Background: an optimization exercise with open tools, aiming at small area and a short achievable clock period. Do not read the settings as production practice. Where RTL was checked, it was by simulation tests only, not by an equivalence proof against the original. Some runs may be left out. An edit can pass the tests and still lose a function that they never use. The RTL of runs 4 to 7 was laid out without a check of its function.

===== design/flow/config.mk =====
export PLATFORM = sky130hd
export DESIGN_NAME = float_adder
export DESIGN_NICKNAME = float_adder
export VERILOG_FILES = /design/flow/design.v
export SDC_FILE = /design/flow/constraint.sdc
export NUM_CORES = 4
export LEC_CHECK = 0
export CAP_MARGIN = 20
export CORE_MARGIN = 2
export CORE_UTILIZATION = 40
export SLEW_MARGIN = 20

===== design/flow/design.v =====
module float_adder(
    input   clk,
    input   rst,
    input   [31:0]  x,
    input   [31:0]  y,
    output  reg [31:0]  z,
    output  reg [1:0]   overflow  
);
    reg [24:0] m_x, m_y, m_z;
    reg [27:0] m_x_ext, m_y_ext, m_z_ext;
    reg [7:0] e_x, e_y, e_z;
    reg [2:0] s_x, s_y, s_z;
    reg [2:0] state_now;
    parameter S_start = 3'b000;
    parameter S_align = 3'b001;
    parameter S_add = 3'b010;
    parameter S_normal = 3'b011;
    parameter S_overflow = 3'b100;
    parameter S_zerocheck = 3'b101;
    parameter S_IDLE = 3'b110;
    wire [5:0] shift_bit;
    FHB32 fhb32_x(
        .x({4'b0, m_z_ext}),
        .high_bit(shift_bit)
    );
    always @(posedge clk or negedge rst) begin
        if (!rst) begin
            state_now <= S_start;
        end
        else begin
            case(state_now)
                S_start: begin
                    if ((x[30:23] == 8'd255 && x[22:0] != 0) || (y[30:23] == 8'd255 && y[22:0] != 0))
                        state_now <= S_overflow;
                    else if ((x[30:23] == 8'd255 && x[22:0] == 0) || (y[30:23] == 8'd255 && y[22:0] == 0))
                        state_now <= S_overflow;
                    else
                        state_now <= S_zerocheck;
                end
                S_zerocheck: begin
                    if ((m_x[22:0] == 0 && e_x == 8'b0) || (m_y[22:0] == 0 && e_y == 8'b0))
                        state_now <= S_overflow;
                    else
                        state_now <= S_align;
                end
                S_align: state_now <= S_add;
                S_add: begin
                    if (s_x != s_y && m_x_ext == m_y_ext)
                        state_now <= S_overflow;
                    else
                        state_now <= S_normal;
                end
                S_normal: state_now <= S_overflow;
                default: state_now <= S_IDLE;
            endcase
        end
    end
    always @(posedge clk) begin
        case(state_now)
            S_start: begin
                e_x <= x[30:23];
                e_y <= y[30:23];
                m_x <= {2'b01, x[22:0]};  
                m_y <= {2'b01, y[22:0]};
                s_x <= {2'b0, x[31]};
                s_y <= {2'b0, y[31]};
                if ((x[30:23] == 8'd255 && x[22:0] != 0) || (y[30:23] == 8'd255 && y[22:0] != 0)) begin
                    overflow <= 2'b11;
                    s_z <= 3'd1;
                    e_z <= 8'd255;
                    m_z <= 25'h7fffff;
                end
                else if ((x[30:23] == 8'd255 && x[22:0] == 0) || (y[30:23] == 8'd255 && y[22:0] == 0)) begin
                    overflow <= 2'b11;
                    s_z <= {2'b0, x[31]};
                    e_z <= 8'd255;
                    if ((x[30:23] == 8'd255 && x[22:0] == 0) && (y[30:23] == 8'd255 && y[22:0] == 0) && x[31] != y[31]) begin
                        m_z <= 25'h7fffff;
                    end else begin
                        m_z <= 25'b0;
                    end
                end
                else begin
                    overflow <= 2'b00;
                end
            end
            S_zerocheck: begin
                if (m_x[22:0] == 0 && e_x == 8'b0) begin
                    s_z <= s_y;
                    e_z <= e_y;
                    m_z <= m_y;
                end
                else if (m_y[22:0] == 0 && e_y == 8'b0) begin
                    s_z <= s_x;
                    e_z <= e_x;
                    m_z <= m_x;
                end
            end
            S_align: begin
                if (e_x == e_y) begin
                    e_z <= e_x;
                    m_x_ext <= {m_x[23:0], 3'b0};
                    m_y_ext <= {m_y[23:0], 3'b0};
                end else if (e_x < e_y) begin
                    e_z <= e_y;
                    m_x_ext <= {m_x >> (e_y - e_x), 3'b0};
                    m_y_ext <= {m_y[23:0], 3'b0};
                end else begin
                    e_z <= e_x;
                    m_x_ext <= {m_x[23:0], 3'b0};
                    m_y_ext <= {m_y >> (e_x - e_y), 3'b0};
                end
            end
            S_add: begin
                if (s_x == s_y) begin
                    m_z_ext <= m_x_ext + m_y_ext;
                    s_z <= s_x;
                end else begin
                    if (m_x_ext < m_y_ext) begin
                        m_z_ext <= m_y_ext - m_x_ext;
                        s_z <= s_y;
                    end else if (m_x_ext > m_y_ext) begin
                        m_z_ext <= m_x_ext - m_y_ext;
                        s_z <= s_x;
                    end else begin
                        m_z <= 25'd0;
                        e_z <= 8'd0;
                        s_z <= 3'd0;
                    end
                end
            end
            S_normal: begin
                if (m_z_ext[27] == 1'b1) begin
                    if (e_z == 8'd254) begin
                        s_z <= s_x;
                        e_z <= 8'd255;
                        m_z <= 0;
                        overflow <= 2'b01;
                    end else begin
                        m_z <= {1'b0, m_z_ext[26:4]};
                        e_z <= e_z + 8'b1;
                    end
                end else begin
                    if (m_z_ext[26] == 1'b0 && e_z >= 1) begin
                        m_z <= (m_z_ext << (6'd26 - shift_bit)) >> 3;
                        e_z <= e_z + shift_bit - 6'd26;
                    end
                    else begin
                        m_z <= m_z_ext[27:3];
                    end
                end
            end
            S_overflow: begin
                z <= {s_z[0], e_z[7:0], m_z[22:0]};
            end
            default: ;
        endcase
    end
endmodule
module FHB32(
    input [31:0] x,
    output reg [5:0] high_bit
);
    integer i;
    always @(*) begin
        high_bit = 0;
        for (i = 0; i < 32; i = i + 1)
            if (x[i] == 1'b1) high_bit = i[5:0];
    end
endmodule

===== design/flow/run.sh =====
#!/bin/bash
# synth_recipe.tcl (not shown) runs the flow's synth.tcl, then flattens the netlist and writes it again
# the make line also repeats each setting of config.mk as NAME=value (left out here)
make -C /OpenROAD-flow-scripts/flow DESIGN_CONFIG=/design/flow/config.mk WORK_HOME=/design/flow/orfs CLKGATE_MAP_FILE= SYNTH_SCRIPT=/design/flow/synth_recipe.tcl finish

===== design/flow/constraint.sdc =====
create_clock -name core_clock -period 5.0 [get_ports {clk}]
set_input_delay 1.0000 -clock core_clock [delete_from_list [all_inputs] [get_ports {clk}]]
set_output_delay 1.0000 -clock core_clock [all_outputs]
set_load 0.01 [all_outputs]

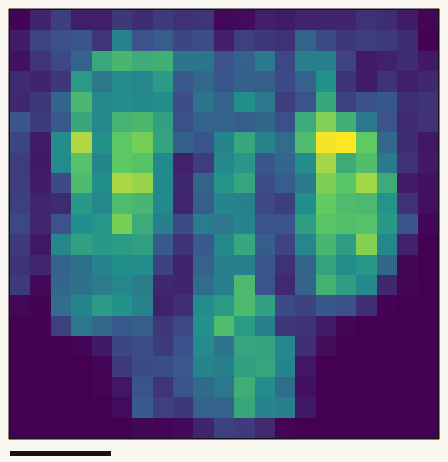
(run_1/route_heat.png)
The bar under the picture is 50 um long. 21 x 21 tiles, from dark purple (low) to yellow (high), scaled to the fullest tile. Values are wire area over tile area, all layers added.
- fullest tile: 0.78
- emptiest ninth of the die: lower right
- mean over tiles: 0.22

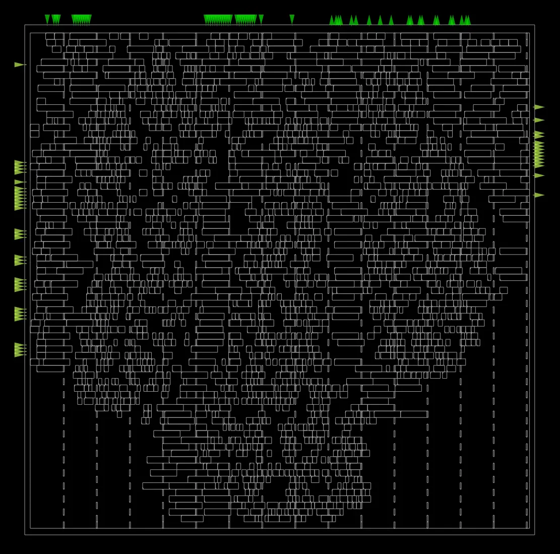
(run_1/placed.png)
fin util: 0.4586
row cnt: 76
final non-filler cell total: 2573
# fillers: 4101
core box area: 43080 um^2

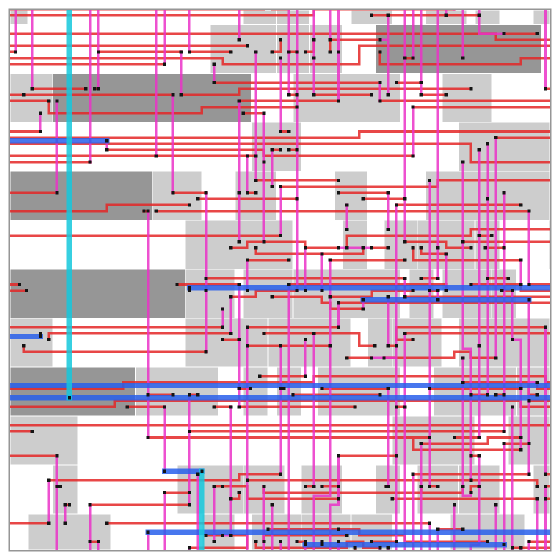
(run_1/closeup.png)
Window x 91 to 121, y 134 to 164 um. Cells in gray, sequential cells in the stronger gray; small squares are vias.
- M1: red
- M2: magenta
- M4: cyan
- M3: blue
- cells with their middle in the window: 55
- most frequent: inv_1 (7), ha_1 (7)
- sequential cells in the window: 5
- netlist names of flops here include: `m_y_ext` (3)

==> metrics.md, run 1 <==
| Metric | Value |
|---|---|
| Status | `no timing/DRC/antenna violations` |
| Syn_nets | `~2100` |
| Worst Tran Pin Value | `1.057 ns` |
| Post-synth EDFFs | `about 200` |
| CP Launch Type | `register` |
| Worst path cell trace | `inv_1 > ha_2 > inv_1 > fa_1 > a21o_1 > a21oi_1 > o21bai_1 > a2111oi_0 > o21bai_2 > nor3_1 > nand3_1 > o21ai_0` |
| Worst Path Required | `between 5 and 6 ns` |
| Final Hold Slack | `~0.42 ns` |
| Post-cts gate resize count | `0` |
| Initial antenna violation count | `1` |
| Sequential share of the synthesized area | `0.3538` |
| Post-route ant nets | `0` |
| DP HPWL | `46.71 mm` |
| Arrival time of the worst setup path | `4.87 ns` |
| # IOs | `100` |
| Post-synthesis cell area | `between 15000 and 20000 um^2` |
| Global-route congestion overflow total | `0` |
| Async S/R FF share, synth | `0.01456` |
| Worst-skew pair later-pin latency | `about 0.55 ns` |
| Buffers & Inverters on Critical Path | `2` |
| Synth Flop Type | `edfxtp_1` |
| Vias | `15910` |
| Final period util | `0.9060` |
| Largest net degree at the start of global routing | `66` |
| Syn avg cell area | `~9 um^2` |
| Hold-fix buffers, CTS | `0` |
| Vias per cell | `6.185` |
| H-tree depth | `1` |
| Final Critical Period | `approximately 4.5 ns` |
| Synth unique cells | `roughly 110` |
| Die H | `212.8 um` |
| Global-route wire length before repair | `between 90 and 100 mm` |
| WS Path Type | `reg -> reg` |
| Worst-case clock buffer depth | `3` |
| Initial DRC count | `about 1800` |
| Number of global-route vias before repair | `between 15000 and 20000` |
| CTS sink count | `approximately 210` |
| Fin area | `~20000 um^2` |
| Worst-path fanout max | `22` |
| Share of layout cells above drive strength 1 | `0.09608` |
| Die area | `45290 um^2` |
| DRC | `0` |
| RSZ-0062 raised after global routing | `false` |
| Port Buffers | `99` |
| Peak Freq | `roughly 220 MHz` |
| Slew headroom | `0.2947` |
| Clk_skew | `approximately 0.015 ns` |
| CTS tree | `yes` |
| Antenna cells | `0` |
| Cell count after synthesis | `a little under 2000` |
| DR WL/cell | `23.60 um` |
| Total CTS buffers | `24` |
| Critical Path Max Stage Delay | `between 0.7 and 0.8 ns` |
| Commonest non-fill, non-tap cells in the layout | `edfxtp_1, a21oi_1, nand2_1, nor2_1, inv_1` |
| Initial Util | `0.4049` |
| Tot GR Track Use | `0.2643` |
| Cell mode on critical path | `inv_1` |
| Total negative slack | `0 ns` |
| Placer Congestion | `a little over 1` |
| Area growth, synth to finish | `13.26%` |
| Slew Limit Fails | `0` |
| Final setup viols | `0` |
| Postcts setup bufs | `0` |
| Reg clk slew, reported paths | `approximately 0.060 ns` |
| Chip width | `between 200 and 250 um` |
| Crit-path slowest cell | `nor3_1` |
| Delay-heaviest family, CP | `compound AO/OA/AOI/OAI gates` |
| DP Area | `roughly 19000 um^2` |
| Crit end category | `register` |
| Worst Hold Class | `reg -> reg` |
| YS warnings | `2` |
| Final #Nets | `roughly 2100` |
| Post-Place Cells | `~2500` |
| # Max-Cap Violations | `0` |
| Final Hold Viols | `0` |
| CTS root buf | `clkbuf_16` |
| 1st-pass router iterations | `6` |
| Detailed Route WL | `between 60 and 70 mm` |
| Yosys reg bits | `roughly 200` |
| Commonest non-fill, non-tap cell in the layout | `edfxtp_1` |
## run 1: layer usage
layer | up-vias | part of all wire | track usage
li1 | 7343 | - | -
met4 | 0 | 0.047 | 0.1116
met3 | 155 | 0.078 | 0.03868
met1 | 7569 | 0.41 | 0.3511
met5 | - | 0 | 0
met2 | 847 | 0.46 | 0.4302
## run 1: worst paths after layout
path / endpoint / startpoint / slack [ns] / cells after the start
worst max-delay path: m_x_ext[23] / e_x[0] / 0.47 / 12
worst min-delay path: z[7] / m_z[7] / 0.42 / 0
worst max register to register: m_x_ext[23] / e_x[0] / 0.47 / 12
worst min register to register: z[7] / m_z[7] / 0.42 / 0
max in group asynchronous: state_now[0] / rst / 4.20 / 1
min in group asynchronous: state_now[1] / rst / 0.64 / 1
## run 1: cell type report
class	count	area, um^2
flip-flops and latches	206	6171
fillers	4101	23320
clock inverters	12	111.4
inverters	129	491.7
well taps	585	732.0
multi-input cells	1471	10310
repair buffers	138	1291
clock buffers	32	651.9
## run 1: stage by stage
| stage | setup slack (ns) |
|---|---|
| floorplan | 0.1869 |
| global placement | 0.6378 |
| detailed placement | 0.4809 |
| CTS | 0.4867 |
| global route | 0.2443 |
| finish | 0.4700 |
## run 1: state kept, by name, indices dropped and copies added, names as in the netlist
signal,cells
m_y_ext,24
e_x,8
s_z,1
state_now,3
s_y,1
z,32
m_x,23
s_x,1
e_z,8
m_x_ext,24
m_z_ext,25
m_z,23
overflow,2
m_y,23
e_y,8
## run 1: cells in the mapped netlist (all sizes together) (23+ instances only)
cell | count | area, um^2
o21ai | 136 | 691.9
nor4 | 43 | 275.3
a21oi | 190 | 962.2
a211oi | 43 | 327.8
nand2 | 168 | 640.6
a21o | 33 | 247.7
clkbuf | 85 | 320.3
nor2b | 23 | 143.9
nor2 | 135 | 524.3
buf | 38 | 221.5
mux2i | 61 | 610.6
nand3 | 36 | 180.2
xnor2 | 30 | 281.5
inv | 128 | 488.0
a31oi | 25 | 156.4
ha | 107 | 1339
edfxtp | 203 | 6096
nor3 | 60 | 325.3
## run 1: cells by family (layout without fill, tap and decap cells)
kind of cell,after synthesis,in the layout,share of synthesized area
xor gates and xnor gates,43,43,0.02310
buffers and inverters,252,311,0.05925
DFF,206,206,0.3538
adders and majority gates,113,113,0.08364
and+or+nand+nor,574,574,0.1635
muxes,102,102,0.07395
AOI/OAI and AO/OA,639,639,0.2428
==> inputs of run 2 (changes only) <==
==> design/flow/design.v (replaced) <==
module float_adder(
    input   clk,
    input   rst,
    input   [31:0]  x,
    input   [31:0]  y,
    output  reg [31:0]  z,
    output  reg [1:0]   overflow  
);
    reg [1:0] cnt;
    always @(posedge clk or negedge rst) begin
        if (!rst)
            cnt <= 2'd0;
        else if (cnt != 2'd3)
            cnt <= cnt + 2'd1;
    end
    reg [31:0] xr, yr;
    always @(posedge clk) begin
        xr <= x;
        yr <= y;
    end
    wire [7:0] ex = xr[30:23], ey = yr[30:23];
    wire [22:0] mx = xr[22:0], my = yr[22:0];
    wire sx = xr[31], sy = yr[31];
    wire zx = (xr[30:0] == 31'd0);
    wire zy = (yr[30:0] == 31'd0);
    wire hx = ~zx;           
    wire hy = ~zy | zx;      
    wire x_big = xr[30:0] > yr[30:0];
    wire [7:0] dxy = ex - ey;
    wire [7:0] dyx = ey - ex;
    wire [7:0] de = x_big ? dxy : dyx;
    wire [22:0] m_big = x_big ? mx : my;        
    wire [23:0] s_sml = x_big ? {hy, my} : {hx, mx};
    wire [7:0]  e_big = x_big ? ex : ey;
    wire [23:0] s_al = (de[7:5] != 3'd0) ? 24'd0 : (s_sml >> de[4:0]);
    wire nanx = (ex == 8'd255) && (mx != 23'd0);
    wire nany = (ey == 8'd255) && (my != 23'd0);
    wire infx = (ex == 8'd255) && (mx == 23'd0);
    wire infy = (ey == 8'd255) && (my == 23'd0);
    wire spec = (ex == 8'd255) || (ey == 8'd255);
    wire ones = nanx || nany || (infx && infy && (sx != sy));
    wire sgn = spec ? (sx | nanx | nany) : (x_big ? sx : sy);
    reg [22:0] a_big;
    reg [23:0] a_sml;
    reg [7:0]  a_e;
    reg a_sgn, a_sub, a_spec, a_ones;
    always @(posedge clk) begin
        a_big  <= m_big;
        a_sml  <= s_al;
        a_e    <= e_big;
        a_sgn  <= sgn;
        a_sub  <= sx ^ sy;
        a_spec <= spec;
        a_ones <= ones;
    end
    wire [24:0] s_add = {1'b0, 1'b1, a_big} + {1'b0, a_sml};
    wire [24:0] s_sub = {1'b0, 1'b1, a_big} - {1'b0, a_sml};
    wire [24:0] s_res = a_sub ? {1'b0, s_sub[23:0]} : s_add;
    reg [24:0] m_sum;
    reg [7:0]  m_e;
    reg m_sgn, m_spec, m_ones;
    always @(posedge clk) begin
        if (cnt == 2'd2) begin
            m_sum  <= s_res;
            m_e    <= a_e;
            m_sgn  <= a_sgn;
            m_spec <= a_spec;
            m_ones <= a_ones;
        end
    end
    reg [4:0] lz;
    integer i;
    always @(*) begin
        lz = 5'd0;
        for (i = 0; i < 24; i = i + 1)
            if (m_sum[i]) lz = 5'd23 - i[4:0];
    end
    wire [4:0]  nsh = (m_e == 8'd0) ? 5'd0 : lz;
    wire [23:0] nrm = m_sum[23:0] << nsh;
    wire [7:0]  e_n = m_e - {3'd0, nsh};
    wire zero = (m_sum == 25'd0);
    wire ovf  = m_sum[24] && (m_e == 8'd254);
    always @(posedge clk) begin
        if (m_spec) begin
            z <= {m_sgn, 8'd255, {23{m_ones}}};
            overflow <= 2'b11;
        end else if (zero) begin
            z <= 32'd0;
            overflow <= 2'b00;
        end else if (m_sum[24]) begin
            z <= ovf ? {m_sgn, 8'd255, 23'd0} : {m_sgn, m_e + 8'd1, m_sum[23:1]};
            overflow <= {1'b0, ovf};
        end else begin
            z <= {m_sgn, e_n, nrm[22:0]};
            overflow <= 2'b00;
        end
    end
endmodule
--- a/design/flow/config.mk
+++ b/design/flow/config.mk
@@ -8,4 +8,5 @@
 export CAP_MARGIN = 20
 export CORE_MARGIN = 2
 export CORE_UTILIZATION = 40
+export SETUP_SLACK_MARGIN = 2.0
 export SLEW_MARGIN = 20
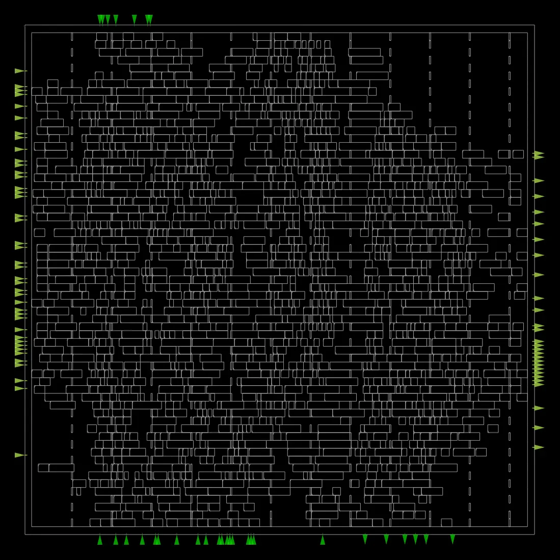
(run_2/placed.png)
row cnt: 63
# fillers: 2556
Seq/total area: 0.2630
seq_cells: 195

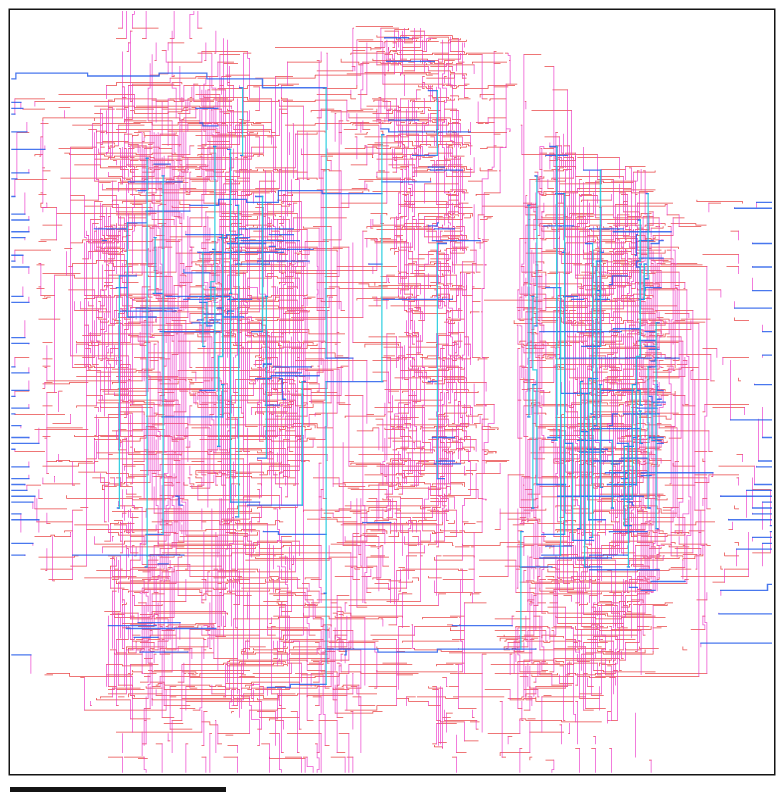
(run_2/layers.png)
The bar under the picture is 50 um long.
- M3: blue (wire length 1570 um)
- M1: red (wire length 15000 um)
- M2: magenta (wire length 18200 um)
- M4: cyan (wire length 1910 um)

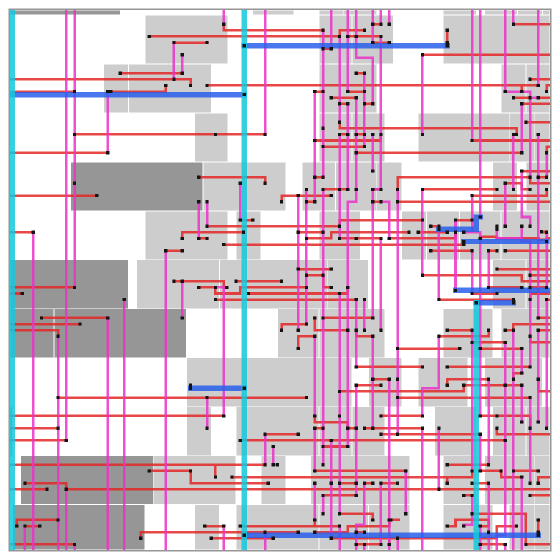
(run_2/closeup.png)
Window x 73 to 103, y 109 to 139 um. Cells in gray, sequential cells in the stronger gray; small squares are vias.
- M3: blue
- M2: magenta
- M4: cyan
- M1: red
- sequential cells in the window: 5
- cells with their middle in the window: 63
- netlist names of flops here include: `a_sml` (3), `a_big` (2)
- most frequent: ha_1 (9), inv_1 (8), a21oi_1 (8)

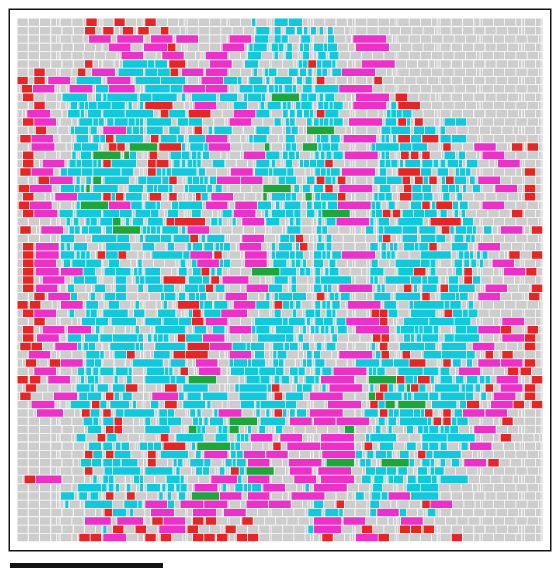
(run_2/class_map.png)
The bar under the picture is 50 um long. Fill, decap, tap and diode cells in gray.
- remaining logic cells: cyan (cells 1038)
- remaining buffers and delay cells: red (cells 243)
- clock drivers and dummy loads: green (cells 32)
- registers: magenta (cells 195)

==> run 2 against run 1 <==
Compared with the run above:
- clock skew fell by 0.0040 ns
- register-to-register slack improved by 1.0 ns
- final area fell by 16%
- critical path type unchanged
==> metrics.md, run 2 <==
| Metric | Value |
|---|---|
| Status | `no timing/DRC/antenna violations` |
| Synth Flop Type | `dfxtp_1` |
| DR WL/cell | `19.31 um` |
| Routed wire length on met3 | `~1.6 mm` |
| WHS Path Cells | `0` |
| Fin util | `0.5604` |
| Final period util | `0.7007` |
| Final setup viols | `0` |
| Area growth, synth to finish | `38.37%` |
| Post-route ant nets | `0` |
| Worst-skew pair later-pin latency | `roughly 0.44 ns` |
| Arrival time of the worst setup path | `between 3 and 4 ns` |
| Initial antenna violation count | `0` |
| Largest regs | `xr (32), yr (32), z (32)` |
| Buffers & Inverters on Critical Path | `4` |
| Largest net degree at the start of global routing | `47` |
| Antenna cells | `0` |
| Core box area | `roughly 29000 um^2` |
| CTS sink count | `195` |
| Die area | `approximately 31000 um^2` |
| Worst-case clock buffer depth | `2` |
| Hold_sp | `a_ones` |
| Chip width | `between 150 and 200 um` |
| Reg clk slew, reported paths | `0.07 ns` |
| Slew Limit Fails | `0` |
| Worst r2r src | `yr[23]` |
| Reg2reg path depth | `15` |
| Clk_skew | `roughly 0.011 ns` |
| # IOs | `100` |
| Syn avg cell area | `a little over 9 um^2` |
| Vias per cell | `5.649` |
| Slew headroom | `0.5235` |
| Hold worst-path end | `m_ones` |
| Port Buffers | `between 90 and 100` |
| Final Critical Period | `around 3.5 ns` |
| Count leader, synth | `dfxtp_1` |
| Synth cell count leaders | `dfxtp_1, inv_1, ha_1` |
| H-tree depth | `4` |
| 1st-pass router iterations | `5` |
| CP Launch Type | `register` |
| Vias | `approximately 11000` |
| Met2 wire len | `18.16 mm` |
| DP HPWL | `between 20 and 25 mm` |
| Total CTS buffers | `17` |
| WS Path Type | `reg -> reg` |
| Initial DRC count | `954` |
| Synth unique cells | `84` |
| Crit-path slowest cell | `fa_2` |
| Total negative slack | `0 ns` |
| Initial Util | `0.4050` |
| CTS root buf | `clkbuf_16` |
| Wl on met1 | `about 15 mm` |
| Share of layout cells above drive strength 1 | `0.3024` |
| Cell count after synthesis | `roughly 1300` |
| Worst Path Required | `5.32 ns` |
| Placer Congestion | `roughly 0.90` |
| Worst Tran Pin Value | `0.7112 ns` |
| Die H | `between 150 and 200 um` |
| FF-to-FF setup slack | `about 1.5 ns` |
| Commonest non-fill, non-tap cells in the layout | `dfxtp_1, buf_4, clkdlybuf4s50_1, inv_1, nand2_1` |
| Number of global-route vias before repair | `approximately 10000` |
| DRC | `0` |
| Worst Hold Class | `reg -> reg` |
| Async S/R FF share, synth | `0.01026` |
| Yosys reg bits | `just under 200` |
| Sequential share of the synthesized area | `0.3580` |
| CTS tree | `yes` |
| Post-synth EDFFs | `36` |
| Final Hold Viols | `0` |
| Final #Nets | `roughly 1700` |
| Cell mode on critical path | `buf_6` |
| CP startpoint | `yr[23]` |
| Commonest non-fill, non-tap cell in the layout | `dfxtp_1` |
| Global-route wire length before repair | `55.05 mm` |
| YS warnings | `1` |
| RR Endpoint | `a_sml[0]` |
| Hold-fix buffers, CTS | `0` |
| Synth top area share | `0.2633` |
| Tot GR Track Use | `0.2255` |
| Worst path cell trace | `inv_2 > ha_4 > fa_2 > a211o_1 > o22a_4 > a41oi_4 > a21o_4 > buf_6 > mux2i_4 > buf_12 > buf_6 > mux2_4 > a21oi_4 > or2b_1 > o221ai_2` |
| Detailed Route WL | `36.65 mm` |
| # Max-Cap Violations | `0` |
| Worst-path fanout max | `8` |
| RSZ-0062 raised after global routing | `true` |
| Synth area leaders | `dfxtp_1, ha_1, edfxtp_1` |
| Post-synthesis cell area | `11940 um^2` |
| Peak Freq | `285.4 MHz` |
| Crit end category | `register` |
run 2: changes by cell type in the layout (fill, tap and decap cells not counted), moves of 55 or more:
| cell | before | now |
|---|---|---|
| a21oi_1 | 185 | 68 |
| o21ai_0 | 123 | 61 |
| dfxtp_1 | 0 | 122 |
| buf_4 | 38 | 114 |
| edfxtp_1 | 203 | 36 |
| nand2_1 | 166 | 82 |
| nor2_1 | 128 | 73 |
run 2: layout make-up:
| cell class | instances | area (um^2) | share of cell area |
|---|---|---|---|
| Inverter | 108 | 417.9 | 0.02530 |
| Clock inverter | 11 | 101.3 | 0.006135 |
| Tap cell | 390 | 488.0 | 0.02954 |
| Timing Repair Buffer | 243 | 2318 | 0.1403 |
| Sequential cell | 195 | 4345 | 0.2630 |
| Clock buffer | 21 | 450.4 | 0.02727 |
| Multi-Input combinational cell | 930 | 8398 | 0.5084 |
run 2: through the flow:
stage | std cells | cell area [um^2] | hold WS [ns] | worst slack (ns)
after global placement | 1730 | 13470 | 0.3893 | 0.8805
after CTS | 1837 | 15270 | 0.4042 | 1.557
after detailed placement | 1730 | 13470 | 0.3887 | 0.8510
final | 1898 | 16520 | 0.4042 | 1.497
after global routing | 1898 | 16520 | 0.4113 | 1.410
after floorplan | 1279 | 12210 | 0.3855 | 1.780
run 2: worst max path at each step:
stage,end,slack [ns],cells past startpoint
global placement,a_sml[1],0.88,14
CTS,a_sml[7],1.56,14
finish,a_sml[0],1.50,15
floorplan,z[30],1.78,19
detailed placement,a_sml[1],0.85,14
global route,a_sml[4],1.41,15
run 2: layer usage:
| metal | vias to the layer above | global-route usage |
|---|---|---|
| met2 | 421 | 0.3862 |
| met3 | 127 | 0.03243 |
| met5 | - | 0 |
| met4 | 0 | 0.1209 |
| met1 | 5089 | 0.2734 |
| li1 | 5085 | - |
run 2: what timing repair did:
item,CTS,global route
pin swaps,31,62
gates cloned,6,4
resized for setup,138,163
setup endpoints to repair,75,58
buffers inserted,69,57
hold endpoints to repair,0,0
run 2: logic make-up (layout without fill, tap and decap cells):
family	after synthesis	after routing	synth area share
compound gates	312	314	0.1705
flops	195	195	0.3580
mux	135	135	0.1373
simple gates	334	336	0.1357
xor+xnor	43	45	0.03343
fa+ha+maj	100	100	0.1079
buf+inv	160	383	0.05712
==> inputs of run 3 (changes only) <==
--- a/design/flow/config.mk
+++ b/design/flow/config.mk
@@ -8,5 +8,4 @@
 export CAP_MARGIN = 20
 export CORE_MARGIN = 2
 export CORE_UTILIZATION = 40
-export SETUP_SLACK_MARGIN = 2.0
 export SLEW_MARGIN = 20
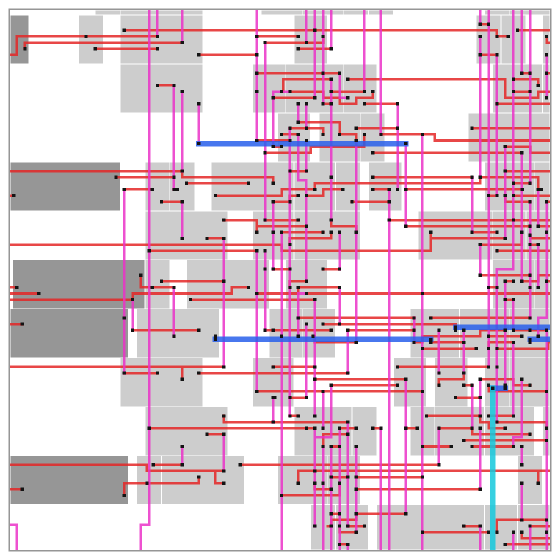
(run_3/closeup.png)
Window x 73 to 103, y 109 to 139 um. Cells in gray, sequential cells in the stronger gray; small squares are vias.
- M2: magenta
- M3: blue
- M1: red
- M4: cyan
- sequential cells in the window: 4
- most frequent: inv_1 (9), a21oi_1 (9), ha_1 (9)
- netlist names of flops here include: `a_sml` (4)
- cells with their middle in the window: 64

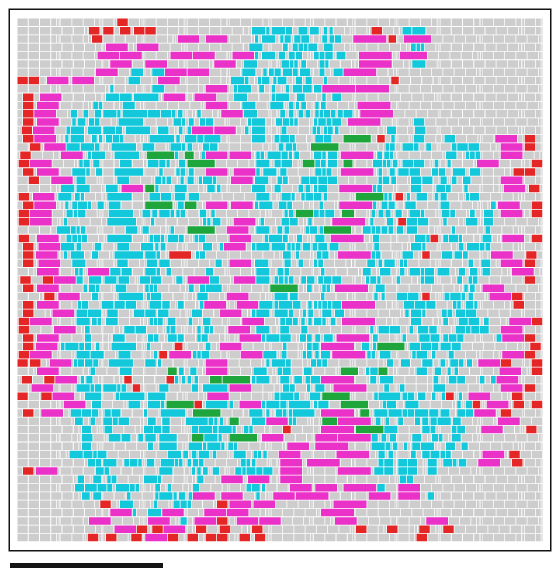
(run_3/class_map.png)
The bar under the picture is 50 um long. Fill, decap, tap and diode cells in gray.
- registers: magenta (cells 195)
- remaining logic cells: cyan (cells 1032)
- remaining buffers and delay cells: red (cells 117)
- clock drivers and dummy loads: green (cells 32)

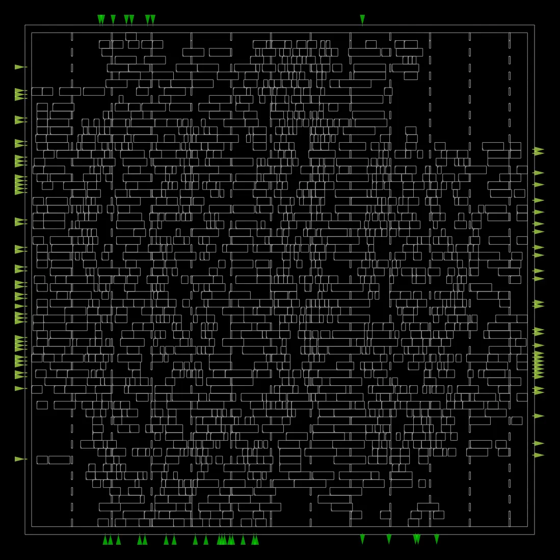
(run_3/placed.png)
Tapcell Cnt: 390
# fillers: 2869
Seq/total area: 0.3076

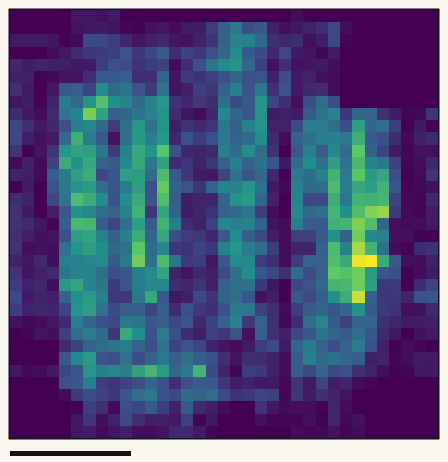
(run_3/route_heat.png)
The bar under the picture is 50 um long. 35 x 35 tiles, from dark purple (low) to yellow (high), scaled to the fullest tile. Values are wire area over tile area, all layers added.
- nearly empty tiles: 18%
- fullest tile: 0.74
- tiles over half the peak: 9.9%
- mean over tiles: 0.16

==> run 3 against run 2 <==
Compared with the run above:
- non-clock buffer count fell by 126
- utilization shrank 8.9 points
- count of clock-buffer cells in the layout shrank 3
- synthesized area stayed put
- first-iteration DRC count is 26% lower
==> metrics.md, run 3 <==
| Metric | Value |
|---|---|
| Slew Limit Fails | `0` |
| Vias per cell | `roughly 5.5` |
| Total negative slack | `0 ns` |
| Core box area | `slightly below 30000 um^2` |
| 1st-pass router iterations | `5` |
| Highest routed layer | `met4` |
| Count leader, synth | `dfxtp_1` |
| Initial antenna violation count | `0` |
| Routed wire length on met3 | `around 1.2 mm` |
| Final period util | `0.8663` |
| Tot GR Track Use | `0.2019` |
| Placer Congestion | `between 0.9 and 1` |
| DR WL/cell | `approximately 18 um` |
| Clk_skew | `approximately 0.017 ns` |
| # Max-Cap Violations | `0` |
| Largest net degree at the start of global routing | `47` |
| Synth top area share | `0.2633` |
| WS Path Type | `reg -> reg` |
| Worst-case clock buffer depth | `2` |
| Crit end category | `register` |
| Final #Nets | `about 1500` |
| Row cnt | `between 60 and 70` |
| Commonest non-fill, non-tap cell in the layout | `dfxtp_1` |
| Hold-fix buffers, CTS | `0` |
| CP Launch Type | `register` |
| DP HPWL | `approximately 25 mm` |
| Post-synthesis cell area | `about 12000 um^2` |
| Worst-path fanout max | `30` |
| Fin util | `0.4713` |
| Peak Freq | `roughly 230 MHz` |
| Number of global-route vias before repair | `9607` |
| Worst Tran Pin Value | `0.9284 ns` |
| CTS sink count | `approximately 200` |
| Share of layout cells above drive strength 1 | `0.08430` |
| Commonest non-fill, non-tap cells in the layout | `dfxtp_1, inv_1, clkdlybuf4s50_1, ha_1, nand2_1` |
| Cell count after synthesis | `between 1000 and 1500` |
| Largest regs | `xr (32), yr (32), z (32)` |
| Vias | `9651` |
| Die area | `between 30000 and 40000 um^2` |
| Final Hold Viols | `0` |
| Async S/R FF share, synth | `0.01026` |
| Worst-skew pair later-pin latency | `0.45 ns` |
| Synth unique cells | `84` |
| CTS tree | `yes` |
| Initial DRC count | `~700` |
| Initial Util | `0.4050` |
| Slew headroom | `0.3788` |
| Port Buffers | `99` |
| Synth Flop Type | `dfxtp_1` |
| Reg clk slew, reported paths | `roughly 0.080 ns` |
| # IOs | `100` |
| Status | `no timing/DRC/antenna violations` |
| Synth area leaders | `dfxtp_1, ha_1, edfxtp_1` |
| Total CTS buffers | `17` |
| Global-route wire length before repair | `50.03 mm` |
| Wl on met1 | `between 10 and 15 mm` |
| H-tree depth | `4` |
| Post-synth EDFFs | `36` |
| Final Critical Period | `about 4.3 ns` |
| Post-route ant nets | `0` |
| Postcts setup bufs | `0` |
| Synth cell count leaders | `dfxtp_1, inv_1, ha_1` |
| Arrival time of the worst setup path | `between 4 and 5 ns` |
| RSZ-0062 raised after global routing | `false` |
| Final setup viols | `0` |
| YS warnings | `1` |
| Die H | `around 180 um` |
| Syn_nets | `1445` |
| FF-to-FF setup slack | `about 0.67 ns` |
| CTS root buf | `clkbuf_16` |
| Worst Path Required | `roughly 5.3 ns` |
| Chip width | `about 180 um` |
| Area of the multi-input gates | `6998 um^2` |
| Worst Hold Class | `reg -> reg` |
| Register Area | `4274 um^2` |
| Sequential share of the synthesized area | `0.3580` |
| Dominant cell type by area after synthesis | `dfxtp_1` |
| Yosys reg bits | `195` |
| Syn avg cell area | `roughly 9.3 um^2` |
| Area growth, synth to finish | `16.37%` |
| Detailed Route WL | `between 30 and 40 mm` |
| DRC | `0` |
| Met2 wire len | `about 15 mm` |
| Global-route congestion overflow total | `0` |
| Post-cts gate resize count | `0` |
| Antenna cells | `0` |
-- run 3: kinds of logic after synthesis --
| kind of cell | synth area share |
|---|---|
| AND/OR/NAND/NOR | 0.1357 |
| multiplexers | 0.1373 |
| buffers and inverters | 0.05712 |
| adder cells (fa/ha/maj) | 0.1079 |
| XOR/XNOR | 0.03343 |
| AO/OA/AOI/OAI | 0.1705 |
| flip-flops | 0.3580 |
-- run 3: worst paths after layout --
check,startpoint,to,depth (start not counted)
max,xr[26],a_sml[0],12
min,a_spec,m_spec,0
max reg2reg,xr[26],a_sml[0],12
min reg2reg,a_spec,m_spec,0
max in group asynchronous,rst,cnt[1],1
min in group asynchronous,rst,cnt[0],1
-- run 3: per-stage QoR --
stage | cell area, um^2 | worst slack [ns] | hold slack (ns) | instances
floorplan | 11940 | 1.329 | 0.3855 | 1279
global placement | 13300 | 0.8082 | 0.3884 | 1734
detailed placement | 13300 | 0.7041 | 0.3887 | 1734
CTS | 13890 | 0.6941 | 0.4022 | 1766
global route | 13890 | 0.4188 | 0.4000 | 1766
finish | 13890 | 0.6687 | 0.4039 | 1766
-- run 3: final cells by class --
class / instances / share of cell area
Clock buffer: 18 / 0.03161
Timing Repair Buffer: 117 / 0.08195
Inverter: 108 / 0.02918
Multi-Input combinational cell: 924 / 0.5037
Tap cell: 390 / 0.03512
Sequential cell: 195 / 0.3076
Clock inverter: 14 / 0.01081
-- run 3: worst max-delay path: stages (launching register included) --
cell      delay, ns
dfxtp_1        0.38
inv_1          0.08
ha_1           0.48
and4_4         0.28
a211o_1        0.29
o22a_1         0.19
a41oi_1        0.21
a21o_4         0.39
buf_4          0.45
mux4_1         0.67
mux2_2         0.31
o21ai_0        0.30
o221ai_2       0.15
-- run 3: routing by layer --
metal	vias to the layer above	track usage
li1	4799	-
met4	0	0.09366
met3	71	0.02749
met1	4501	0.2528
met5	-	0
met2	280	0.3442
==> inputs of run 4 (changes only) <==
==> design/flow/design.v (replaced) <==
module float_adder(
    input   clk,
    input   rst,
    input   [31:0]  x,
    input   [31:0]  y,
    output  [31:0]  z,
    output  [1:0]   overflow  
);
    reg [1:0] cnt;
    always @(posedge clk or negedge rst) begin
        if (!rst)
            cnt <= 2'd0;
        else if (cnt != 2'd3)
            cnt <= cnt + 2'd1;
    end
    wire [7:0] ex = x[30:23], ey = y[30:23];
    wire [8:0] dxy = {1'b0, ex} - {1'b0, ey};
    wire [7:0] dyx = ey - ex;
    wire [7:0] ad = dxy[8] ? dyx : dxy[7:0];
    wire x_gt = (ex > ey) || ((ex == ey) && (x[22:0] > y[22:0]));
    reg [31:0] xr, yr;
    reg [4:0]  i_sh;
    reg        i_far, i_xb;
    always @(posedge clk) begin
        xr    <= x;
        yr    <= y;
        i_sh  <= ad[4:0];
        i_far <= ad[7:5] != 3'd0;
        i_xb  <= x_gt;
    end
    wire [7:0] rex = xr[30:23], rey = yr[30:23];
    wire [22:0] mx = xr[22:0], my = yr[22:0];
    wire sx = xr[31], sy = yr[31];
    wire zx = (xr[30:0] == 31'd0);
    wire zy = (yr[30:0] == 31'd0);
    wire hx = ~zx;           
    wire hy = ~zy | zx;      
    wire [22:0] m_big = i_xb ? mx : my;         
    wire [23:0] s_sml = i_xb ? {hy, my} : {hx, mx};
    wire [7:0]  e_big = i_xb ? rex : rey;
    wire [23:0] s_al  = i_far ? 24'd0 : (s_sml >> i_sh);
    wire ex1 = (rex == 8'd255), ey1 = (rey == 8'd255);
    wire nan  = (ex1 && (mx != 23'd0)) || (ey1 && (my != 23'd0));
    wire spec = ex1 || ey1;
    wire ones = nan || (ex1 && ey1 && (sx != sy));
    wire sgn = spec ? (sx | nan) : (i_xb ? sx : sy);
    reg [22:0] a_big;
    reg [23:0] a_sml;
    reg [7:0]  a_e;
    reg a_sgn, a_sub, a_spec, a_ones;
    always @(posedge clk) begin
        a_big  <= m_big;
        a_sml  <= s_al;
        a_e    <= e_big;
        a_sgn  <= sgn;
        a_sub  <= sx ^ sy;
        a_spec <= spec;
        a_ones <= ones;
    end
    wire [24:0] s_res = {2'b01, a_big} + ({1'b0, a_sml} ^ {25{a_sub}}) + {24'd0, a_sub};
    reg [24:0] m_sum;
    reg [7:0]  m_e;
    reg m_sgn, m_spec, m_ones;
    always @(posedge clk) begin
        if (cnt == 2'd2) begin
            m_sum  <= {s_res[24] & ~a_sub, s_res[23:0]};
            m_e    <= a_e;
            m_sgn  <= a_sgn;
            m_spec <= a_spec;
            m_ones <= a_ones;
        end
    end
    reg [4:0] lz;
    integer i;
    always @(*) begin
        lz = 5'd0;
        for (i = 0; i < 24; i = i + 1)
            if (m_sum[i]) lz = 5'd23 - i[4:0];
    end
    wire carry = m_sum[24];
    wire zero  = (m_sum == 25'd0);
    wire [4:0]  nsh = (m_e == 8'd0 || carry) ? 5'd0 : lz;
    wire [23:0] crs = m_sum[23:0] << {nsh[4:3], 3'b000};
    wire ovf = carry && (m_e == 8'd254);
    wire [7:0] e_res = carry ? m_e + 8'd1 : m_e - {3'd0, nsh};
    reg [23:0] n_m;
    reg [2:0]  n_sh;
    reg        n_car, n_ones, n_clr;
    reg [7:0]  n_e;
    reg        n_s;
    reg [1:0]  n_ov;
    always @(posedge clk) begin
        n_m    <= crs;
        n_sh   <= nsh[2:0];
        n_car  <= carry;
        n_ones <= m_spec & m_ones;
        n_clr  <= m_spec | ovf | zero;
        n_e    <= (m_spec | ovf) ? 8'd255 : (zero ? 8'd0 : e_res);
        n_s    <= zero & ~m_spec ? 1'b0 : m_sgn;
        n_ov   <= m_spec ? 2'b11 : {1'b0, ovf};
    end
    wire [23:0] fin = n_m << n_sh;
    reg [22:0] z_m;
    always @(posedge clk) begin
        if (n_ones)
            z_m <= {23{1'b1}};
        else if (n_clr)
            z_m <= 23'd0;
        else if (n_car)
            z_m <= n_m[23:1];
        else
            z_m <= fin[22:0];
    end
    assign z = {n_s, n_e, z_m};
    assign overflow = n_ov;
endmodule
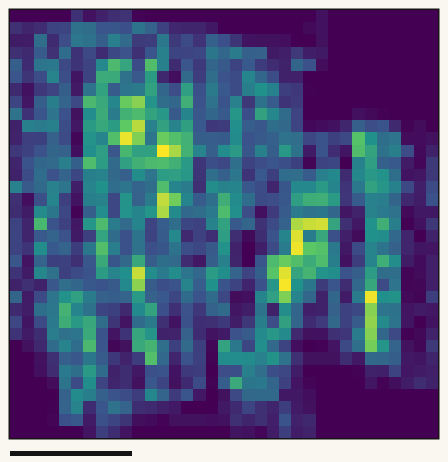
(run_4/route_heat.png)
The bar under the picture is 50 um long. 35 x 35 tiles, from dark purple (low) to yellow (high), scaled to the fullest tile. Values are wire area over tile area, all layers added.
- mean over tiles: 0.13
- nearly empty tiles: 19%
- densest ninth of the die: center

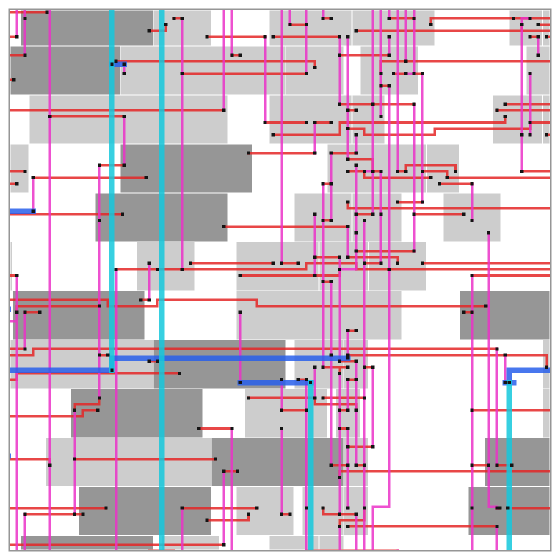
(run_4/closeup.png)
Window x 73 to 103, y 108 to 138 um. Cells in gray, sequential cells in the stronger gray; small squares are vias.
- M4: cyan
- M1: red
- M3: blue
- M2: magenta
- most frequent: dfxtp_1 (10), xor2_1 (5), ha_1 (5)
- sequential cells in the window: 10
- cells with their middle in the window: 43
- netlist names of flops here include: `a_big` (5), `a_sml` (5)

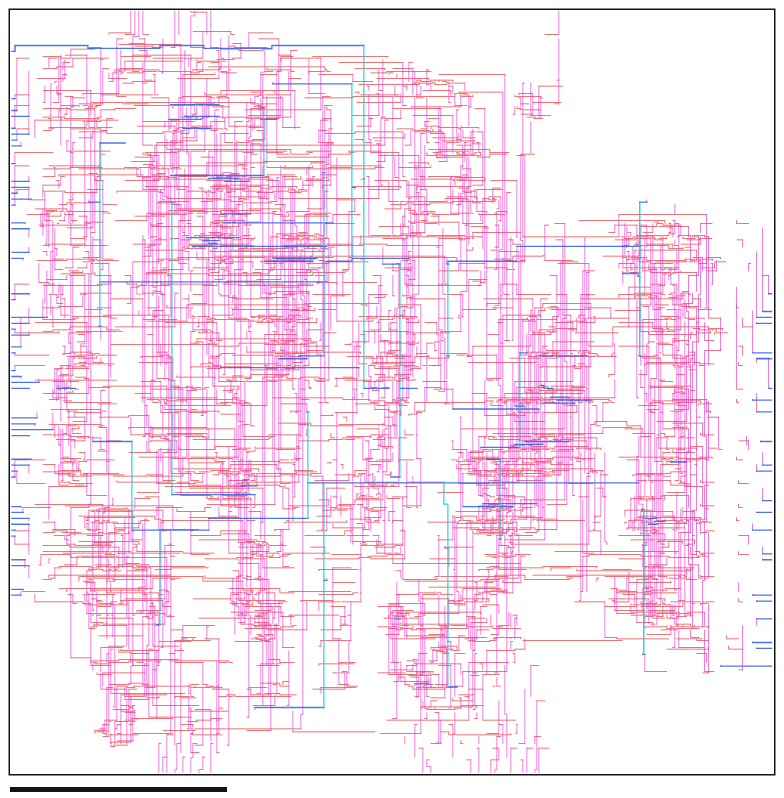
(run_4/layers.png)
The bar under the picture is 50 um long.
- M4: cyan (wire length 631 um)
- M1: red (wire length 11800 um)
- M3: blue (wire length 985 um)
- M2: magenta (wire length 12900 um)

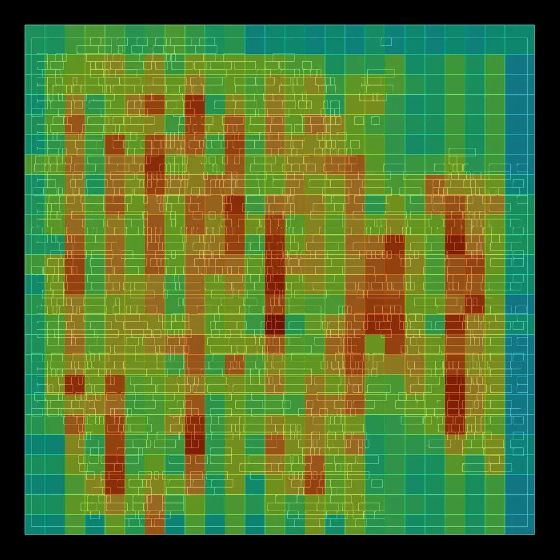
(run_4/congestion_map.png)
GRT Max-Usage Layer: met2
global routing usage on met3: 0.02078
met1 Resource Use GR: 0.2185
met2 usage: 0.3025
DR WL/cell: 15.94 um

==> run 4 against run 3 <==
Compared with the run above:
- synthesized cell count shrank 8.9%
- non-clock buffer count shrank 11
- still clean on timing, DRC and antenna
- cell count shrank 6.4%
- count of clock-buffer cells in the layout grew 19
- utilization grew 1.5 points
- sequential share of layout area grew 5.0 points
- final area grew 0.91%
==> metrics.md, run 4 <==
| Metric | Value |
|---|---|
| Global-route wire length before repair | `43.09 mm` |
| Buffers & Inverters on Critical Path | `1` |
| Commonest non-fill, non-tap cell in the layout | `dfxtp_1` |
| Area growth, synth to finish | `18.77%` |
| Delay-heaviest family, CP | `compound AO/OA/AOI/OAI gates` |
| Synth cell count leaders | `dfxtp_1, nand2_1, nor2_1` |
| Total negative slack | `0 ns` |
| DP HPWL | `about 21 mm` |
| Antenna cells | `0` |
| RSZ-0062 raised after global routing | `false` |
| Die area | `30900 um^2` |
| Slew Limit Fails | `0` |
| Hold_sp | `a_spec` |
| CTS root buf | `clkbuf_16` |
| Crit end category | `register` |
| Peak Freq | `258.7 MHz` |
| Commonest non-fill, non-tap cells in the layout | `dfxtp_1, nand2_1, clkdlybuf4s50_1, nor2_1, ha_1` |
| Worst-path fanout max | `5` |
| Initial Util | `0.4090` |
| Total CTS buffers | `26` |
| Detailed Route WL | `26.36 mm` |
| Synth unique cells | `slightly below 80` |
| Syn_nets | `between 1000 and 1500` |
| FF-to-FF setup slack | `between 1 and 1.5 ns` |
| Worst-case clock buffer depth | `3` |
| # IOs | `100` |
| H-tree depth | `1` |
| Worst Hold Class | `reg -> reg` |
| Worst Path Required | `~5.4 ns` |
| Dominant cell type by area after synthesis | `dfxtp_1` |
| Arrival time of the worst setup path | `between 4 and 5 ns` |
| Post-synth EDFFs | `36` |
| Syn avg cell area | `between 10 and 15 um^2` |
| Post-synthesis cell area | `roughly 12000 um^2` |
| Synth area leaders | `dfxtp_1, edfxtp_1, ha_1` |
| Slew headroom | `0.3762` |
| WHS Path Cells | `0` |
| Final Hold Slack | `a little over 0.4 ns` |
| DRC | `0` |
| Post-cts gate resize count | `0` |
| Clk_skew | `0.02473 ns` |
| Async S/R FF share, synth | `0.008621` |
| Placer Congestion | `between 0.8 and 0.9` |
| YS warnings | `1` |
| Hold worst-path end | `m_spec` |
| Row cnt | `a little over 60` |
| Cell mode on critical path | `ha_1` |
| Cell count after synthesis | `roughly 1200` |
| CP Launch Type | `register` |
| Hold-fix buffers, CTS | `0` |
| CTS tree | `yes` |
| Postcts setup bufs | `0` |
| Final Hold Viols | `0` |
| Synth Flop Type | `dfxtp_1` |
| Initial antenna violation count | `0` |
| WS Path Type | `reg -> reg` |
| Status | `no timing/DRC/antenna violations` |
| Share of layout cells above drive strength 1 | `0.1072` |
| Vias | `about 8600` |
| Synth top area share | `0.3290` |
| Worst Tran Pin Value | `just over 0.9 ns` |
| Final WS setup | `around 1.1 ns` |
| Critical Path Max Stage Delay | `roughly 0.5 ns` |
| Post-route ant nets | `0` |
| # Max-Cap Violations | `0` |
| Count leader, synth | `dfxtp_1` |
| Port Buffers | `approximately 100` |
| Initial DRC count | `between 500 and 600` |
| Core box area | `approximately 29000 um^2` |
| Final #Nets | `around 1400` |
| Final Critical Period | `a little under 4 ns` |
| Number of global-route vias before repair | `between 8000 and 9000` |
| CTS sink count | `around 230` |
| Worst r2r src | `m_sum[7]` |
| Global-route congestion overflow total | `0` |
| RR Endpoint | `n_e[7]` |
| Worst path cell trace | `nor2_1 > a211oi_1 > o311a_1 > nor3_1 > inv_1 > ha_1 > nor2b_1 > ha_1 > a21o_1 > a21oi_1 > o21ai_0 > o41ai_1 > xor2_1 > xnor2_1 > o21ai_1` |
| Largest regs | `xr (32), yr (32), m_sum (25)` |
| Final period util | `0.7731` |
| Die H | `175.8 um` |
| 1st-pass router iterations | `5` |
| Crit-path slowest cell | `edfxtp_1` |
| Setup WS pre-CTS | `between 1 and 1.5 ns` |
| Reg2reg path depth | `15` |
| Reg clk slew, reported paths | `roughly 0.060 ns` |
| Chip width | `between 150 and 200 um` |
| Tot GR Track Use | `0.1709` |
| # fillers | `between 2000 and 3000` |
| Yosys reg bits | `232` |
| Vias per cell | `about 5.2` |
| Largest net degree at the start of global routing | `44` |
| Final setup viols | `0` |
| Sequential share of the synthesized area | `0.4248` |
| Worst-skew pair later-pin latency | `between 0.5 and 0.6 ns` |
-- run 4: cells by family (layout without fill, tap and decap cells) --
kind of cell	count (synthesis)	count (layout)	share of synthesized area
AND/OR/NAND/NOR	308	308	0.1254
AO/OA/AOI/OAI	257	257	0.1491
flip-flops	232	232	0.4248
multiplexers	123	123	0.1365
buffers and inverters	114	218	0.04081
adder cells (fa/ha/maj)	74	74	0.08098
XOR/XNOR	57	57	0.04229
-- run 4: worst max path at each step --
stage	from	to	slack, ns	cells past startpoint
final	m_sum[7]	n_e[7]	1.13	15
after global routing	m_sum[1]	n_e[7]	0.77	16
after CTS	m_sum[7]	n_e[7]	1.12	15
after detailed placement	y[28]	i_far	1.08	11
after global placement	y[28]	i_far	1.16	11
after floorplan	m_sum[3]	n_e[7]	1.65	15
-- run 4: layout make-up --
type	instances	area (um^2)	area share
Clock inverter	9	117.6	0.008389
Inverter	66	247.7	0.01767
Timing Repair Buffer	106	1044	0.07443
Multi-Input combinational cell	819	6307	0.4499
Clock buffer	37	805.8	0.05747
Sequential cell	232	5017	0.3579
Tap cell	384	480.5	0.03427
-- run 4: metal layers --
| metal | part of all wire | vias to the layer above |
|---|---|---|
| met5 | 0 | - |
| met4 | 0.024 | 0 |
| met3 | 0.037 | 44 |
| met2 | 0.49 | 194 |
| met1 | 0.45 | 3950 |
| li1 | - | 4373 |
-- run 4: metrics by stage --
stage          area (um^2)  cells    util
2_1_floorplan        11800   1165       -
3_3_place_gp         13100   1607  0.4538
3_5_place_dp         13100   1607  0.4538
4_1_cts              14020   1653  0.4858
5_1_grt              14020   1653  0.4858
6_report             14020   1653  0.4858
-- run 4: worst register-to-register path, delay by kind of cell, from the launching register on --
kind / cells / cell delay (ns)
AND/OR/NAND/NOR: 3 / 0.85
adder cells (fa/ha/maj): 2 / 0.55
flip-flops: 1 / 0.50
AO/OA/AOI/OAI: 7 / 1.37
buffers and inverters: 1 / 0.09
XOR/XNOR: 2 / 0.37
==> inputs of run 5 (changes only) <==
--- a/design/flow/config.mk
+++ b/design/flow/config.mk
@@ -8,4 +8,5 @@
 export CAP_MARGIN = 20
 export CORE_MARGIN = 2
 export CORE_UTILIZATION = 40
+export SETUP_SLACK_MARGIN = 2.5
 export SLEW_MARGIN = 20
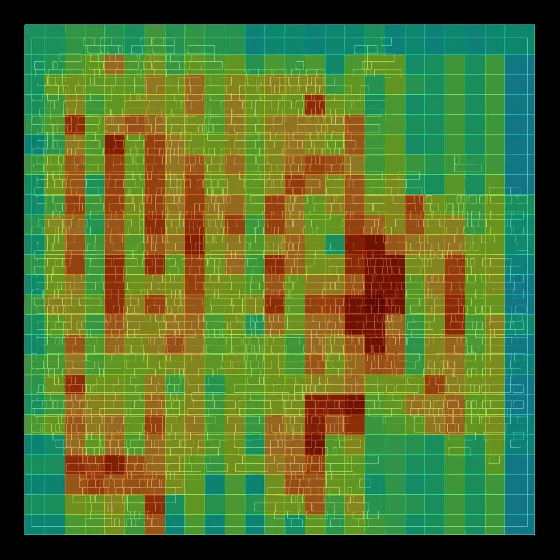
(run_5/congestion_map.png)
Tot GR Track Use: 0.1791
met1 Resource Use GR: 0.2191
met2 usage: 0.3223
global routing usage on met3: 0.02251

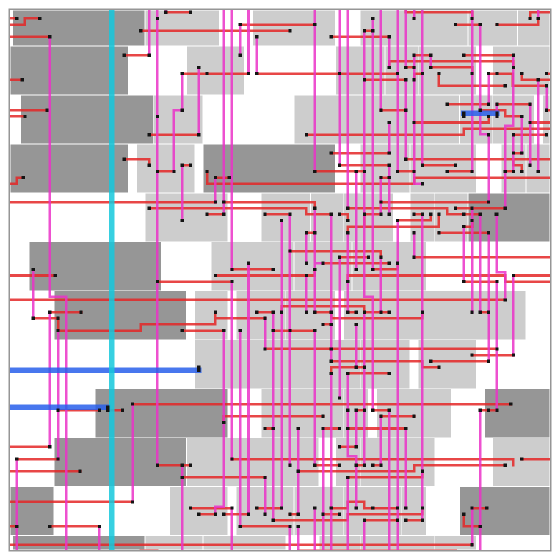
(run_5/closeup.png)
Window x 73 to 103, y 108 to 138 um. Cells in gray, sequential cells in the stronger gray; small squares are vias.
- M4: cyan
- M2: magenta
- M3: blue
- M1: red
- cells with their middle in the window: 57
- most frequent: dfxtp_1 (11), buf_4 (6)
- netlist names of flops here include: `a_sml` (7), `a_big` (4)
- sequential cells in the window: 11

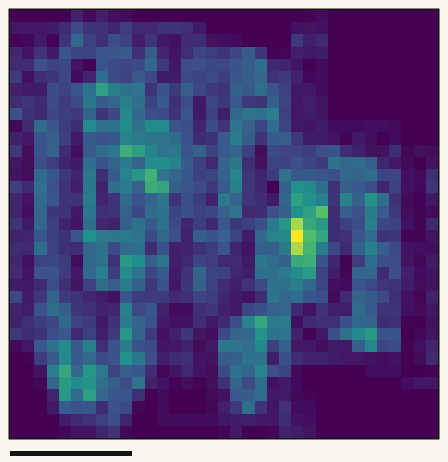
(run_5/route_heat.png)
The bar under the picture is 50 um long. 35 x 35 tiles, from dark purple (low) to yellow (high), scaled to the fullest tile. Values are wire area over tile area, all layers added.
- fullest tile: 0.86
- mean over tiles: 0.15
- nearly empty tiles: 20%
- emptiest ninth of the die: upper right
- tiles over half the peak: 3.0%

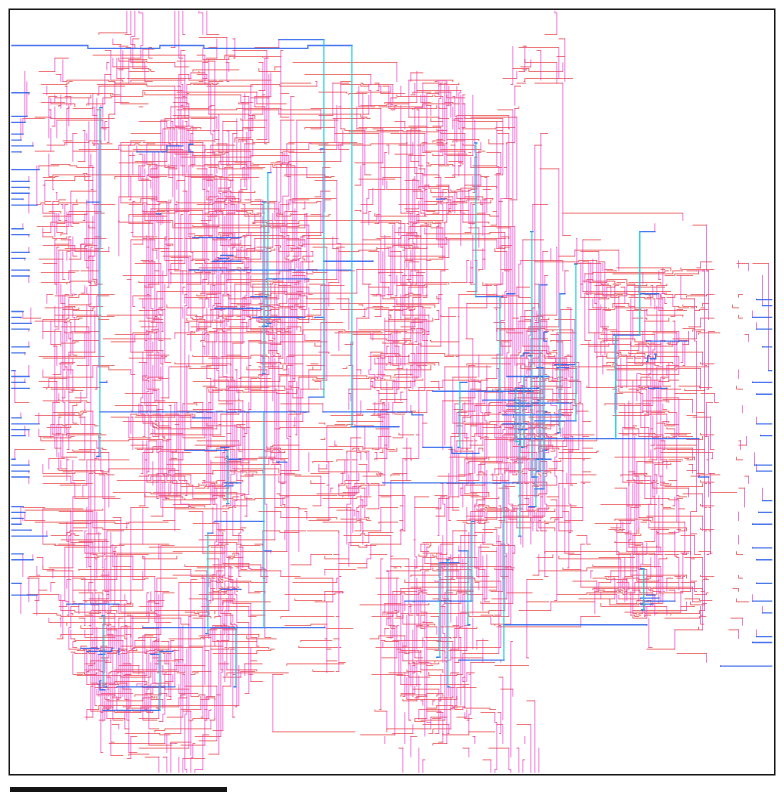
(run_5/layers.png)
The bar under the picture is 50 um long.
- M3: blue (wire length 1060 um)
- M1: red (wire length 12400 um)
- M4: cyan (wire length 978 um)
- M2: magenta (wire length 14600 um)

==> run 5 against run 4 <==
Compared with the run above:
- flip-flop and latch count unchanged
- largest cell class unchanged
- critical endpoint unchanged
- critical path type unchanged
- synthesized cell count unchanged
- non-clock buffer count up 111
==> metrics.md, run 5 <==
| Metric | Value |
|---|---|
| DP Area | `about 13000 um^2` |
| Crit-path slowest cell | `edfxtp_1` |
| Worst Tran Pin Value | `0.8915 ns` |
| Synth unique cells | `79` |
| Worst-case clock buffer depth | `3` |
| Synth top area share | `0.3290` |
| Reg clk slew, reported paths | `0.06 ns` |
| Initial DRC count | `around 600` |
| Syn_nets | `between 1000 and 1500` |
| Worst Hold Class | `reg -> reg` |
| CTS tree | `yes` |
| WP depth | `16` |
| Synth Area in Compound Gates | `0.1491` |
| # IOs | `100` |
| Final Critical Period | `3.366 ns` |
| Vias | `9258` |
| DP HPWL | `between 20 and 25 mm` |
| H-tree depth | `1` |
| Setup WS pre-CTS | `roughly 1.3 ns` |
| Total CTS buffers | `26` |
| Worst-path fanout max | `3` |
| Reg2reg path depth | `16` |
| Number of global-route vias before repair | `approximately 9000` |
| Cell count after synthesis | `approximately 1200` |
| Largest net degree at the start of global routing | `44` |
| Status | `no timing/DRC/antenna violations` |
| Synth Flop Type | `dfxtp_1` |
| Largest regs | `xr (32), yr (32), m_sum (25)` |
| CTS root buf | `clkbuf_16` |
| Final WS setup | `1.634 ns` |
| Synth Area in Adders | `0.08098` |
| Arrival time of the worst setup path | `between 3 and 4 ns` |
| Post-route ant nets | `0` |
| Largest family of logic cells by synthesized area | `compound AO/OA/AOI/OAI gates` |
| Post-synth EDFFs | `36` |
| Clk_skew | `about 0.018 ns` |
| Fin area | `around 16000 um^2` |
| Commonest non-fill, non-tap cells in the layout | `dfxtp_1, buf_4, nand2_1, clkdlybuf4s50_1, nor2_1` |
| Final setup viols | `0` |
| Post-synthesis mux area share | `0.1365` |
| Total negative slack | `0 ns` |
| Global-route wire length before repair | `between 40 and 50 mm` |
| Peak Freq | `297.1 MHz` |
| Vias per cell | `5.239` |
| Port Buffers | `99` |
run 5: worst paths after layout:
kind | slack [ns] | endpoint | start
max in group asynchronous | 4.25 | cnt[0] | rst
setup / recovery | 1.63 | n_e[7] | m_sum[5]
hold / removal | 0.41 | m_e[0] | a_e[0]
setup reg to reg | 1.63 | n_e[7] | m_sum[5]
hold reg to reg | 0.41 | m_e[0] | a_e[0]
min in group asynchronous | 0.64 | cnt[1] | rst
run 5: cell type report:
type,count,area [um^2],area share
tap,384,480.5,0.03079
timing repair buffer,217,1888,0.1210
sequential,232,5027,0.3222
clock buffer,37,773.2,0.04956
clock inverter,10,61.31,0.003929
inverter,66,262.8,0.01684
multi-input combinational,819,7099,0.4550
timing repair inverter,2,10.01,0.0006415
run 5: layer usage:
metal | vias to the layer above | track usage | part of all wire
met5 | - | 0 | 0
met4 | 0 | 0.06474 | 0.034
met3 | 74 | 0.02251 | 0.036
met2 | 256 | 0.3223 | 0.50
met1 | 4316 | 0.2191 | 0.43
li1 | 4612 | - | -
run 5: timing repair:
item,4_1_cts,5_1_grt
cloned,0,2
pin swaps,55,43
setup buffers,63,48
resized for setup,143,80
endpoints found under the setup margin,45,38
hold endpoints to repair,0,0
run 5: cell families after synthesis:
family / Yosys count
adders and majority gates: 74
muxes: 123
AOI/OAI and AO/OA: 257
DFF: 232
buffers and inverters: 114
xor gates and xnor gates: 57
and+or+nand+nor: 308
run 5: through the flow:
| stage | std cells | hold slack (ns) |
|---|---|---|
| global route | 1767 | 0.4201 |
| floorplan | 1165 | 0.3855 |
| global placement | 1607 | 0.3896 |
| finish | 1767 | 0.4087 |
| CTS | 1717 | 0.4114 |
| detailed placement | 1607 | 0.3933 |
==> inputs of run 6 (changes only) <==
==> design/flow/design.v (replaced) <==
module float_adder(
    input   clk,
    input   rst,
    input   [31:0]  x,
    input   [31:0]  y,
    output  [31:0]  z,
    output  [1:0]   overflow  
);
    reg [1:0] cnt;
    always @(posedge clk or negedge rst) begin
        if (!rst)
            cnt <= 2'd0;
        else if (cnt != 2'd3)
            cnt <= cnt + 2'd1;
    end
    wire [8:0] d = {1'b0, x[30:23]} - {1'b0, y[30:23]};
    wire x_gt = x[30:0] > y[30:0];       
    reg [31:0] xr, yr;
    reg [8:0]  i_d;
    reg        i_xb;
    always @(posedge clk) begin
        xr   <= x;
        yr   <= y;
        i_d  <= d;
        i_xb <= x_gt;
    end
    wire [7:0] ex = xr[30:23], ey = yr[30:23];
    wire [22:0] mx = xr[22:0], my = yr[22:0];
    wire sx = xr[31], sy = yr[31];
    wire sub = sx ^ sy;
    wire neg = i_d[8];                   
    wire zx = (xr[30:0] == 31'd0);
    wire zy = (yr[30:0] == 31'd0);
    wire hx = ~zx;           
    wire hy = ~zy | zx;      
    wire [23:0] s_sml = i_xb ? {hy, my} : (neg ? {1'b0, hx, mx[22:1]} : {hx, mx});
    wire [4:0]  sh    = i_d[4:0] ^ {5{neg}};
    wire        far   = neg ? (i_d[7:5] != 3'b111) : (i_d[7:5] != 3'b000);
    wire [23:0] s_al  = far ? 24'd0 : (s_sml >> sh);
    wire [22:0] m_big = i_xb ? mx : my;         
    wire [7:0]  e_big = i_xb ? ex : ey;
    wire ex1 = (ex == 8'd255), ey1 = (ey == 8'd255);
    wire nan  = (ex1 && (mx != 23'd0)) || (ey1 && (my != 23'd0));
    wire spec = ex1 || ey1;
    wire ones = nan || (ex1 && ey1 && sub);
    wire sgn = spec ? (sx | nan) : (i_xb ? sx : sy);
    reg [22:0] a_big;
    reg [23:0] a_sml;
    reg [7:0]  a_e;
    reg a_sgn, a_sub, a_spec, a_ones;
    always @(posedge clk) begin
        a_big  <= m_big;
        a_sml  <= s_al ^ {24{sub}};
        a_e    <= e_big;
        a_sgn  <= sgn;
        a_sub  <= sub;
        a_spec <= spec;
        a_ones <= ones;
    end
    wire [25:0] s_res = {2'b01, a_big, 1'b1} + {a_sub, a_sml, a_sub};
    wire [24:0] sum = {s_res[25] & ~a_sub, s_res[24:1]};
    reg [24:0] m_sum;
    reg [7:0]  m_ep1;        
    reg m_sgn, m_spec, m_ones;
    always @(posedge clk) begin
        if (cnt == 2'd2) begin
            m_sum  <= sum;
            m_ep1  <= a_e + 8'd1;
            m_sgn  <= a_sgn;
            m_spec <= a_spec;
            m_ones <= a_ones;
        end
    end
    wire e0 = (m_ep1 == 8'd1);
    wire [24:0] lzin = {m_sum[24], m_sum[23] | e0, m_sum[22:0]};
    reg [4:0] k;
    integer i;
    always @(*) begin
        k = 5'd0;
        for (i = 0; i < 25; i = i + 1)
            if (lzin[i]) k = 5'd24 - i[4:0];
    end
    wire [23:0] crs  = m_sum[23:0] << {k[4:3], 3'b000};
    wire zero = (m_sum == 25'd0);
    wire ovf  = m_sum[24] && (m_ep1 == 8'd255);
    reg [23:0] n_m;
    reg [4:0]  n_k;
    reg [7:0]  n_ep1;
    reg        n_ones, n_clr, n_e255, n_e0;
    reg        n_s;
    reg [1:0]  n_ov;
    always @(posedge clk) begin
        n_m    <= crs;
        n_k    <= k;
        n_ep1  <= m_ep1;
        n_ones <= m_spec & m_ones;
        n_clr  <= m_spec | ovf;
        n_e255 <= m_spec | ovf;
        n_e0   <= zero & ~m_spec;
        n_s    <= (zero & ~m_spec) ? 1'b0 : m_sgn;
        n_ov   <= m_spec ? 2'b11 : {1'b0, ovf};
    end
    wire [23:0] fin = n_m << n_k[2:0];
    reg [22:0] z_m;
    reg [7:0]  z_e;
    always @(posedge clk) begin
        z_m <= n_ones ? {23{1'b1}} : (n_clr ? 23'd0 : fin[23:1]);
        z_e <= n_e255 ? 8'd255 : (n_e0 ? 8'd0 : n_ep1 - {3'd0, n_k});
    end
    assign z = {n_s, z_e, z_m};
    assign overflow = n_ov;
endmodule
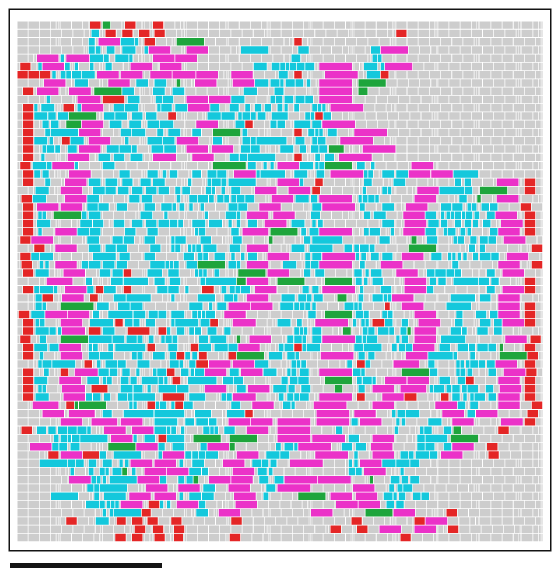
(run_6/class_map.png)
The bar under the picture is 50 um long. Fill, decap, tap and diode cells in gray.
- remaining buffers and delay cells: red (cells 147)
- remaining logic cells: cyan (cells 884)
- registers: magenta (cells 245)
- clock drivers and dummy loads: green (cells 50)

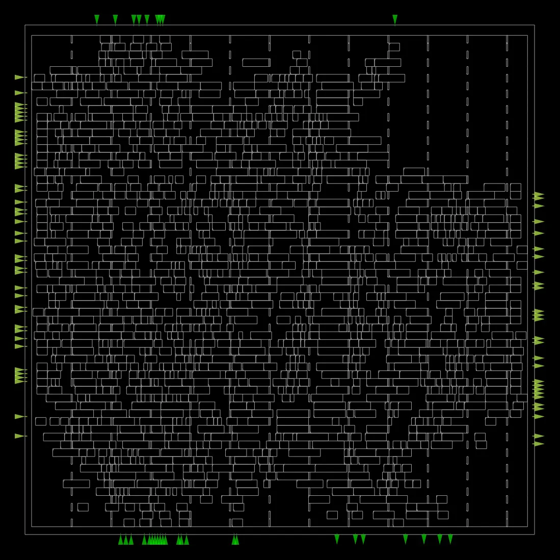
(run_6/placed.png)
Seq/total area: 0.3479
core box area: 29640 um^2
# fillers: 2717

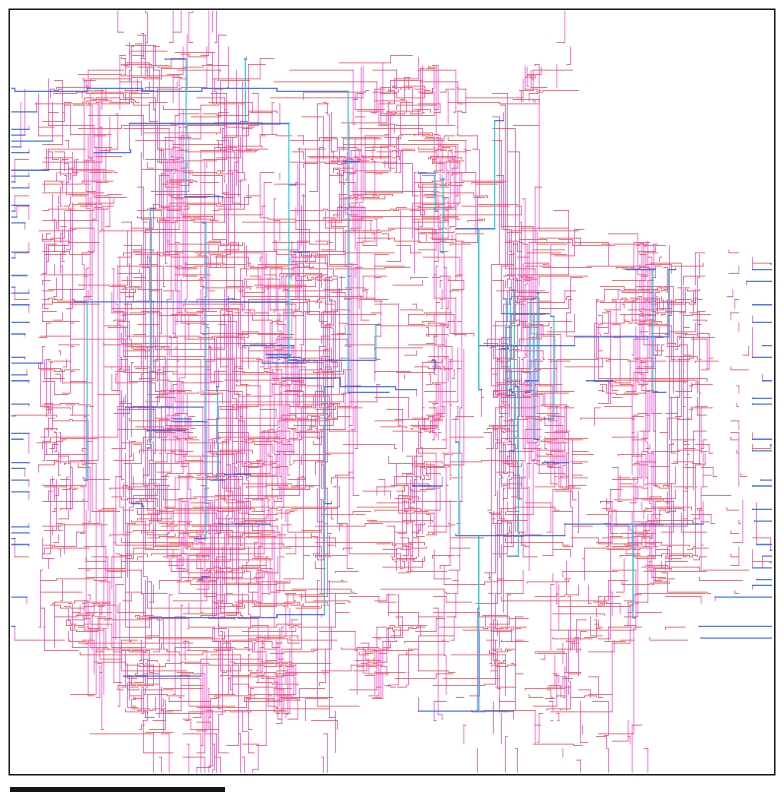
(run_6/layers.png)
The bar under the picture is 50 um long.
- M3: blue (wire length 903 um)
- M4: cyan (wire length 858 um)
- M1: red (wire length 12200 um)
- M2: magenta (wire length 14000 um)

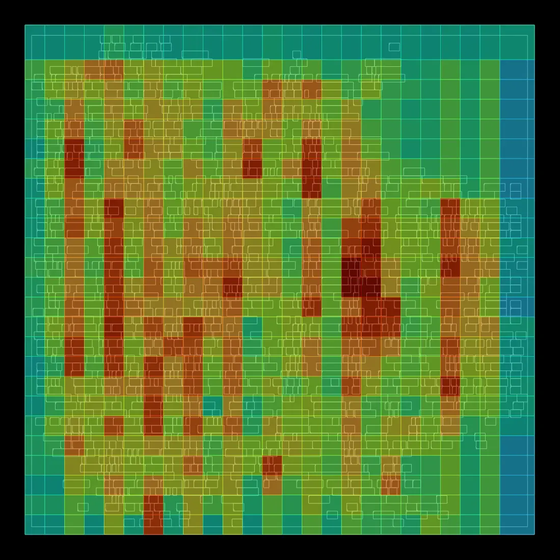
(run_6/congestion_map.png)
met2 usage: 0.3199
global routing usage on met3: 0.02378
DR WL/cell: 16.32 um
met1 Resource Use GR: 0.2108

==> run 6 against run 5 <==
Compared with the run above:
- via count decreased by 4.0%
- worst hold slack got worse by 0.013 ns
- clock skew increased by 0.0020 ns
- highest routed layer unchanged
- register-to-register slack improved by 0.66 ns
- flip-flop and latch count increased by 13
- worst setup slack improved by 0.66 ns
- non-clock buffer count decreased by 70
- maximum frequency increased by 25%
- cell count decreased by 2.9%
==> metrics.md, run 6 <==
| Metric | Value |
|---|---|
| Status | `no timing/DRC/antenna violations` |
| FF-to-FF setup slack | `approximately 2.3 ns` |
| Synth cell count leaders | `dfxtp_1, mux2i_1, nor2_1` |
| Reg2reg path depth | `10` |
| Synth top area share | `0.3434` |
| Die H | `between 150 and 200 um` |
| Synth unique cells | `72` |
| Initial DRC count | `just over 500` |
| Dominant cell type by area after synthesis | `dfxtp_1` |
| WHS Path Cells | `0` |
| Post-Place Cells | `roughly 1600` |
| Count leader, synth | `dfxtp_1` |
| Peak Freq | `approximately 370 MHz` |
| Cell count after synthesis | `1178` |
| Vias | `8890` |
| Port Buffers | `around 100` |
| CP Launch Type | `register` |
| CTS root buf | `clkbuf_16` |
| Initial Util | `0.4072` |
| Syn avg cell area | `10.24 um^2` |
| CTS tree | `yes` |
| H-tree depth | `1` |
| Synth Area in XOR/XNOR | `0.04914` |
| Worst Hold Class | `reg -> reg` |
| Simple-gate share of the synthesized area | `0.1157` |
| Total CTS buffers | `27` |
| Largest regs | `xr (32), yr (32), m_sum (25)` |
| Commonest non-fill, non-tap cells in the layout | `dfxtp_1, clkdlybuf4s50_1, mux2i_1, nor2_1, inv_1` |
| Synth area leaders | `dfxtp_1, edfxtp_1, mux2i_1` |
| Worst-path fanout max | `5` |
| RSZ-0062 raised after global routing | `true` |
| WS Path Type | `reg -> reg` |
| Final period util | `0.5403` |
| Chip width | `between 150 and 200 um` |
| CTS sink count | `245` |
| Commonest non-fill, non-tap cell in the layout | `dfxtp_1` |
| Global-route congestion overflow total | `0` |
| Post-synthesis mux area share | `0.1430` |
| # Max-Cap Violations | `0` |
| Synth Flop Type | `dfxtp_1` |
| Share of layout cells above drive strength 1 | `0.2081` |
| Syn_nets | `1310` |
| Final Hold Slack | `~0.40 ns` |
| YS warnings | `1` |
| Sequential share of the synthesized area | `0.4371` |
| Post-synth EDFFs | `36` |
| Largest net degree at the start of global routing | `between 50 and 60` |
| Worst-skew pair later-pin latency | `0.54 ns` |
| Largest family of logic cells by synthesized area | `compound AO/OA/AOI/OAI gates` |
| DRC | `0` |
| Detailed Route WL | `approximately 28 mm` |
| Slew headroom | `0.3931` |
| Hold worst-path end | `n_ep1[3]` |
| Synth Area in Adders | `0.07030` |
| 1st-pass router iterations | `5` |
| Synth Area in Compound Gates | `0.1461` |
| RR Endpoint | `m_sum[23]` |
| Reg clk slew, reported paths | `0.06 ns` |
| Post-synthesis cell area | `~12000 um^2` |
| Vias per cell | `roughly 5.2` |
| Arrival time of the worst setup path | `around 3 ns` |
| Placer Congestion | `0.8510` |
| Worst-case clock buffer depth | `3` |
| Final Hold Viols | `0` |
| Hold_sp | `m_ep1[3]` |
| Final setup viols | `0` |
| Slew Limit Fails | `0` |
| Async S/R FF share, synth | `0.008163` |
| Post-route ant nets | `0` |
| Tot GR Track Use | `0.1749` |
| Number of global-route vias before repair | `a little under 9000` |
| Final Critical Period | `2.701 ns` |
| Worst Tran Pin Value | `between 0.9 and 1 ns` |
| Die area | `around 32000 um^2` |
| DP HPWL | `between 20 and 25 mm` |
| Yosys reg bits | `245` |
| Area growth, synth to finish | `26.52%` |
| Initial antenna violation count | `0` |
| Antenna cells | `0` |
| Global-route wire length before repair | `between 40 and 50 mm` |
| Fin util | `0.5152` |
| # IOs | `100` |
| Final non-filler cell total | `~1700` |
| Crit end category | `register` |
| Total negative slack | `0 ns` |
| Final #Nets | `approximately 1400` |
| Row cnt | `63` |
| Worst r2r src | `a_sml[6]` |
| Clk_skew | `0.01968 ns` |
| Worst Path Required | `about 5.3 ns` |
==> run 6: worst max-delay path by stage <==
| stage | startpoint | slack, ns | to | cells past startpoint |
|---|---|---|---|---|
| after global routing | a_sml[6] | 2.16 | m_sum[23] | 10 |
| after CTS | a_sml[1] | 2.34 | m_sum[23] | 10 |
| after floorplan | a_sml[1] | 2.52 | m_sum[23] | 10 |
| after global placement | y[29] | 1.45 | i_xb | 9 |
| final | a_sml[6] | 2.30 | m_sum[23] | 10 |
| after detailed placement | y[29] | 1.48 | i_xb | 9 |
==> run 6: cells by family (layout without fill, tap and decap cells) <==
| group | Yosys count | count (layout) |
|---|---|---|
| AOI/OAI and AO/OA | 256 | 256 |
| buffers and inverters | 118 | 266 |
| and+or+nand+nor | 275 | 275 |
| adders and majority gates | 66 | 66 |
| muxes | 152 | 152 |
| DFF | 245 | 245 |
| xor gates and xnor gates | 66 | 66 |
==> run 6: layout make-up <==
class,instances,area (um^2)
multi-input cells,815,6918
flip-flops and latches,245,5313
repair buffers,147,1416
inverters,69,264.0
well taps,390,488.0
clock buffers,36,729.5
fillers,2717,14370
clock inverters,14,140.1
==> run 6: per-layer routing <==
| layer | part of all wire | up-vias | track usage |
|---|---|---|---|
| met4 | 0.031 | 0 | 0.05533 |
| met1 | 0.44 | 4129 | 0.2108 |
| met3 | 0.032 | 59 | 0.02378 |
| met5 | 0 | - | 0 |
| met2 | 0.50 | 179 | 0.3199 |
| li1 | - | 4523 | - |
==> run 6: repair_timing <==
item / CTS / global route
gates resized for setup: 76 / 61
hold buffers: 0 / 0
pin swaps: 40 / 39
endpoints found under the setup margin: 46 / 48
cloned: 0 / 1
buffers inserted: 19 / 16
endpoints found under the hold margin: 0 / 0
==> run 6: worst max-delay path: stages, from the launching register on <==
cell and delay [ns]:
dfxtp_4 0.36, ha_4 0.25, a211o_1 0.33, a21oi_2 0.21, a2bb2oi_2 0.16, o21ai_2 0.10, o41ai_4 0.45, o311a_1 0.24
o21bai_1 0.06, a21oi_1 0.18, xor2_1 0.08
==> run 6: through the flow <==
stage | area [um^2] | setup slack, ns
after floorplan | 12100 | 2.517
after global placement | 13480 | 1.452
after detailed placement | 13480 | 1.477
after CTS | 14860 | 2.343
after global routing | 15270 | 2.158
final | 15270 | 2.299
==> inputs of run 7 (changes only) <==
--- a/design/flow/config.mk
+++ b/design/flow/config.mk
@@ -8,5 +8,4 @@
 export CAP_MARGIN = 20
 export CORE_MARGIN = 2
 export CORE_UTILIZATION = 40
-export SETUP_SLACK_MARGIN = 2.5
 export SLEW_MARGIN = 20
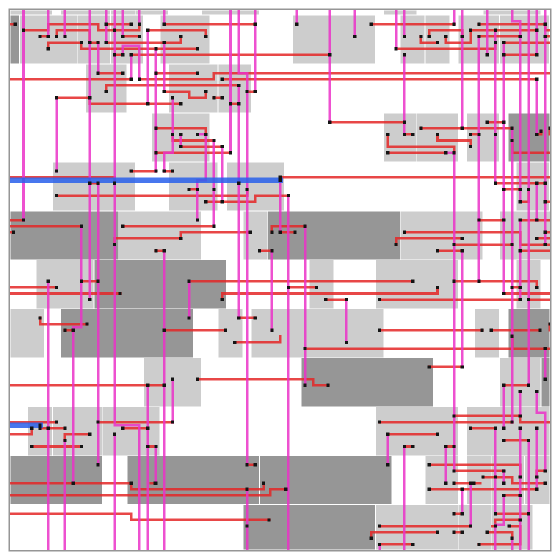
(run_7/closeup.png)
Window x 74 to 104, y 109 to 139 um. Cells in gray, sequential cells in the stronger gray; small squares are vias.
- M2: magenta
- M1: red
- M3: blue
- cells with their middle in the window: 54
- sequential cells in the window: 9
- most frequent: dfxtp_1 (9), ha_1 (7)
- netlist names of flops here include: `a_big` (5), `a_sml` (4)

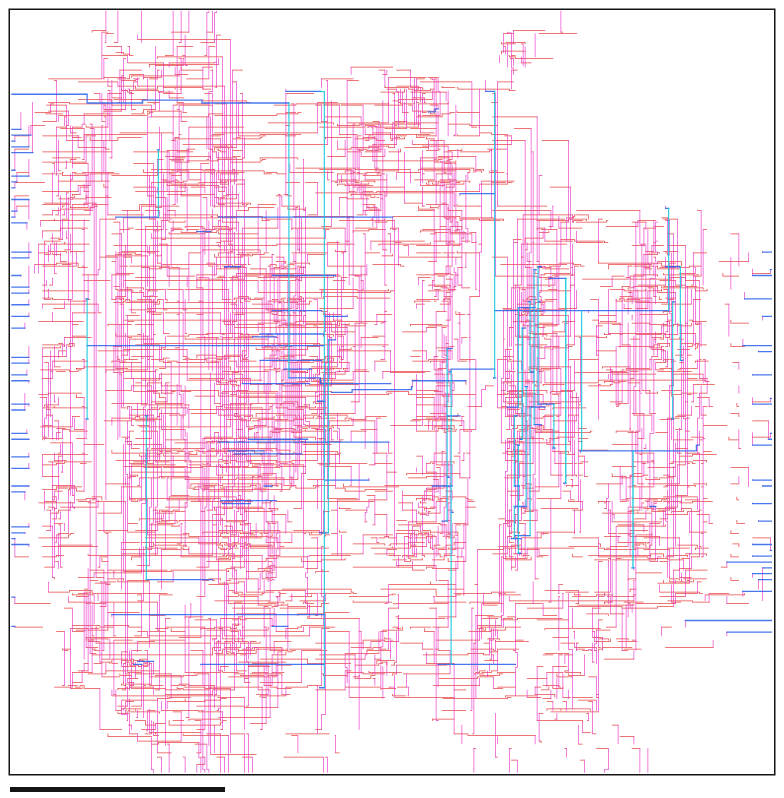
(run_7/layers.png)
The bar under the picture is 50 um long.
- M3: blue (wire length 951 um)
- M1: red (wire length 12000 um)
- M2: magenta (wire length 13200 um)
- M4: cyan (wire length 935 um)

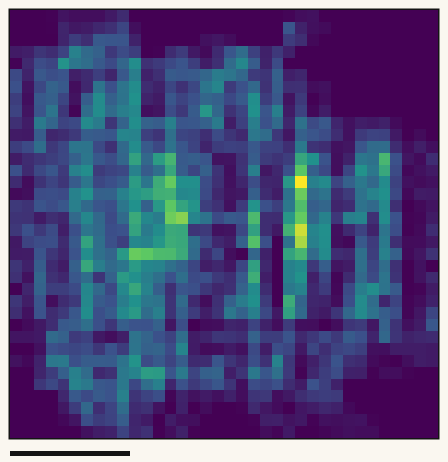
(run_7/route_heat.png)
The bar under the picture is 50 um long. 36 x 36 tiles, from dark purple (low) to yellow (high), scaled to the fullest tile. Values are wire area over tile area, all layers added.
- mean over tiles: 0.14
- fullest tile: 0.70
- tiles over half the peak: 5.2%
- nearly empty tiles: 20%

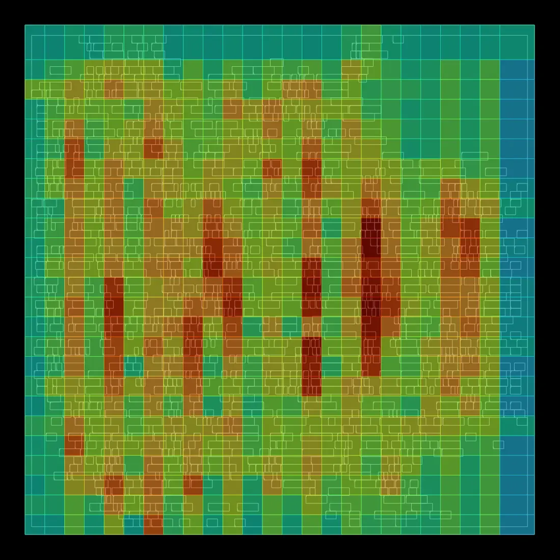
(run_7/congestion_map.png)
met1 Resource Use GR: 0.2086
DR WL/cell: 16.14 um

==> run 7 against run 6 <==
Compared with the run above:
- die area unchanged
- critical endpoint is now a_sml[1]
- synthesized cell count unchanged
- final area decreased by 6.0%
- count of clock-buffer cells in the layout decreased by 3
- sequential share of layout area increased by 2.0 points
- critical path depth decreased by 3
- register-to-register slack got worse by 0.62 ns
- synthesized area unchanged
- still clean on timing, DRC and antenna
- maximum frequency decreased by 19%
==> metrics.md, run 7 <==
| Metric | Value |
|---|---|
| Status | `no timing/DRC/antenna violations` |
| Vias per cell | `5.196` |
| CTS root buf | `clkbuf_16` |
| Worst Tran Pin Value | `1.029 ns` |
| Syn avg cell area | `~10 um^2` |
| Post-synth EDFFs | `36` |
| Number of global-route vias before repair | `around 8500` |
| Detailed Route WL | `27.06 mm` |
| Sequential share of the synthesized area | `0.4371` |
| Final Critical Period | `approximately 3.3 ns` |
| Post-cts gate resize count | `0` |
| Worst r2r src | `i_d[8]` |
| Placer Congestion | `between 0.9 and 1` |
| Tot GR Track Use | `0.1704` |
| Die area | `approximately 32000 um^2` |
| Arrival time of the worst setup path | `3.73 ns` |
| Synth Area in Compound Gates | `0.1461` |
| Slew headroom | `0.3137` |
| Synth unique cells | `72` |
| Post-route ant nets | `0` |
| Synth Area in Adders | `0.07030` |
| # IOs | `100` |
| Syn_nets | `between 1000 and 1500` |
| Initial antenna violation count | `0` |
| CTS sink count | `245` |
| Final Hold Viols | `0` |
| Worst Path Required | `around 5.4 ns` |
| Synth Area in XOR/XNOR | `0.04914` |
| Global-route wire length before repair | `43.52 mm` |
| WS Path Type | `reg -> reg` |
| YS warnings | `1` |
| Chip width | `approximately 180 um` |
| Area growth, synth to finish | `18.90%` |
| Die H | `177.7 um` |
| Yosys reg bits | `245` |
| Port Buffers | `approximately 100` |
| Post-synthesis mux area share | `0.1430` |
| Cell count after synthesis | `about 1200` |
| Largest net degree at the start of global routing | `45` |
| 1st-pass router iterations | `5` |
| Post-synthesis cell area | `12070 um^2` |
| CTS tree | `yes` |
| Final #Nets | `between 1000 and 1500` |
| Worst-case clock buffer depth | `3` |
| Vias | `a little under 9000` |
| Worst-skew pair later-pin latency | `0.53 ns` |
| Largest family of logic cells by synthesized area | `compound AO/OA/AOI/OAI gates` |
| Synth top area share | `0.3434` |
| Row cnt | `63` |
| Async S/R FF share, synth | `0.008163` |
| Simple-gate share of the synthesized area | `0.1157` |
| Final setup viols | `0` |
| Global-route congestion overflow total | `0` |
| Count leader, synth | `dfxtp_1` |
## run 7: critical path: stages (launching register included)
cell and delay [ns]:
dfxtp_2 1.01, inv_1 0.37, nand2_1 0.20, nand3_1 0.50
nor2_1 0.69, a221o_1 0.24, a21oi_1 0.05, xnor2_1 0.12
## run 7: cell families (layout without fill, tap and decap cells)
kind of cell	count (synthesis)	after routing
flops	245	245
simple gates	275	275
xor+xnor	66	66
fa+ha+maj	66	66
buf+inv	118	227
mux	152	152
compound gates	256	256
## run 7: final cells by class
type	count	area [um^2]
fill	2806	15290
timing repair buffer	112	1092
sequential	245	5278
inverter	69	259.0
clock buffer	33	738.2
multi-input combinational	815	6341
clock inverter	13	152.6
tap	390	488.0
## run 7: through the flow
stage	area (um^2)	hold WS, ns	setup WS [ns]
6_report	14350	0.4041	1.674
5_1_grt	14350	0.4205	1.352
4_1_cts	14340	0.4042	1.629
3_5_place_dp	13450	0.3922	1.076
3_3_place_gp	13450	0.3850	1.147
2_1_floorplan	12070	0.3704	2.352
## run 7: layer usage
layer,vias to the layer above,share of wire
met4,0,0.035
li1,4447,-
met3,66,0.035
met2,178,0.49
met5,-,0
met1,4022,0.44
## run 7: worst min path at each step
stage | depth (start not counted) | from | slack (ns) | end
floorplan | 0 | m_ep1[5] | 0.37 | n_ep1[5]
global placement | 0 | m_ep1[5] | 0.38 | n_ep1[5]
finish | 0 | m_ep1[3] | 0.40 | n_ep1[3]
detailed placement | 0 | m_ep1[4] | 0.39 | n_ep1[4]
CTS | 0 | m_ep1[4] | 0.40 | n_ep1[4]
global route | 0 | m_ep1[3] | 0.42 | n_ep1[3]
==> inputs of run 8 (changes only) <==
--- a/design/flow/design.v
+++ b/design/flow/design.v
@@ -6,19 +6,23 @@
     output  [31:0]  z,
     output  [1:0]   overflow  
 );
-    reg [1:0] cnt;
+    reg [2:0] cnt;
     always @(posedge clk or negedge rst) begin
         if (!rst)
-            cnt <= 2'd0;
-        else if (cnt != 2'd3)
-            cnt <= cnt + 2'd1;
+            cnt <= 3'd0;
+        else if (cnt != 3'd7)
+            cnt <= cnt + 3'd1;
     end
     wire [8:0] d = {1'b0, x[30:23]} - {1'b0, y[30:23]};
     wire x_gt = x[30:0] > y[30:0];       
+    wire zx = (x[30:0] == 31'd0);
+    wire zy = (y[30:0] == 31'd0);
     reg [31:0] xr, yr;
     reg [8:0]  i_d;
-    reg        i_xb;
+    reg        i_xb, i_hx, i_hy;
     always @(posedge clk) begin
+        i_hx <= ~zx;             
+        i_hy <= ~zy | zx;        
         xr   <= x;
         yr   <= y;
         i_d  <= d;
@@ -29,10 +33,7 @@
     wire sx = xr[31], sy = yr[31];
     wire sub = sx ^ sy;
     wire neg = i_d[8];                   
-    wire zx = (xr[30:0] == 31'd0);
-    wire zy = (yr[30:0] == 31'd0);
-    wire hx = ~zx;           
-    wire hy = ~zy | zx;      
+    wire hx = i_hx, hy = i_hy;
     wire [23:0] s_sml = i_xb ? {hy, my} : (neg ? {1'b0, hx, mx[22:1]} : {hx, mx});
     wire [4:0]  sh    = i_d[4:0] ^ {5{neg}};
     wire        far   = neg ? (i_d[7:5] != 3'b111) : (i_d[7:5] != 3'b000);
@@ -63,13 +64,11 @@
     reg [7:0]  m_ep1;        
     reg m_sgn, m_spec, m_ones;
     always @(posedge clk) begin
-        if (cnt == 2'd2) begin
-            m_sum  <= sum;
-            m_ep1  <= a_e + 8'd1;
-            m_sgn  <= a_sgn;
-            m_spec <= a_spec;
-            m_ones <= a_ones;
-        end
+        m_sum  <= sum;
+        m_ep1  <= a_e + 8'd1;
+        m_sgn  <= a_sgn;
+        m_spec <= a_spec;
+        m_ones <= a_ones;
     end
     wire e0 = (m_ep1 == 8'd1);
     wire [24:0] lzin = {m_sum[24], m_sum[23] | e0, m_sum[22:0]};
@@ -87,9 +86,7 @@
     reg [4:0]  n_k;
     reg [7:0]  n_ep1;
     reg        n_ones, n_clr, n_e255, n_e0;
-    reg        n_s;
-    reg [1:0]  n_ov;
-    always @(posedge clk) begin
+        always @(posedge clk) begin
         n_m    <= crs;
         n_k    <= k;
         n_ep1  <= m_ep1;
@@ -97,16 +94,24 @@
         n_clr  <= m_spec | ovf;
         n_e255 <= m_spec | ovf;
         n_e0   <= zero & ~m_spec;
-        n_s    <= (zero & ~m_spec) ? 1'b0 : m_sgn;
-        n_ov   <= m_spec ? 2'b11 : {1'b0, ovf};
+    end
+    reg        z_s;
+    reg [1:0]  z_ov;
+    always @(posedge clk) begin
+        if (cnt == 3'd3) begin
+            z_s    <= (zero & ~m_spec) ? 1'b0 : m_sgn;
+            z_ov   <= m_spec ? 2'b11 : {1'b0, ovf};
+        end
     end
     wire [23:0] fin = n_m << n_k[2:0];
     reg [22:0] z_m;
     reg [7:0]  z_e;
     always @(posedge clk) begin
+        if (cnt == 3'd4) begin
         z_m <= n_ones ? {23{1'b1}} : (n_clr ? 23'd0 : fin[23:1]);
         z_e <= n_e255 ? 8'd255 : (n_e0 ? 8'd0 : n_ep1 - {3'd0, n_k});
+        end
     end
-    assign z = {n_s, z_e, z_m};
-    assign overflow = n_ov;
+    assign z = {z_s, z_e, z_m};
+    assign overflow = z_ov;
 endmodule
--- a/design/flow/config.mk
+++ b/design/flow/config.mk
@@ -8,4 +8,5 @@
 export CAP_MARGIN = 20
 export CORE_MARGIN = 2
 export CORE_UTILIZATION = 40
+export SETUP_SLACK_MARGIN = 3.0
 export SLEW_MARGIN = 20
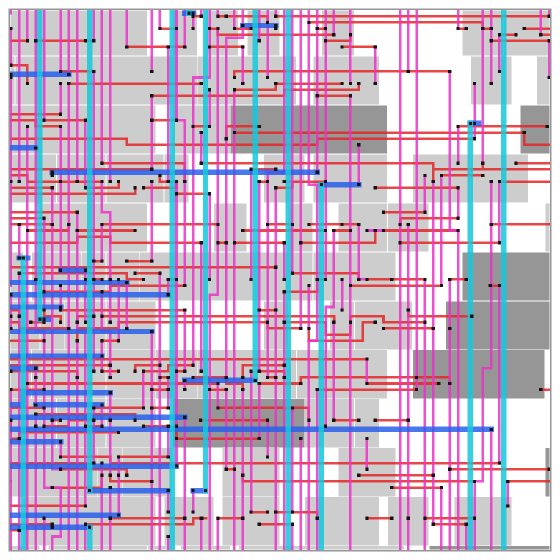
(run_8/closeup.png)
Window x 77 to 107, y 114 to 144 um. Cells in gray, sequential cells in the stronger gray; small squares are vias.
- M2: magenta
- M3: blue
- M4: cyan
- M1: red
- cells with their middle in the window: 63
- netlist names of flops here include: `a_sml` (3), `a_big` (2)
- sequential cells in the window: 5
- most frequent: xnor2_1 (8), buf_4 (6), nor2_1 (5)

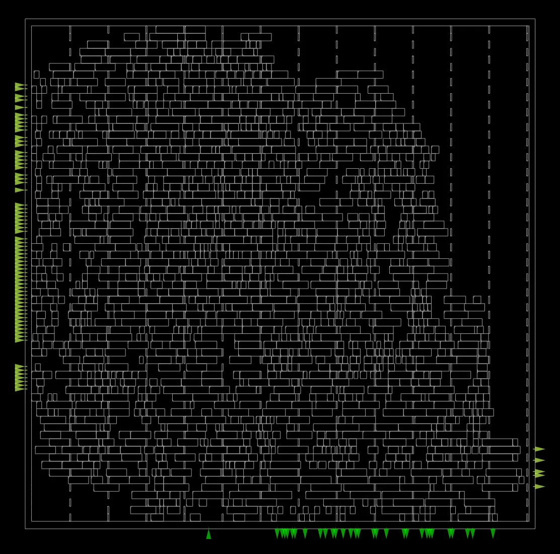
(run_8/placed.png)
# fillers: 2815
fin util: 0.5497
seq_cells: 248

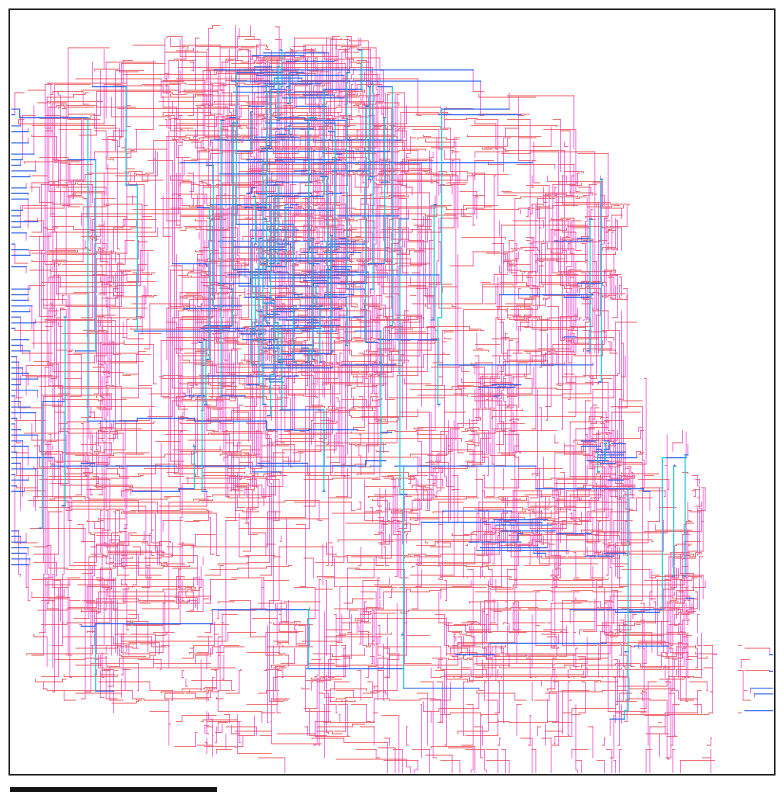
(run_8/layers.png)
The bar under the picture is 50 um long.
- M3: blue (wire length 2530 um)
- M2: magenta (wire length 18800 um)
- M4: cyan (wire length 1990 um)
- M1: red (wire length 16200 um)

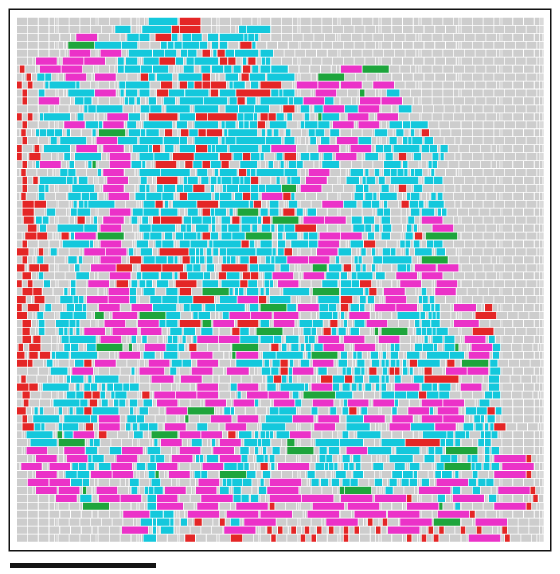
(run_8/class_map.png)
The bar under the picture is 50 um long. Fill, decap, tap and diode cells in gray.
- registers: magenta (cells 248)
- clock drivers and dummy loads: green (cells 49)
- remaining logic cells: cyan (cells 984)
- remaining buffers and delay cells: red (cells 234)

==> run 8 against run 7 <==
Compared with the run above:
- flip-flop and latch count grew 3
- global-route usage grew 5.3 points
- largest cell class unchanged
- critical path depth grew 4
- routed wire length grew 46%
- worst setup slack gained 0.96 ns
- final area grew 24%
- die area grew 8.2%
- cell count grew 17%
- sequential share of layout area shrank 6.7 points
- maximum frequency grew 41%
- synthesized cell count grew 8.9%
- still clean on timing, DRC and antenna
- non-clock buffer count grew 122
==> metrics.md, run 8 <==
| Metric | Value |
|---|---|
| Status | `no timing/DRC/antenna violations` |
| Sequential share of the synthesized area | `0.4069` |
| Yosys reg bits | `between 200 and 250` |
| Syn_nets | `between 1000 and 1500` |
| Final Critical Period | `2.363 ns` |
| Total negative slack | `0 ns` |
| Setup WS pre-CTS | `1.834 ns` |
| Total CTS buffers | `27` |
| Final Hold Viols | `0` |
| Area growth, synth to finish | `36.10%` |
| Synth area leaders | `dfxtp_1, edfxtp_1, ha_1` |
| DRC | `0` |
| Register Area | `about 5400 um^2` |
| Final setup viols | `0` |
| Worst Tran Pin Value | `around 0.70 ns` |
| Slew Limit Fails | `0` |
| Synth Flop Type | `dfxtp_1` |
| Final WS setup | `between 2 and 3 ns` |
| Dominant cell type by area after synthesis | `dfxtp_1` |
| Vias | `around 11000` |
| Clk_skew | `between 0.015 and 0.02 ns` |
| Synth unique cells | `93` |
| Post-synthesis cell area | `about 13000 um^2` |
| DP HPWL | `around 27 mm` |
| Die area | `between 30000 and 40000 um^2` |
| Reg clk slew, reported paths | `approximately 0.060 ns` |
| Largest regs | `xr (32), yr (32), m_sum (25)` |
| Chip width | `about 180 um` |
| Cell count after synthesis | `between 1000 and 1500` |
| CP Launch Type | `register` |
| Slew headroom | `0.5331` |
| Final period util | `0.4726` |
| H-tree depth | `1` |
| Arrival time of the worst setup path | `2.79 ns` |
| Initial Util | `0.4039` |
| Global-route wire length before repair | `59.74 mm` |
| Final Hold Slack | `roughly 0.33 ns` |
| Count leader, synth | `dfxtp_1` |
| Row cnt | `between 60 and 70` |
| Area of the multi-input gates | `roughly 8500 um^2` |
| CTS sink count | `~250` |
| Tot GR Track Use | `0.2229` |
| Worst-case clock buffer depth | `3` |
| Async S/R FF share, synth | `0.01210` |
| # IOs | `100` |
| Number of global-route vias before repair | `around 11000` |
| Worst Hold Class | `reg -> reg` |
| Final #Nets | `roughly 1600` |
| WS Path Type | `reg -> reg` |
| Commonest non-fill, non-tap cells in the layout | `dfxtp_1, buf_4, nand2_1, nor2_1, buf_2` |
| Largest net degree at the start of global routing | `32` |
| Crit end category | `register` |
| Antenna cells | `0` |
| Port Buffers | `between 90 and 100` |
| Detailed Route WL | `between 30 and 40 mm` |
| Initial antenna violation count | `1` |
| # Max-Cap Violations | `0` |
| Placer Congestion | `approximately 0.95` |
| Vias per cell | `between 5 and 6` |
| Commonest non-fill, non-tap cell in the layout | `dfxtp_1` |
| 1st-pass router iterations | `7` |
| Share of layout cells above drive strength 1 | `0.3591` |
[run 8: changes by cell type in the layout (fill, tap and decap cells not counted), moves of 17 or more]
cell and delta:
a21oi_1 -28, buf_12 +17, buf_2 +59, buf_4 +78, buf_6 +19, clkdlybuf4s50_1 -92
ha_1 -26, ha_4 +26, inv_1 -17, mux2_2 -19, mux2_4 +17, mux2i_1 -41
o211ai_1 +17, o21ai_0 -20
[run 8: cell families after synthesis]
kind of cell / Yosys count / synth area share
AND/OR/NAND/NOR: 322 / 0.1248
AO/OA/AOI/OAI: 314 / 0.1711
flip-flops: 248 / 0.4069
multiplexers: 135 / 0.1315
buffers and inverters: 125 / 0.04679
XOR/XNOR: 71 / 0.05215
adder cells (fa/ha/maj): 68 / 0.06679
[run 8: worst max-delay path: stages, from the launching register on]
cell and delay (ns):
dfxtp_4 0.40, buf_12 0.17, xnor2_4 0.20, buf_12 0.14, buf_16 0.12, buf_12 0.10
o211ai_1 0.13, a31oi_1 0.33, mux2i_1 0.17, a211oi_2 0.28, a221oi_2 0.07, xnor2_1 0.13
[run 8: layout make-up]
cell class              instances  area share
clock buffers                  37     0.04120
clock inverters                12    0.008859
inverters                      69     0.01737
multi-input cells             915      0.4803
flip-flops and latches        248      0.3010
well taps                     442     0.03108
repair buffers                234      0.1202
[run 8: timing repair]
| action | in CTS | in global routing |
|---|---|---|
| hold buffers | 0 | 0 |
| buffers inserted | 75 | 36 |
| pin swaps | 77 | 70 |
| hold endpoints to repair | 0 | 0 |
| gates resized for setup | 481 | 109 |
| gates cloned | 11 | 3 |
| endpoints found under the setup margin | 106 | 101 |
[run 8: worst paths after layout]
| path | from | endpoint | slack (ns) | cells after the start |
|---|---|---|---|---|
| hold / removal | a_spec | m_spec | 0.33 | 0 |
| hold reg to reg | a_spec | m_spec | 0.33 | 0 |
| min in group asynchronous | rst | cnt[2] | 0.65 | 1 |
| setup / recovery | i_d[8] | a_sml[3] | 2.64 | 11 |
| setup reg to reg | i_d[8] | a_sml[3] | 2.64 | 11 |
| max in group asynchronous | rst | cnt[0] | 4.19 | 1 |
[run 8: through the flow]
| stage | cells | area, um^2 |
|---|---|---|
| 3_3_place_gp | 1783 | 14620 |
| 2_1_floorplan | 1283 | 13360 |
| 3_5_place_dp | 1783 | 14620 |
| 5_1_grt | 1957 | 17790 |
| 6_report | 1957 | 17790 |
| 4_1_cts | 1918 | 17010 |
[run 8: layer usage]
layer	global-route usage	up-vias	part of all wire
li1	-	5160	-
met2	0.3852	507	0.48
met1	0.2810	5203	0.41
met3	0.03126	152	0.064
met4	0.08762	0	0.050
met5	0	-	0
==> inputs of run 9 (changes only) <==
--- a/design/flow/config.mk
+++ b/design/flow/config.mk
@@ -7,6 +7,6 @@
 export LEC_CHECK = 0
 export CAP_MARGIN = 20
 export CORE_MARGIN = 2
-export CORE_UTILIZATION = 40
-export SETUP_SLACK_MARGIN = 3.0
+export CORE_UTILIZATION = 65
+export SETUP_SLACK_MARGIN = 2.5
 export SLEW_MARGIN = 20
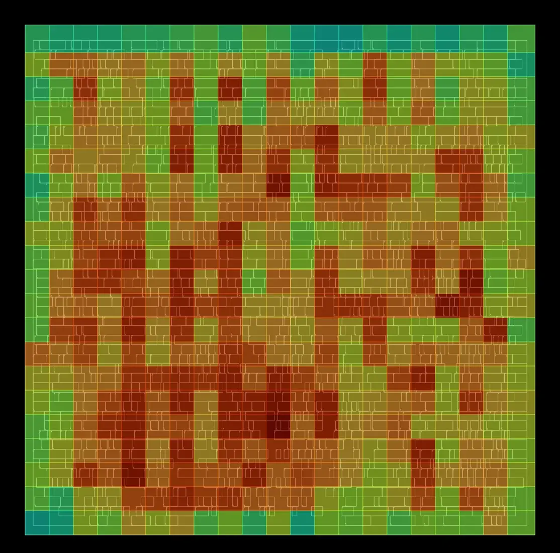
(run_9/congestion_map.png)
global routing usage on met3: 0.06552
met2 usage: 0.5849

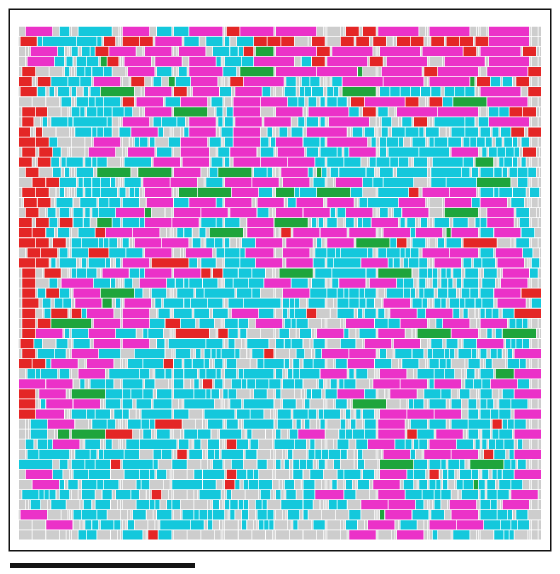
(run_9/class_map.png)
The bar under the picture is 50 um long. Fill, decap, tap and diode cells in gray.
- remaining logic cells: cyan (cells 982)
- remaining buffers and delay cells: red (cells 132)
- clock drivers and dummy loads: green (cells 43)
- registers: magenta (cells 248)

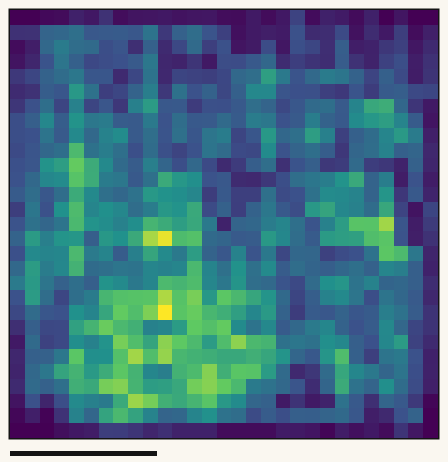
(run_9/route_heat.png)
The bar under the picture is 50 um long. 29 x 29 tiles, from dark purple (low) to yellow (high), scaled to the fullest tile. Values are wire area over tile area, all layers added.
- densest ninth of the die: bottom center
- nearly empty tiles: 1.7%
- mean over tiles: 0.29

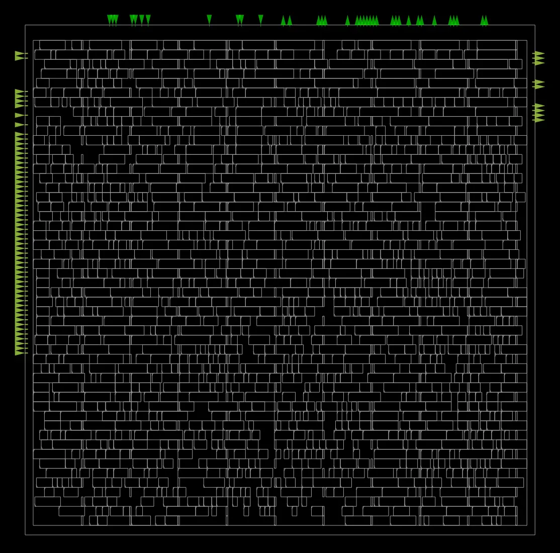
(run_9/placed.png)
core box area: 19590 um^2
fin util: 0.7918
# fillers: 1271

==> run 9 against run 8 <==
Compared with the run above:
- non-clock buffer count down 102
- maximum frequency shrank 6.1%
- worst setup slack worse by 0.15 ns
- register-to-register slack lost 0.15 ns
- largest cell class unchanged
==> metrics.md, run 9 <==
| Metric | Value |
|---|---|
| Area of the multi-input gates | `around 7400 um^2` |
| CTS tree | `yes` |
| Worst-case clock buffer depth | `3` |
| Async S/R FF share, synth | `0.01210` |
| CP Launch Type | `register` |
| Hold_sp | `a_spec` |
| Simple-gate share of the synthesized area | `0.1248` |
| Number of global-route vias before repair | `approximately 10000` |
| Synth unique cells | `between 90 and 100` |
| Row cnt | `slightly above 50` |
| Final WS setup | `between 2 and 2.5 ns` |
| Area growth, synth to finish | `18.63%` |
| WP depth | `8` |
| WS Path Type | `reg -> reg` |
| Worst r2r src | `i_d[8]` |
| Largest net degree at the start of global routing | `81` |
| Register Area | `between 5000 and 6000 um^2` |
| Post-synthesis mux area share | `0.1315` |
| Sequential share of the synthesized area | `0.4069` |
| Detailed Route WL | `around 37 mm` |
| Post-synth EDFFs | `34` |
| Port Buffers | `99` |
| H-tree depth | `1` |
| Crit end category | `register` |
| Reg2reg path depth | `8` |
| Post-route ant nets | `0` |
| YS warnings | `1` |
| Worst Path Required | `about 5.4 ns` |
| Slew headroom | `0.4110` |
| Critical Path Max Stage Delay | `between 0.4 and 0.5 ns` |
| # IOs | `100` |
| Total negative slack | `0 ns` |
| Synth Area in XOR/XNOR | `0.05215` |
| Worst setup path endpoint | `a_sml[0]` |
| Buffers & Inverters on Critical Path | `1` |
| Tot GR Track Use | `0.3342` |
| Die area | `about 21000 um^2` |
| Antenna cells | `0` |
| Largest regs | `xr (32), yr (32), m_sum (25)` |
| Setup WS pre-CTS | `roughly 1.7 ns` |
| Global-route wire length before repair | `56.68 mm` |
| 1st-pass router iterations | `5` |
| Synth Area in Adders | `0.06679` |
| Clk_skew | `around 0.011 ns` |
| Worst path cell trace | `buf_4 > mux2_2 > o21ai_0 > mux2i_1 > a22oi_1 > a21oi_1 > o221ai_1 > xnor2_1` |
| Syn_nets | `1417` |
| Peak Freq | `~400 MHz` |
| DP Area | `roughly 14000 um^2` |
| Synth Flop Type | `dfxtp_1` |
| Chip width | `between 100 and 150 um` |
| Yosys reg bits | `about 250` |
| Delay-heaviest family, CP | `compound AO/OA/AOI/OAI gates` |
| Placer Congestion | `between 0.9 and 1` |
| Crit-path slowest cell | `dfxtp_4` |
| Cell count after synthesis | `approximately 1300` |
| Initial DRC count | `880` |
| Final Critical Period | `~2.5 ns` |
| CTS root buf | `clkbuf_16` |
| Worst-skew pair later-pin latency | `between 0.5 and 0.6 ns` |
| RR Endpoint | `a_sml[0]` |
| Final setup viols | `0` |
| Initial antenna violation count | `1` |
| FF-to-FF setup slack | `~2.5 ns` |
| Worst-path fanout max | `11` |
| Slew Limit Fails | `0` |
| CTS sink count | `around 250` |
| Status | `no timing/DRC/antenna violations` |
| # Max-Cap Violations | `0` |
| Total CTS buffers | `25` |
| Final non-filler cell total | `approximately 1700` |
| Final period util | `0.5036` |
| Post-Place Cells | `1602` |
| Worst Tran Pin Value | `0.8823 ns` |
| Worst Hold Class | `reg -> reg` |
| Share of layout cells above drive strength 1 | `0.1616` |
| Fin area | `about 16000 um^2` |
| Synth Area in Compound Gates | `0.1711` |
| Initial Util | `0.6674` |
| RSZ-0062 raised after global routing | `true` |
| DR WL/cell | `roughly 22 um` |
| Arrival time of the worst setup path | `between 2 and 3 ns` |
| Vias per cell | `6.354` |
| Final #Nets | `approximately 1500` |
| Commonest non-fill, non-tap cells in the layout | `dfxtp_1, clkdlybuf4s50_1, nand2_1, nor2_1, inv_1` |
| DRC | `0` |
| Die H | `roughly 150 um` |
## run 9: cell counts after synthesis
Identical to the previous run, type by type.
## run 9: through the flow
step           hold WS [ns]  utilization
6_report             0.3285       0.7918
3_5_place_dp         0.3121       0.7220
2_1_floorplan        0.3096            -
3_3_place_gp         0.3119       0.7220
4_1_cts              0.3306       0.7740
5_1_grt              0.3361       0.7918
## run 9: worst min path at each step
stage,slack (ns),cells past startpoint,endpoint
after floorplan,0.31,0,m_ones
after global placement,0.31,0,m_sgn
after detailed placement,0.31,0,m_sgn
after CTS,0.33,0,m_spec
after global routing,0.34,0,m_sgn
final,0.33,0,m_spec
## run 9: cell families (layout without fill, tap and decap cells)
group	count (synthesis)	count (layout)
AND/OR/NAND/NOR	322	322
AO/OA/AOI/OAI	314	314
flip-flops	248	248
multiplexers	135	135
buffers and inverters	125	244
XOR/XNOR	71	74
adder cells (fa/ha/maj)	68	68
## run 9: what timing repair did
| item | 4_1_cts | 5_1_grt |
|---|---|---|
| gates resized for setup | 39 | 51 |
| setup endpoints to repair | 41 | 29 |
| cloned | 2 | 3 |
| pin swaps | 6 | 15 |
| buffers inserted | 8 | 12 |
| hold buffers | 0 | 0 |
## run 9: final cells by class
type,count,area share
multi-input combinational,913,0.4784
sequential,248,0.3439
timing repair buffer,132,0.08833
clock buffer,36,0.04622
tap,265,0.02138
inverter,69,0.01710
clock inverter,7,0.004679
## run 9: metal layers
layer | up-vias | wire [um] | global-route usage | part of all wire
li1 | 4951 | - | - | -
met3 | 91 | 2954 | 0.06552 | 0.080
met5 | - | 0 | 0 | 0
met4 | 0 | 1150 | 0.1142 | 0.031
met2 | 512 | 18530 | 0.5849 | 0.50
met1 | 5058 | 14340 | 0.4130 | 0.39

==> gallery <==
Signal wires by layer.
The bar under the picture is 50 um long.
panel A
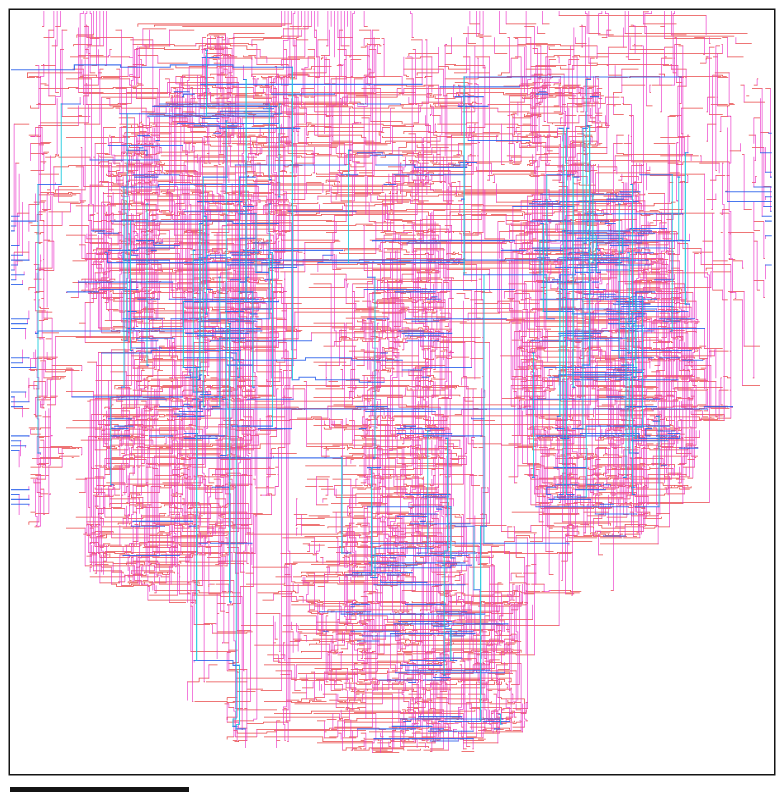
panel B
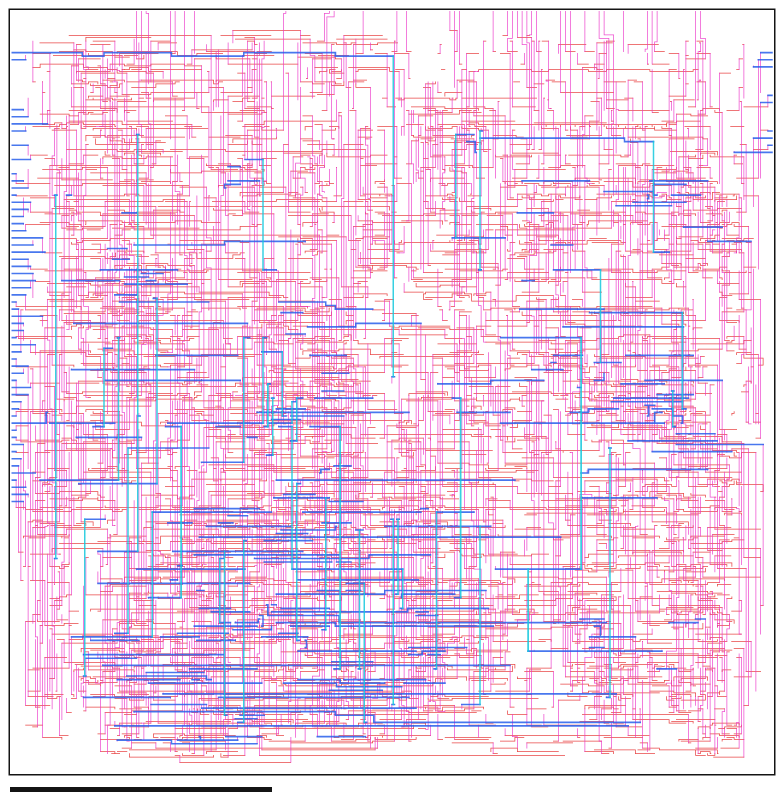
panel C
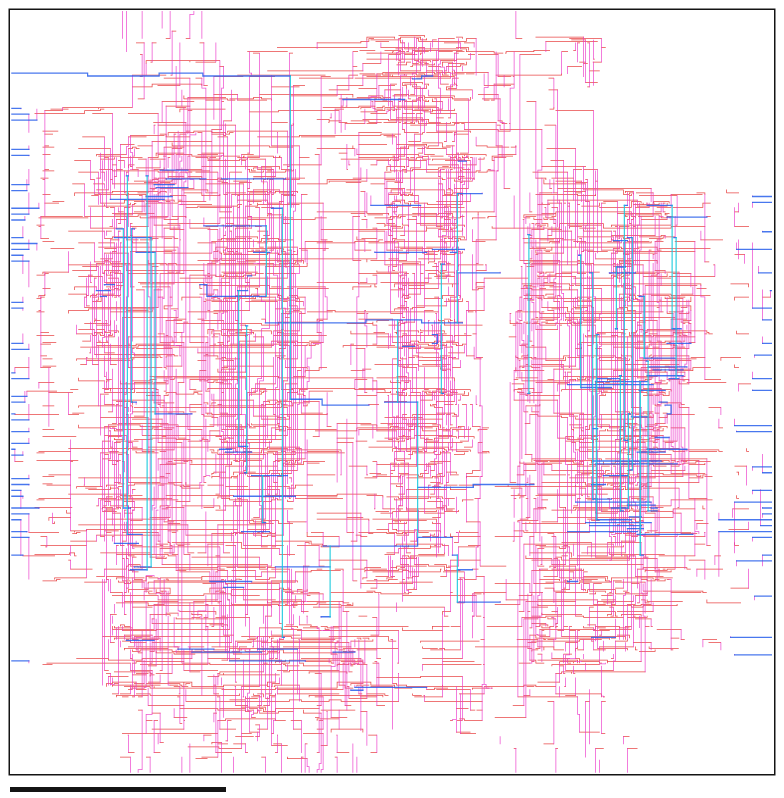
Panel A comes from run 1.
Panel B comes from run 9.
Panel C comes from run 3.
- least wire: panel C
- smallest die: panel B

Key to panel C:
- M2: magenta (wire length 14700 um)
- M1: red (wire length 14100 um)
- M4: cyan (wire length 1290 um)
- M3: blue (wire length 1190 um)


==> layout pictures side by side <==
Wiring heat map.
Plate I
The bar under the picture is 50 um long. 35 x 35 tiles, from dark purple (low) to yellow (high), scaled to the fullest tile. Values are wire area over tile area, all layers added.
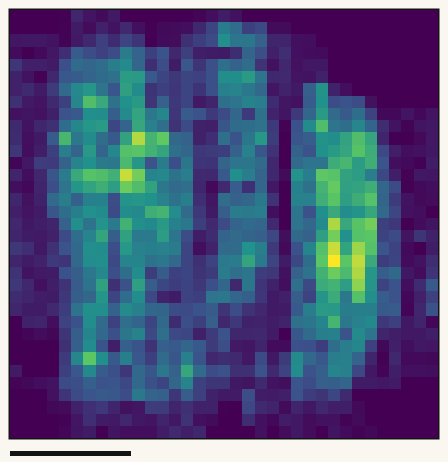
Plate II
The bar under the picture is 50 um long. 37 x 37 tiles, from dark purple (low) to yellow (high), scaled to the fullest tile. Values are wire area over tile area, all layers added.
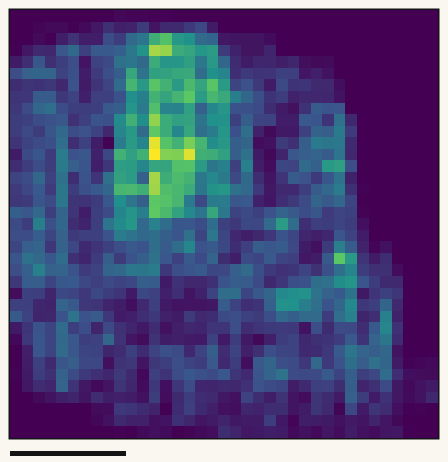
Plate III
The bar under the picture is 50 um long. 36 x 36 tiles, from dark purple (low) to yellow (high), scaled to the fullest tile. Values are wire area over tile area, all layers added.
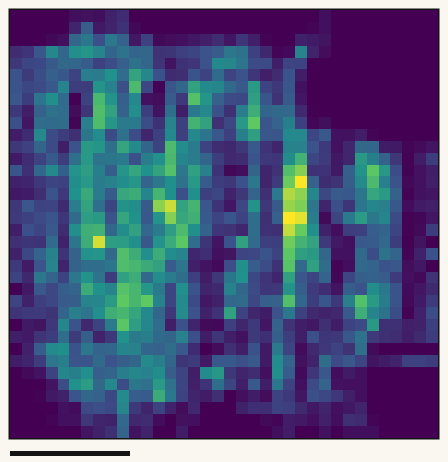
run 8: Plate II
run 2: Plate I
run 6: Plate III

Key to Plate III:
- nearly empty tiles: 20%
- mean over tiles: 0.14
- fullest tile: 0.61
- emptiest ninth of the die: upper right
- tiles over half the peak: 10%

[static timing again, ports no longer ideal]
Ports are ideal in the flow. The routed layouts listed here were re-timed in OpenROAD.
Step 1, drivers: a clkbuf_16 drives clk and a buf_2 each remaining input, both assumed.
Step 2, shift: input delay + t, output delay - t, t = (earliest + latest rising clock arrival at the registers) / 2. This alone moves slack from input paths to output paths.
a / b / c = ideal ports / drivers / drivers and shift; a / b = the first two.
| run | shift t [ns] | setup slack, ns | worst setup path at the end | cell pins on the clock port's net |
|---|---|---|---|---|
| run 1 | 0.601 | 0.470 / 0.470 / 0.470 | register to register | 1 |
| run 2 | 0.485 | 1.497 / 1.497 / 1.497 | register to register | 1 |
| run 3 | 0.487 | 0.669 / 0.669 / 0.669 | register to register | 1 |
| run 4 | 0.569 | 1.134 / 1.134 / 1.087 | input to register | 1 |
| run 5 | 0.577 | 1.634 / 1.634 / 1.634 | register to register | 1 |
| run 6 | 0.576 | 2.299 / 2.299 / 2.013 | input to register | 1 |
| run 7 | 0.571 | 1.674 / 1.674 / 1.226 | input to register | 1 |
| run 8 | 0.599 | 2.637 / 2.637 / 2.407 | input to register | 1 |
| run 9 | 0.548 | 2.482 / 2.482 / 2.010 | input to register | 1 |
After both steps setup and hold are still met in every run listed. For run 9, which loses most, drivers alone change the setup slack by 0.000 ns; drivers and shift together by -0.472 ns.
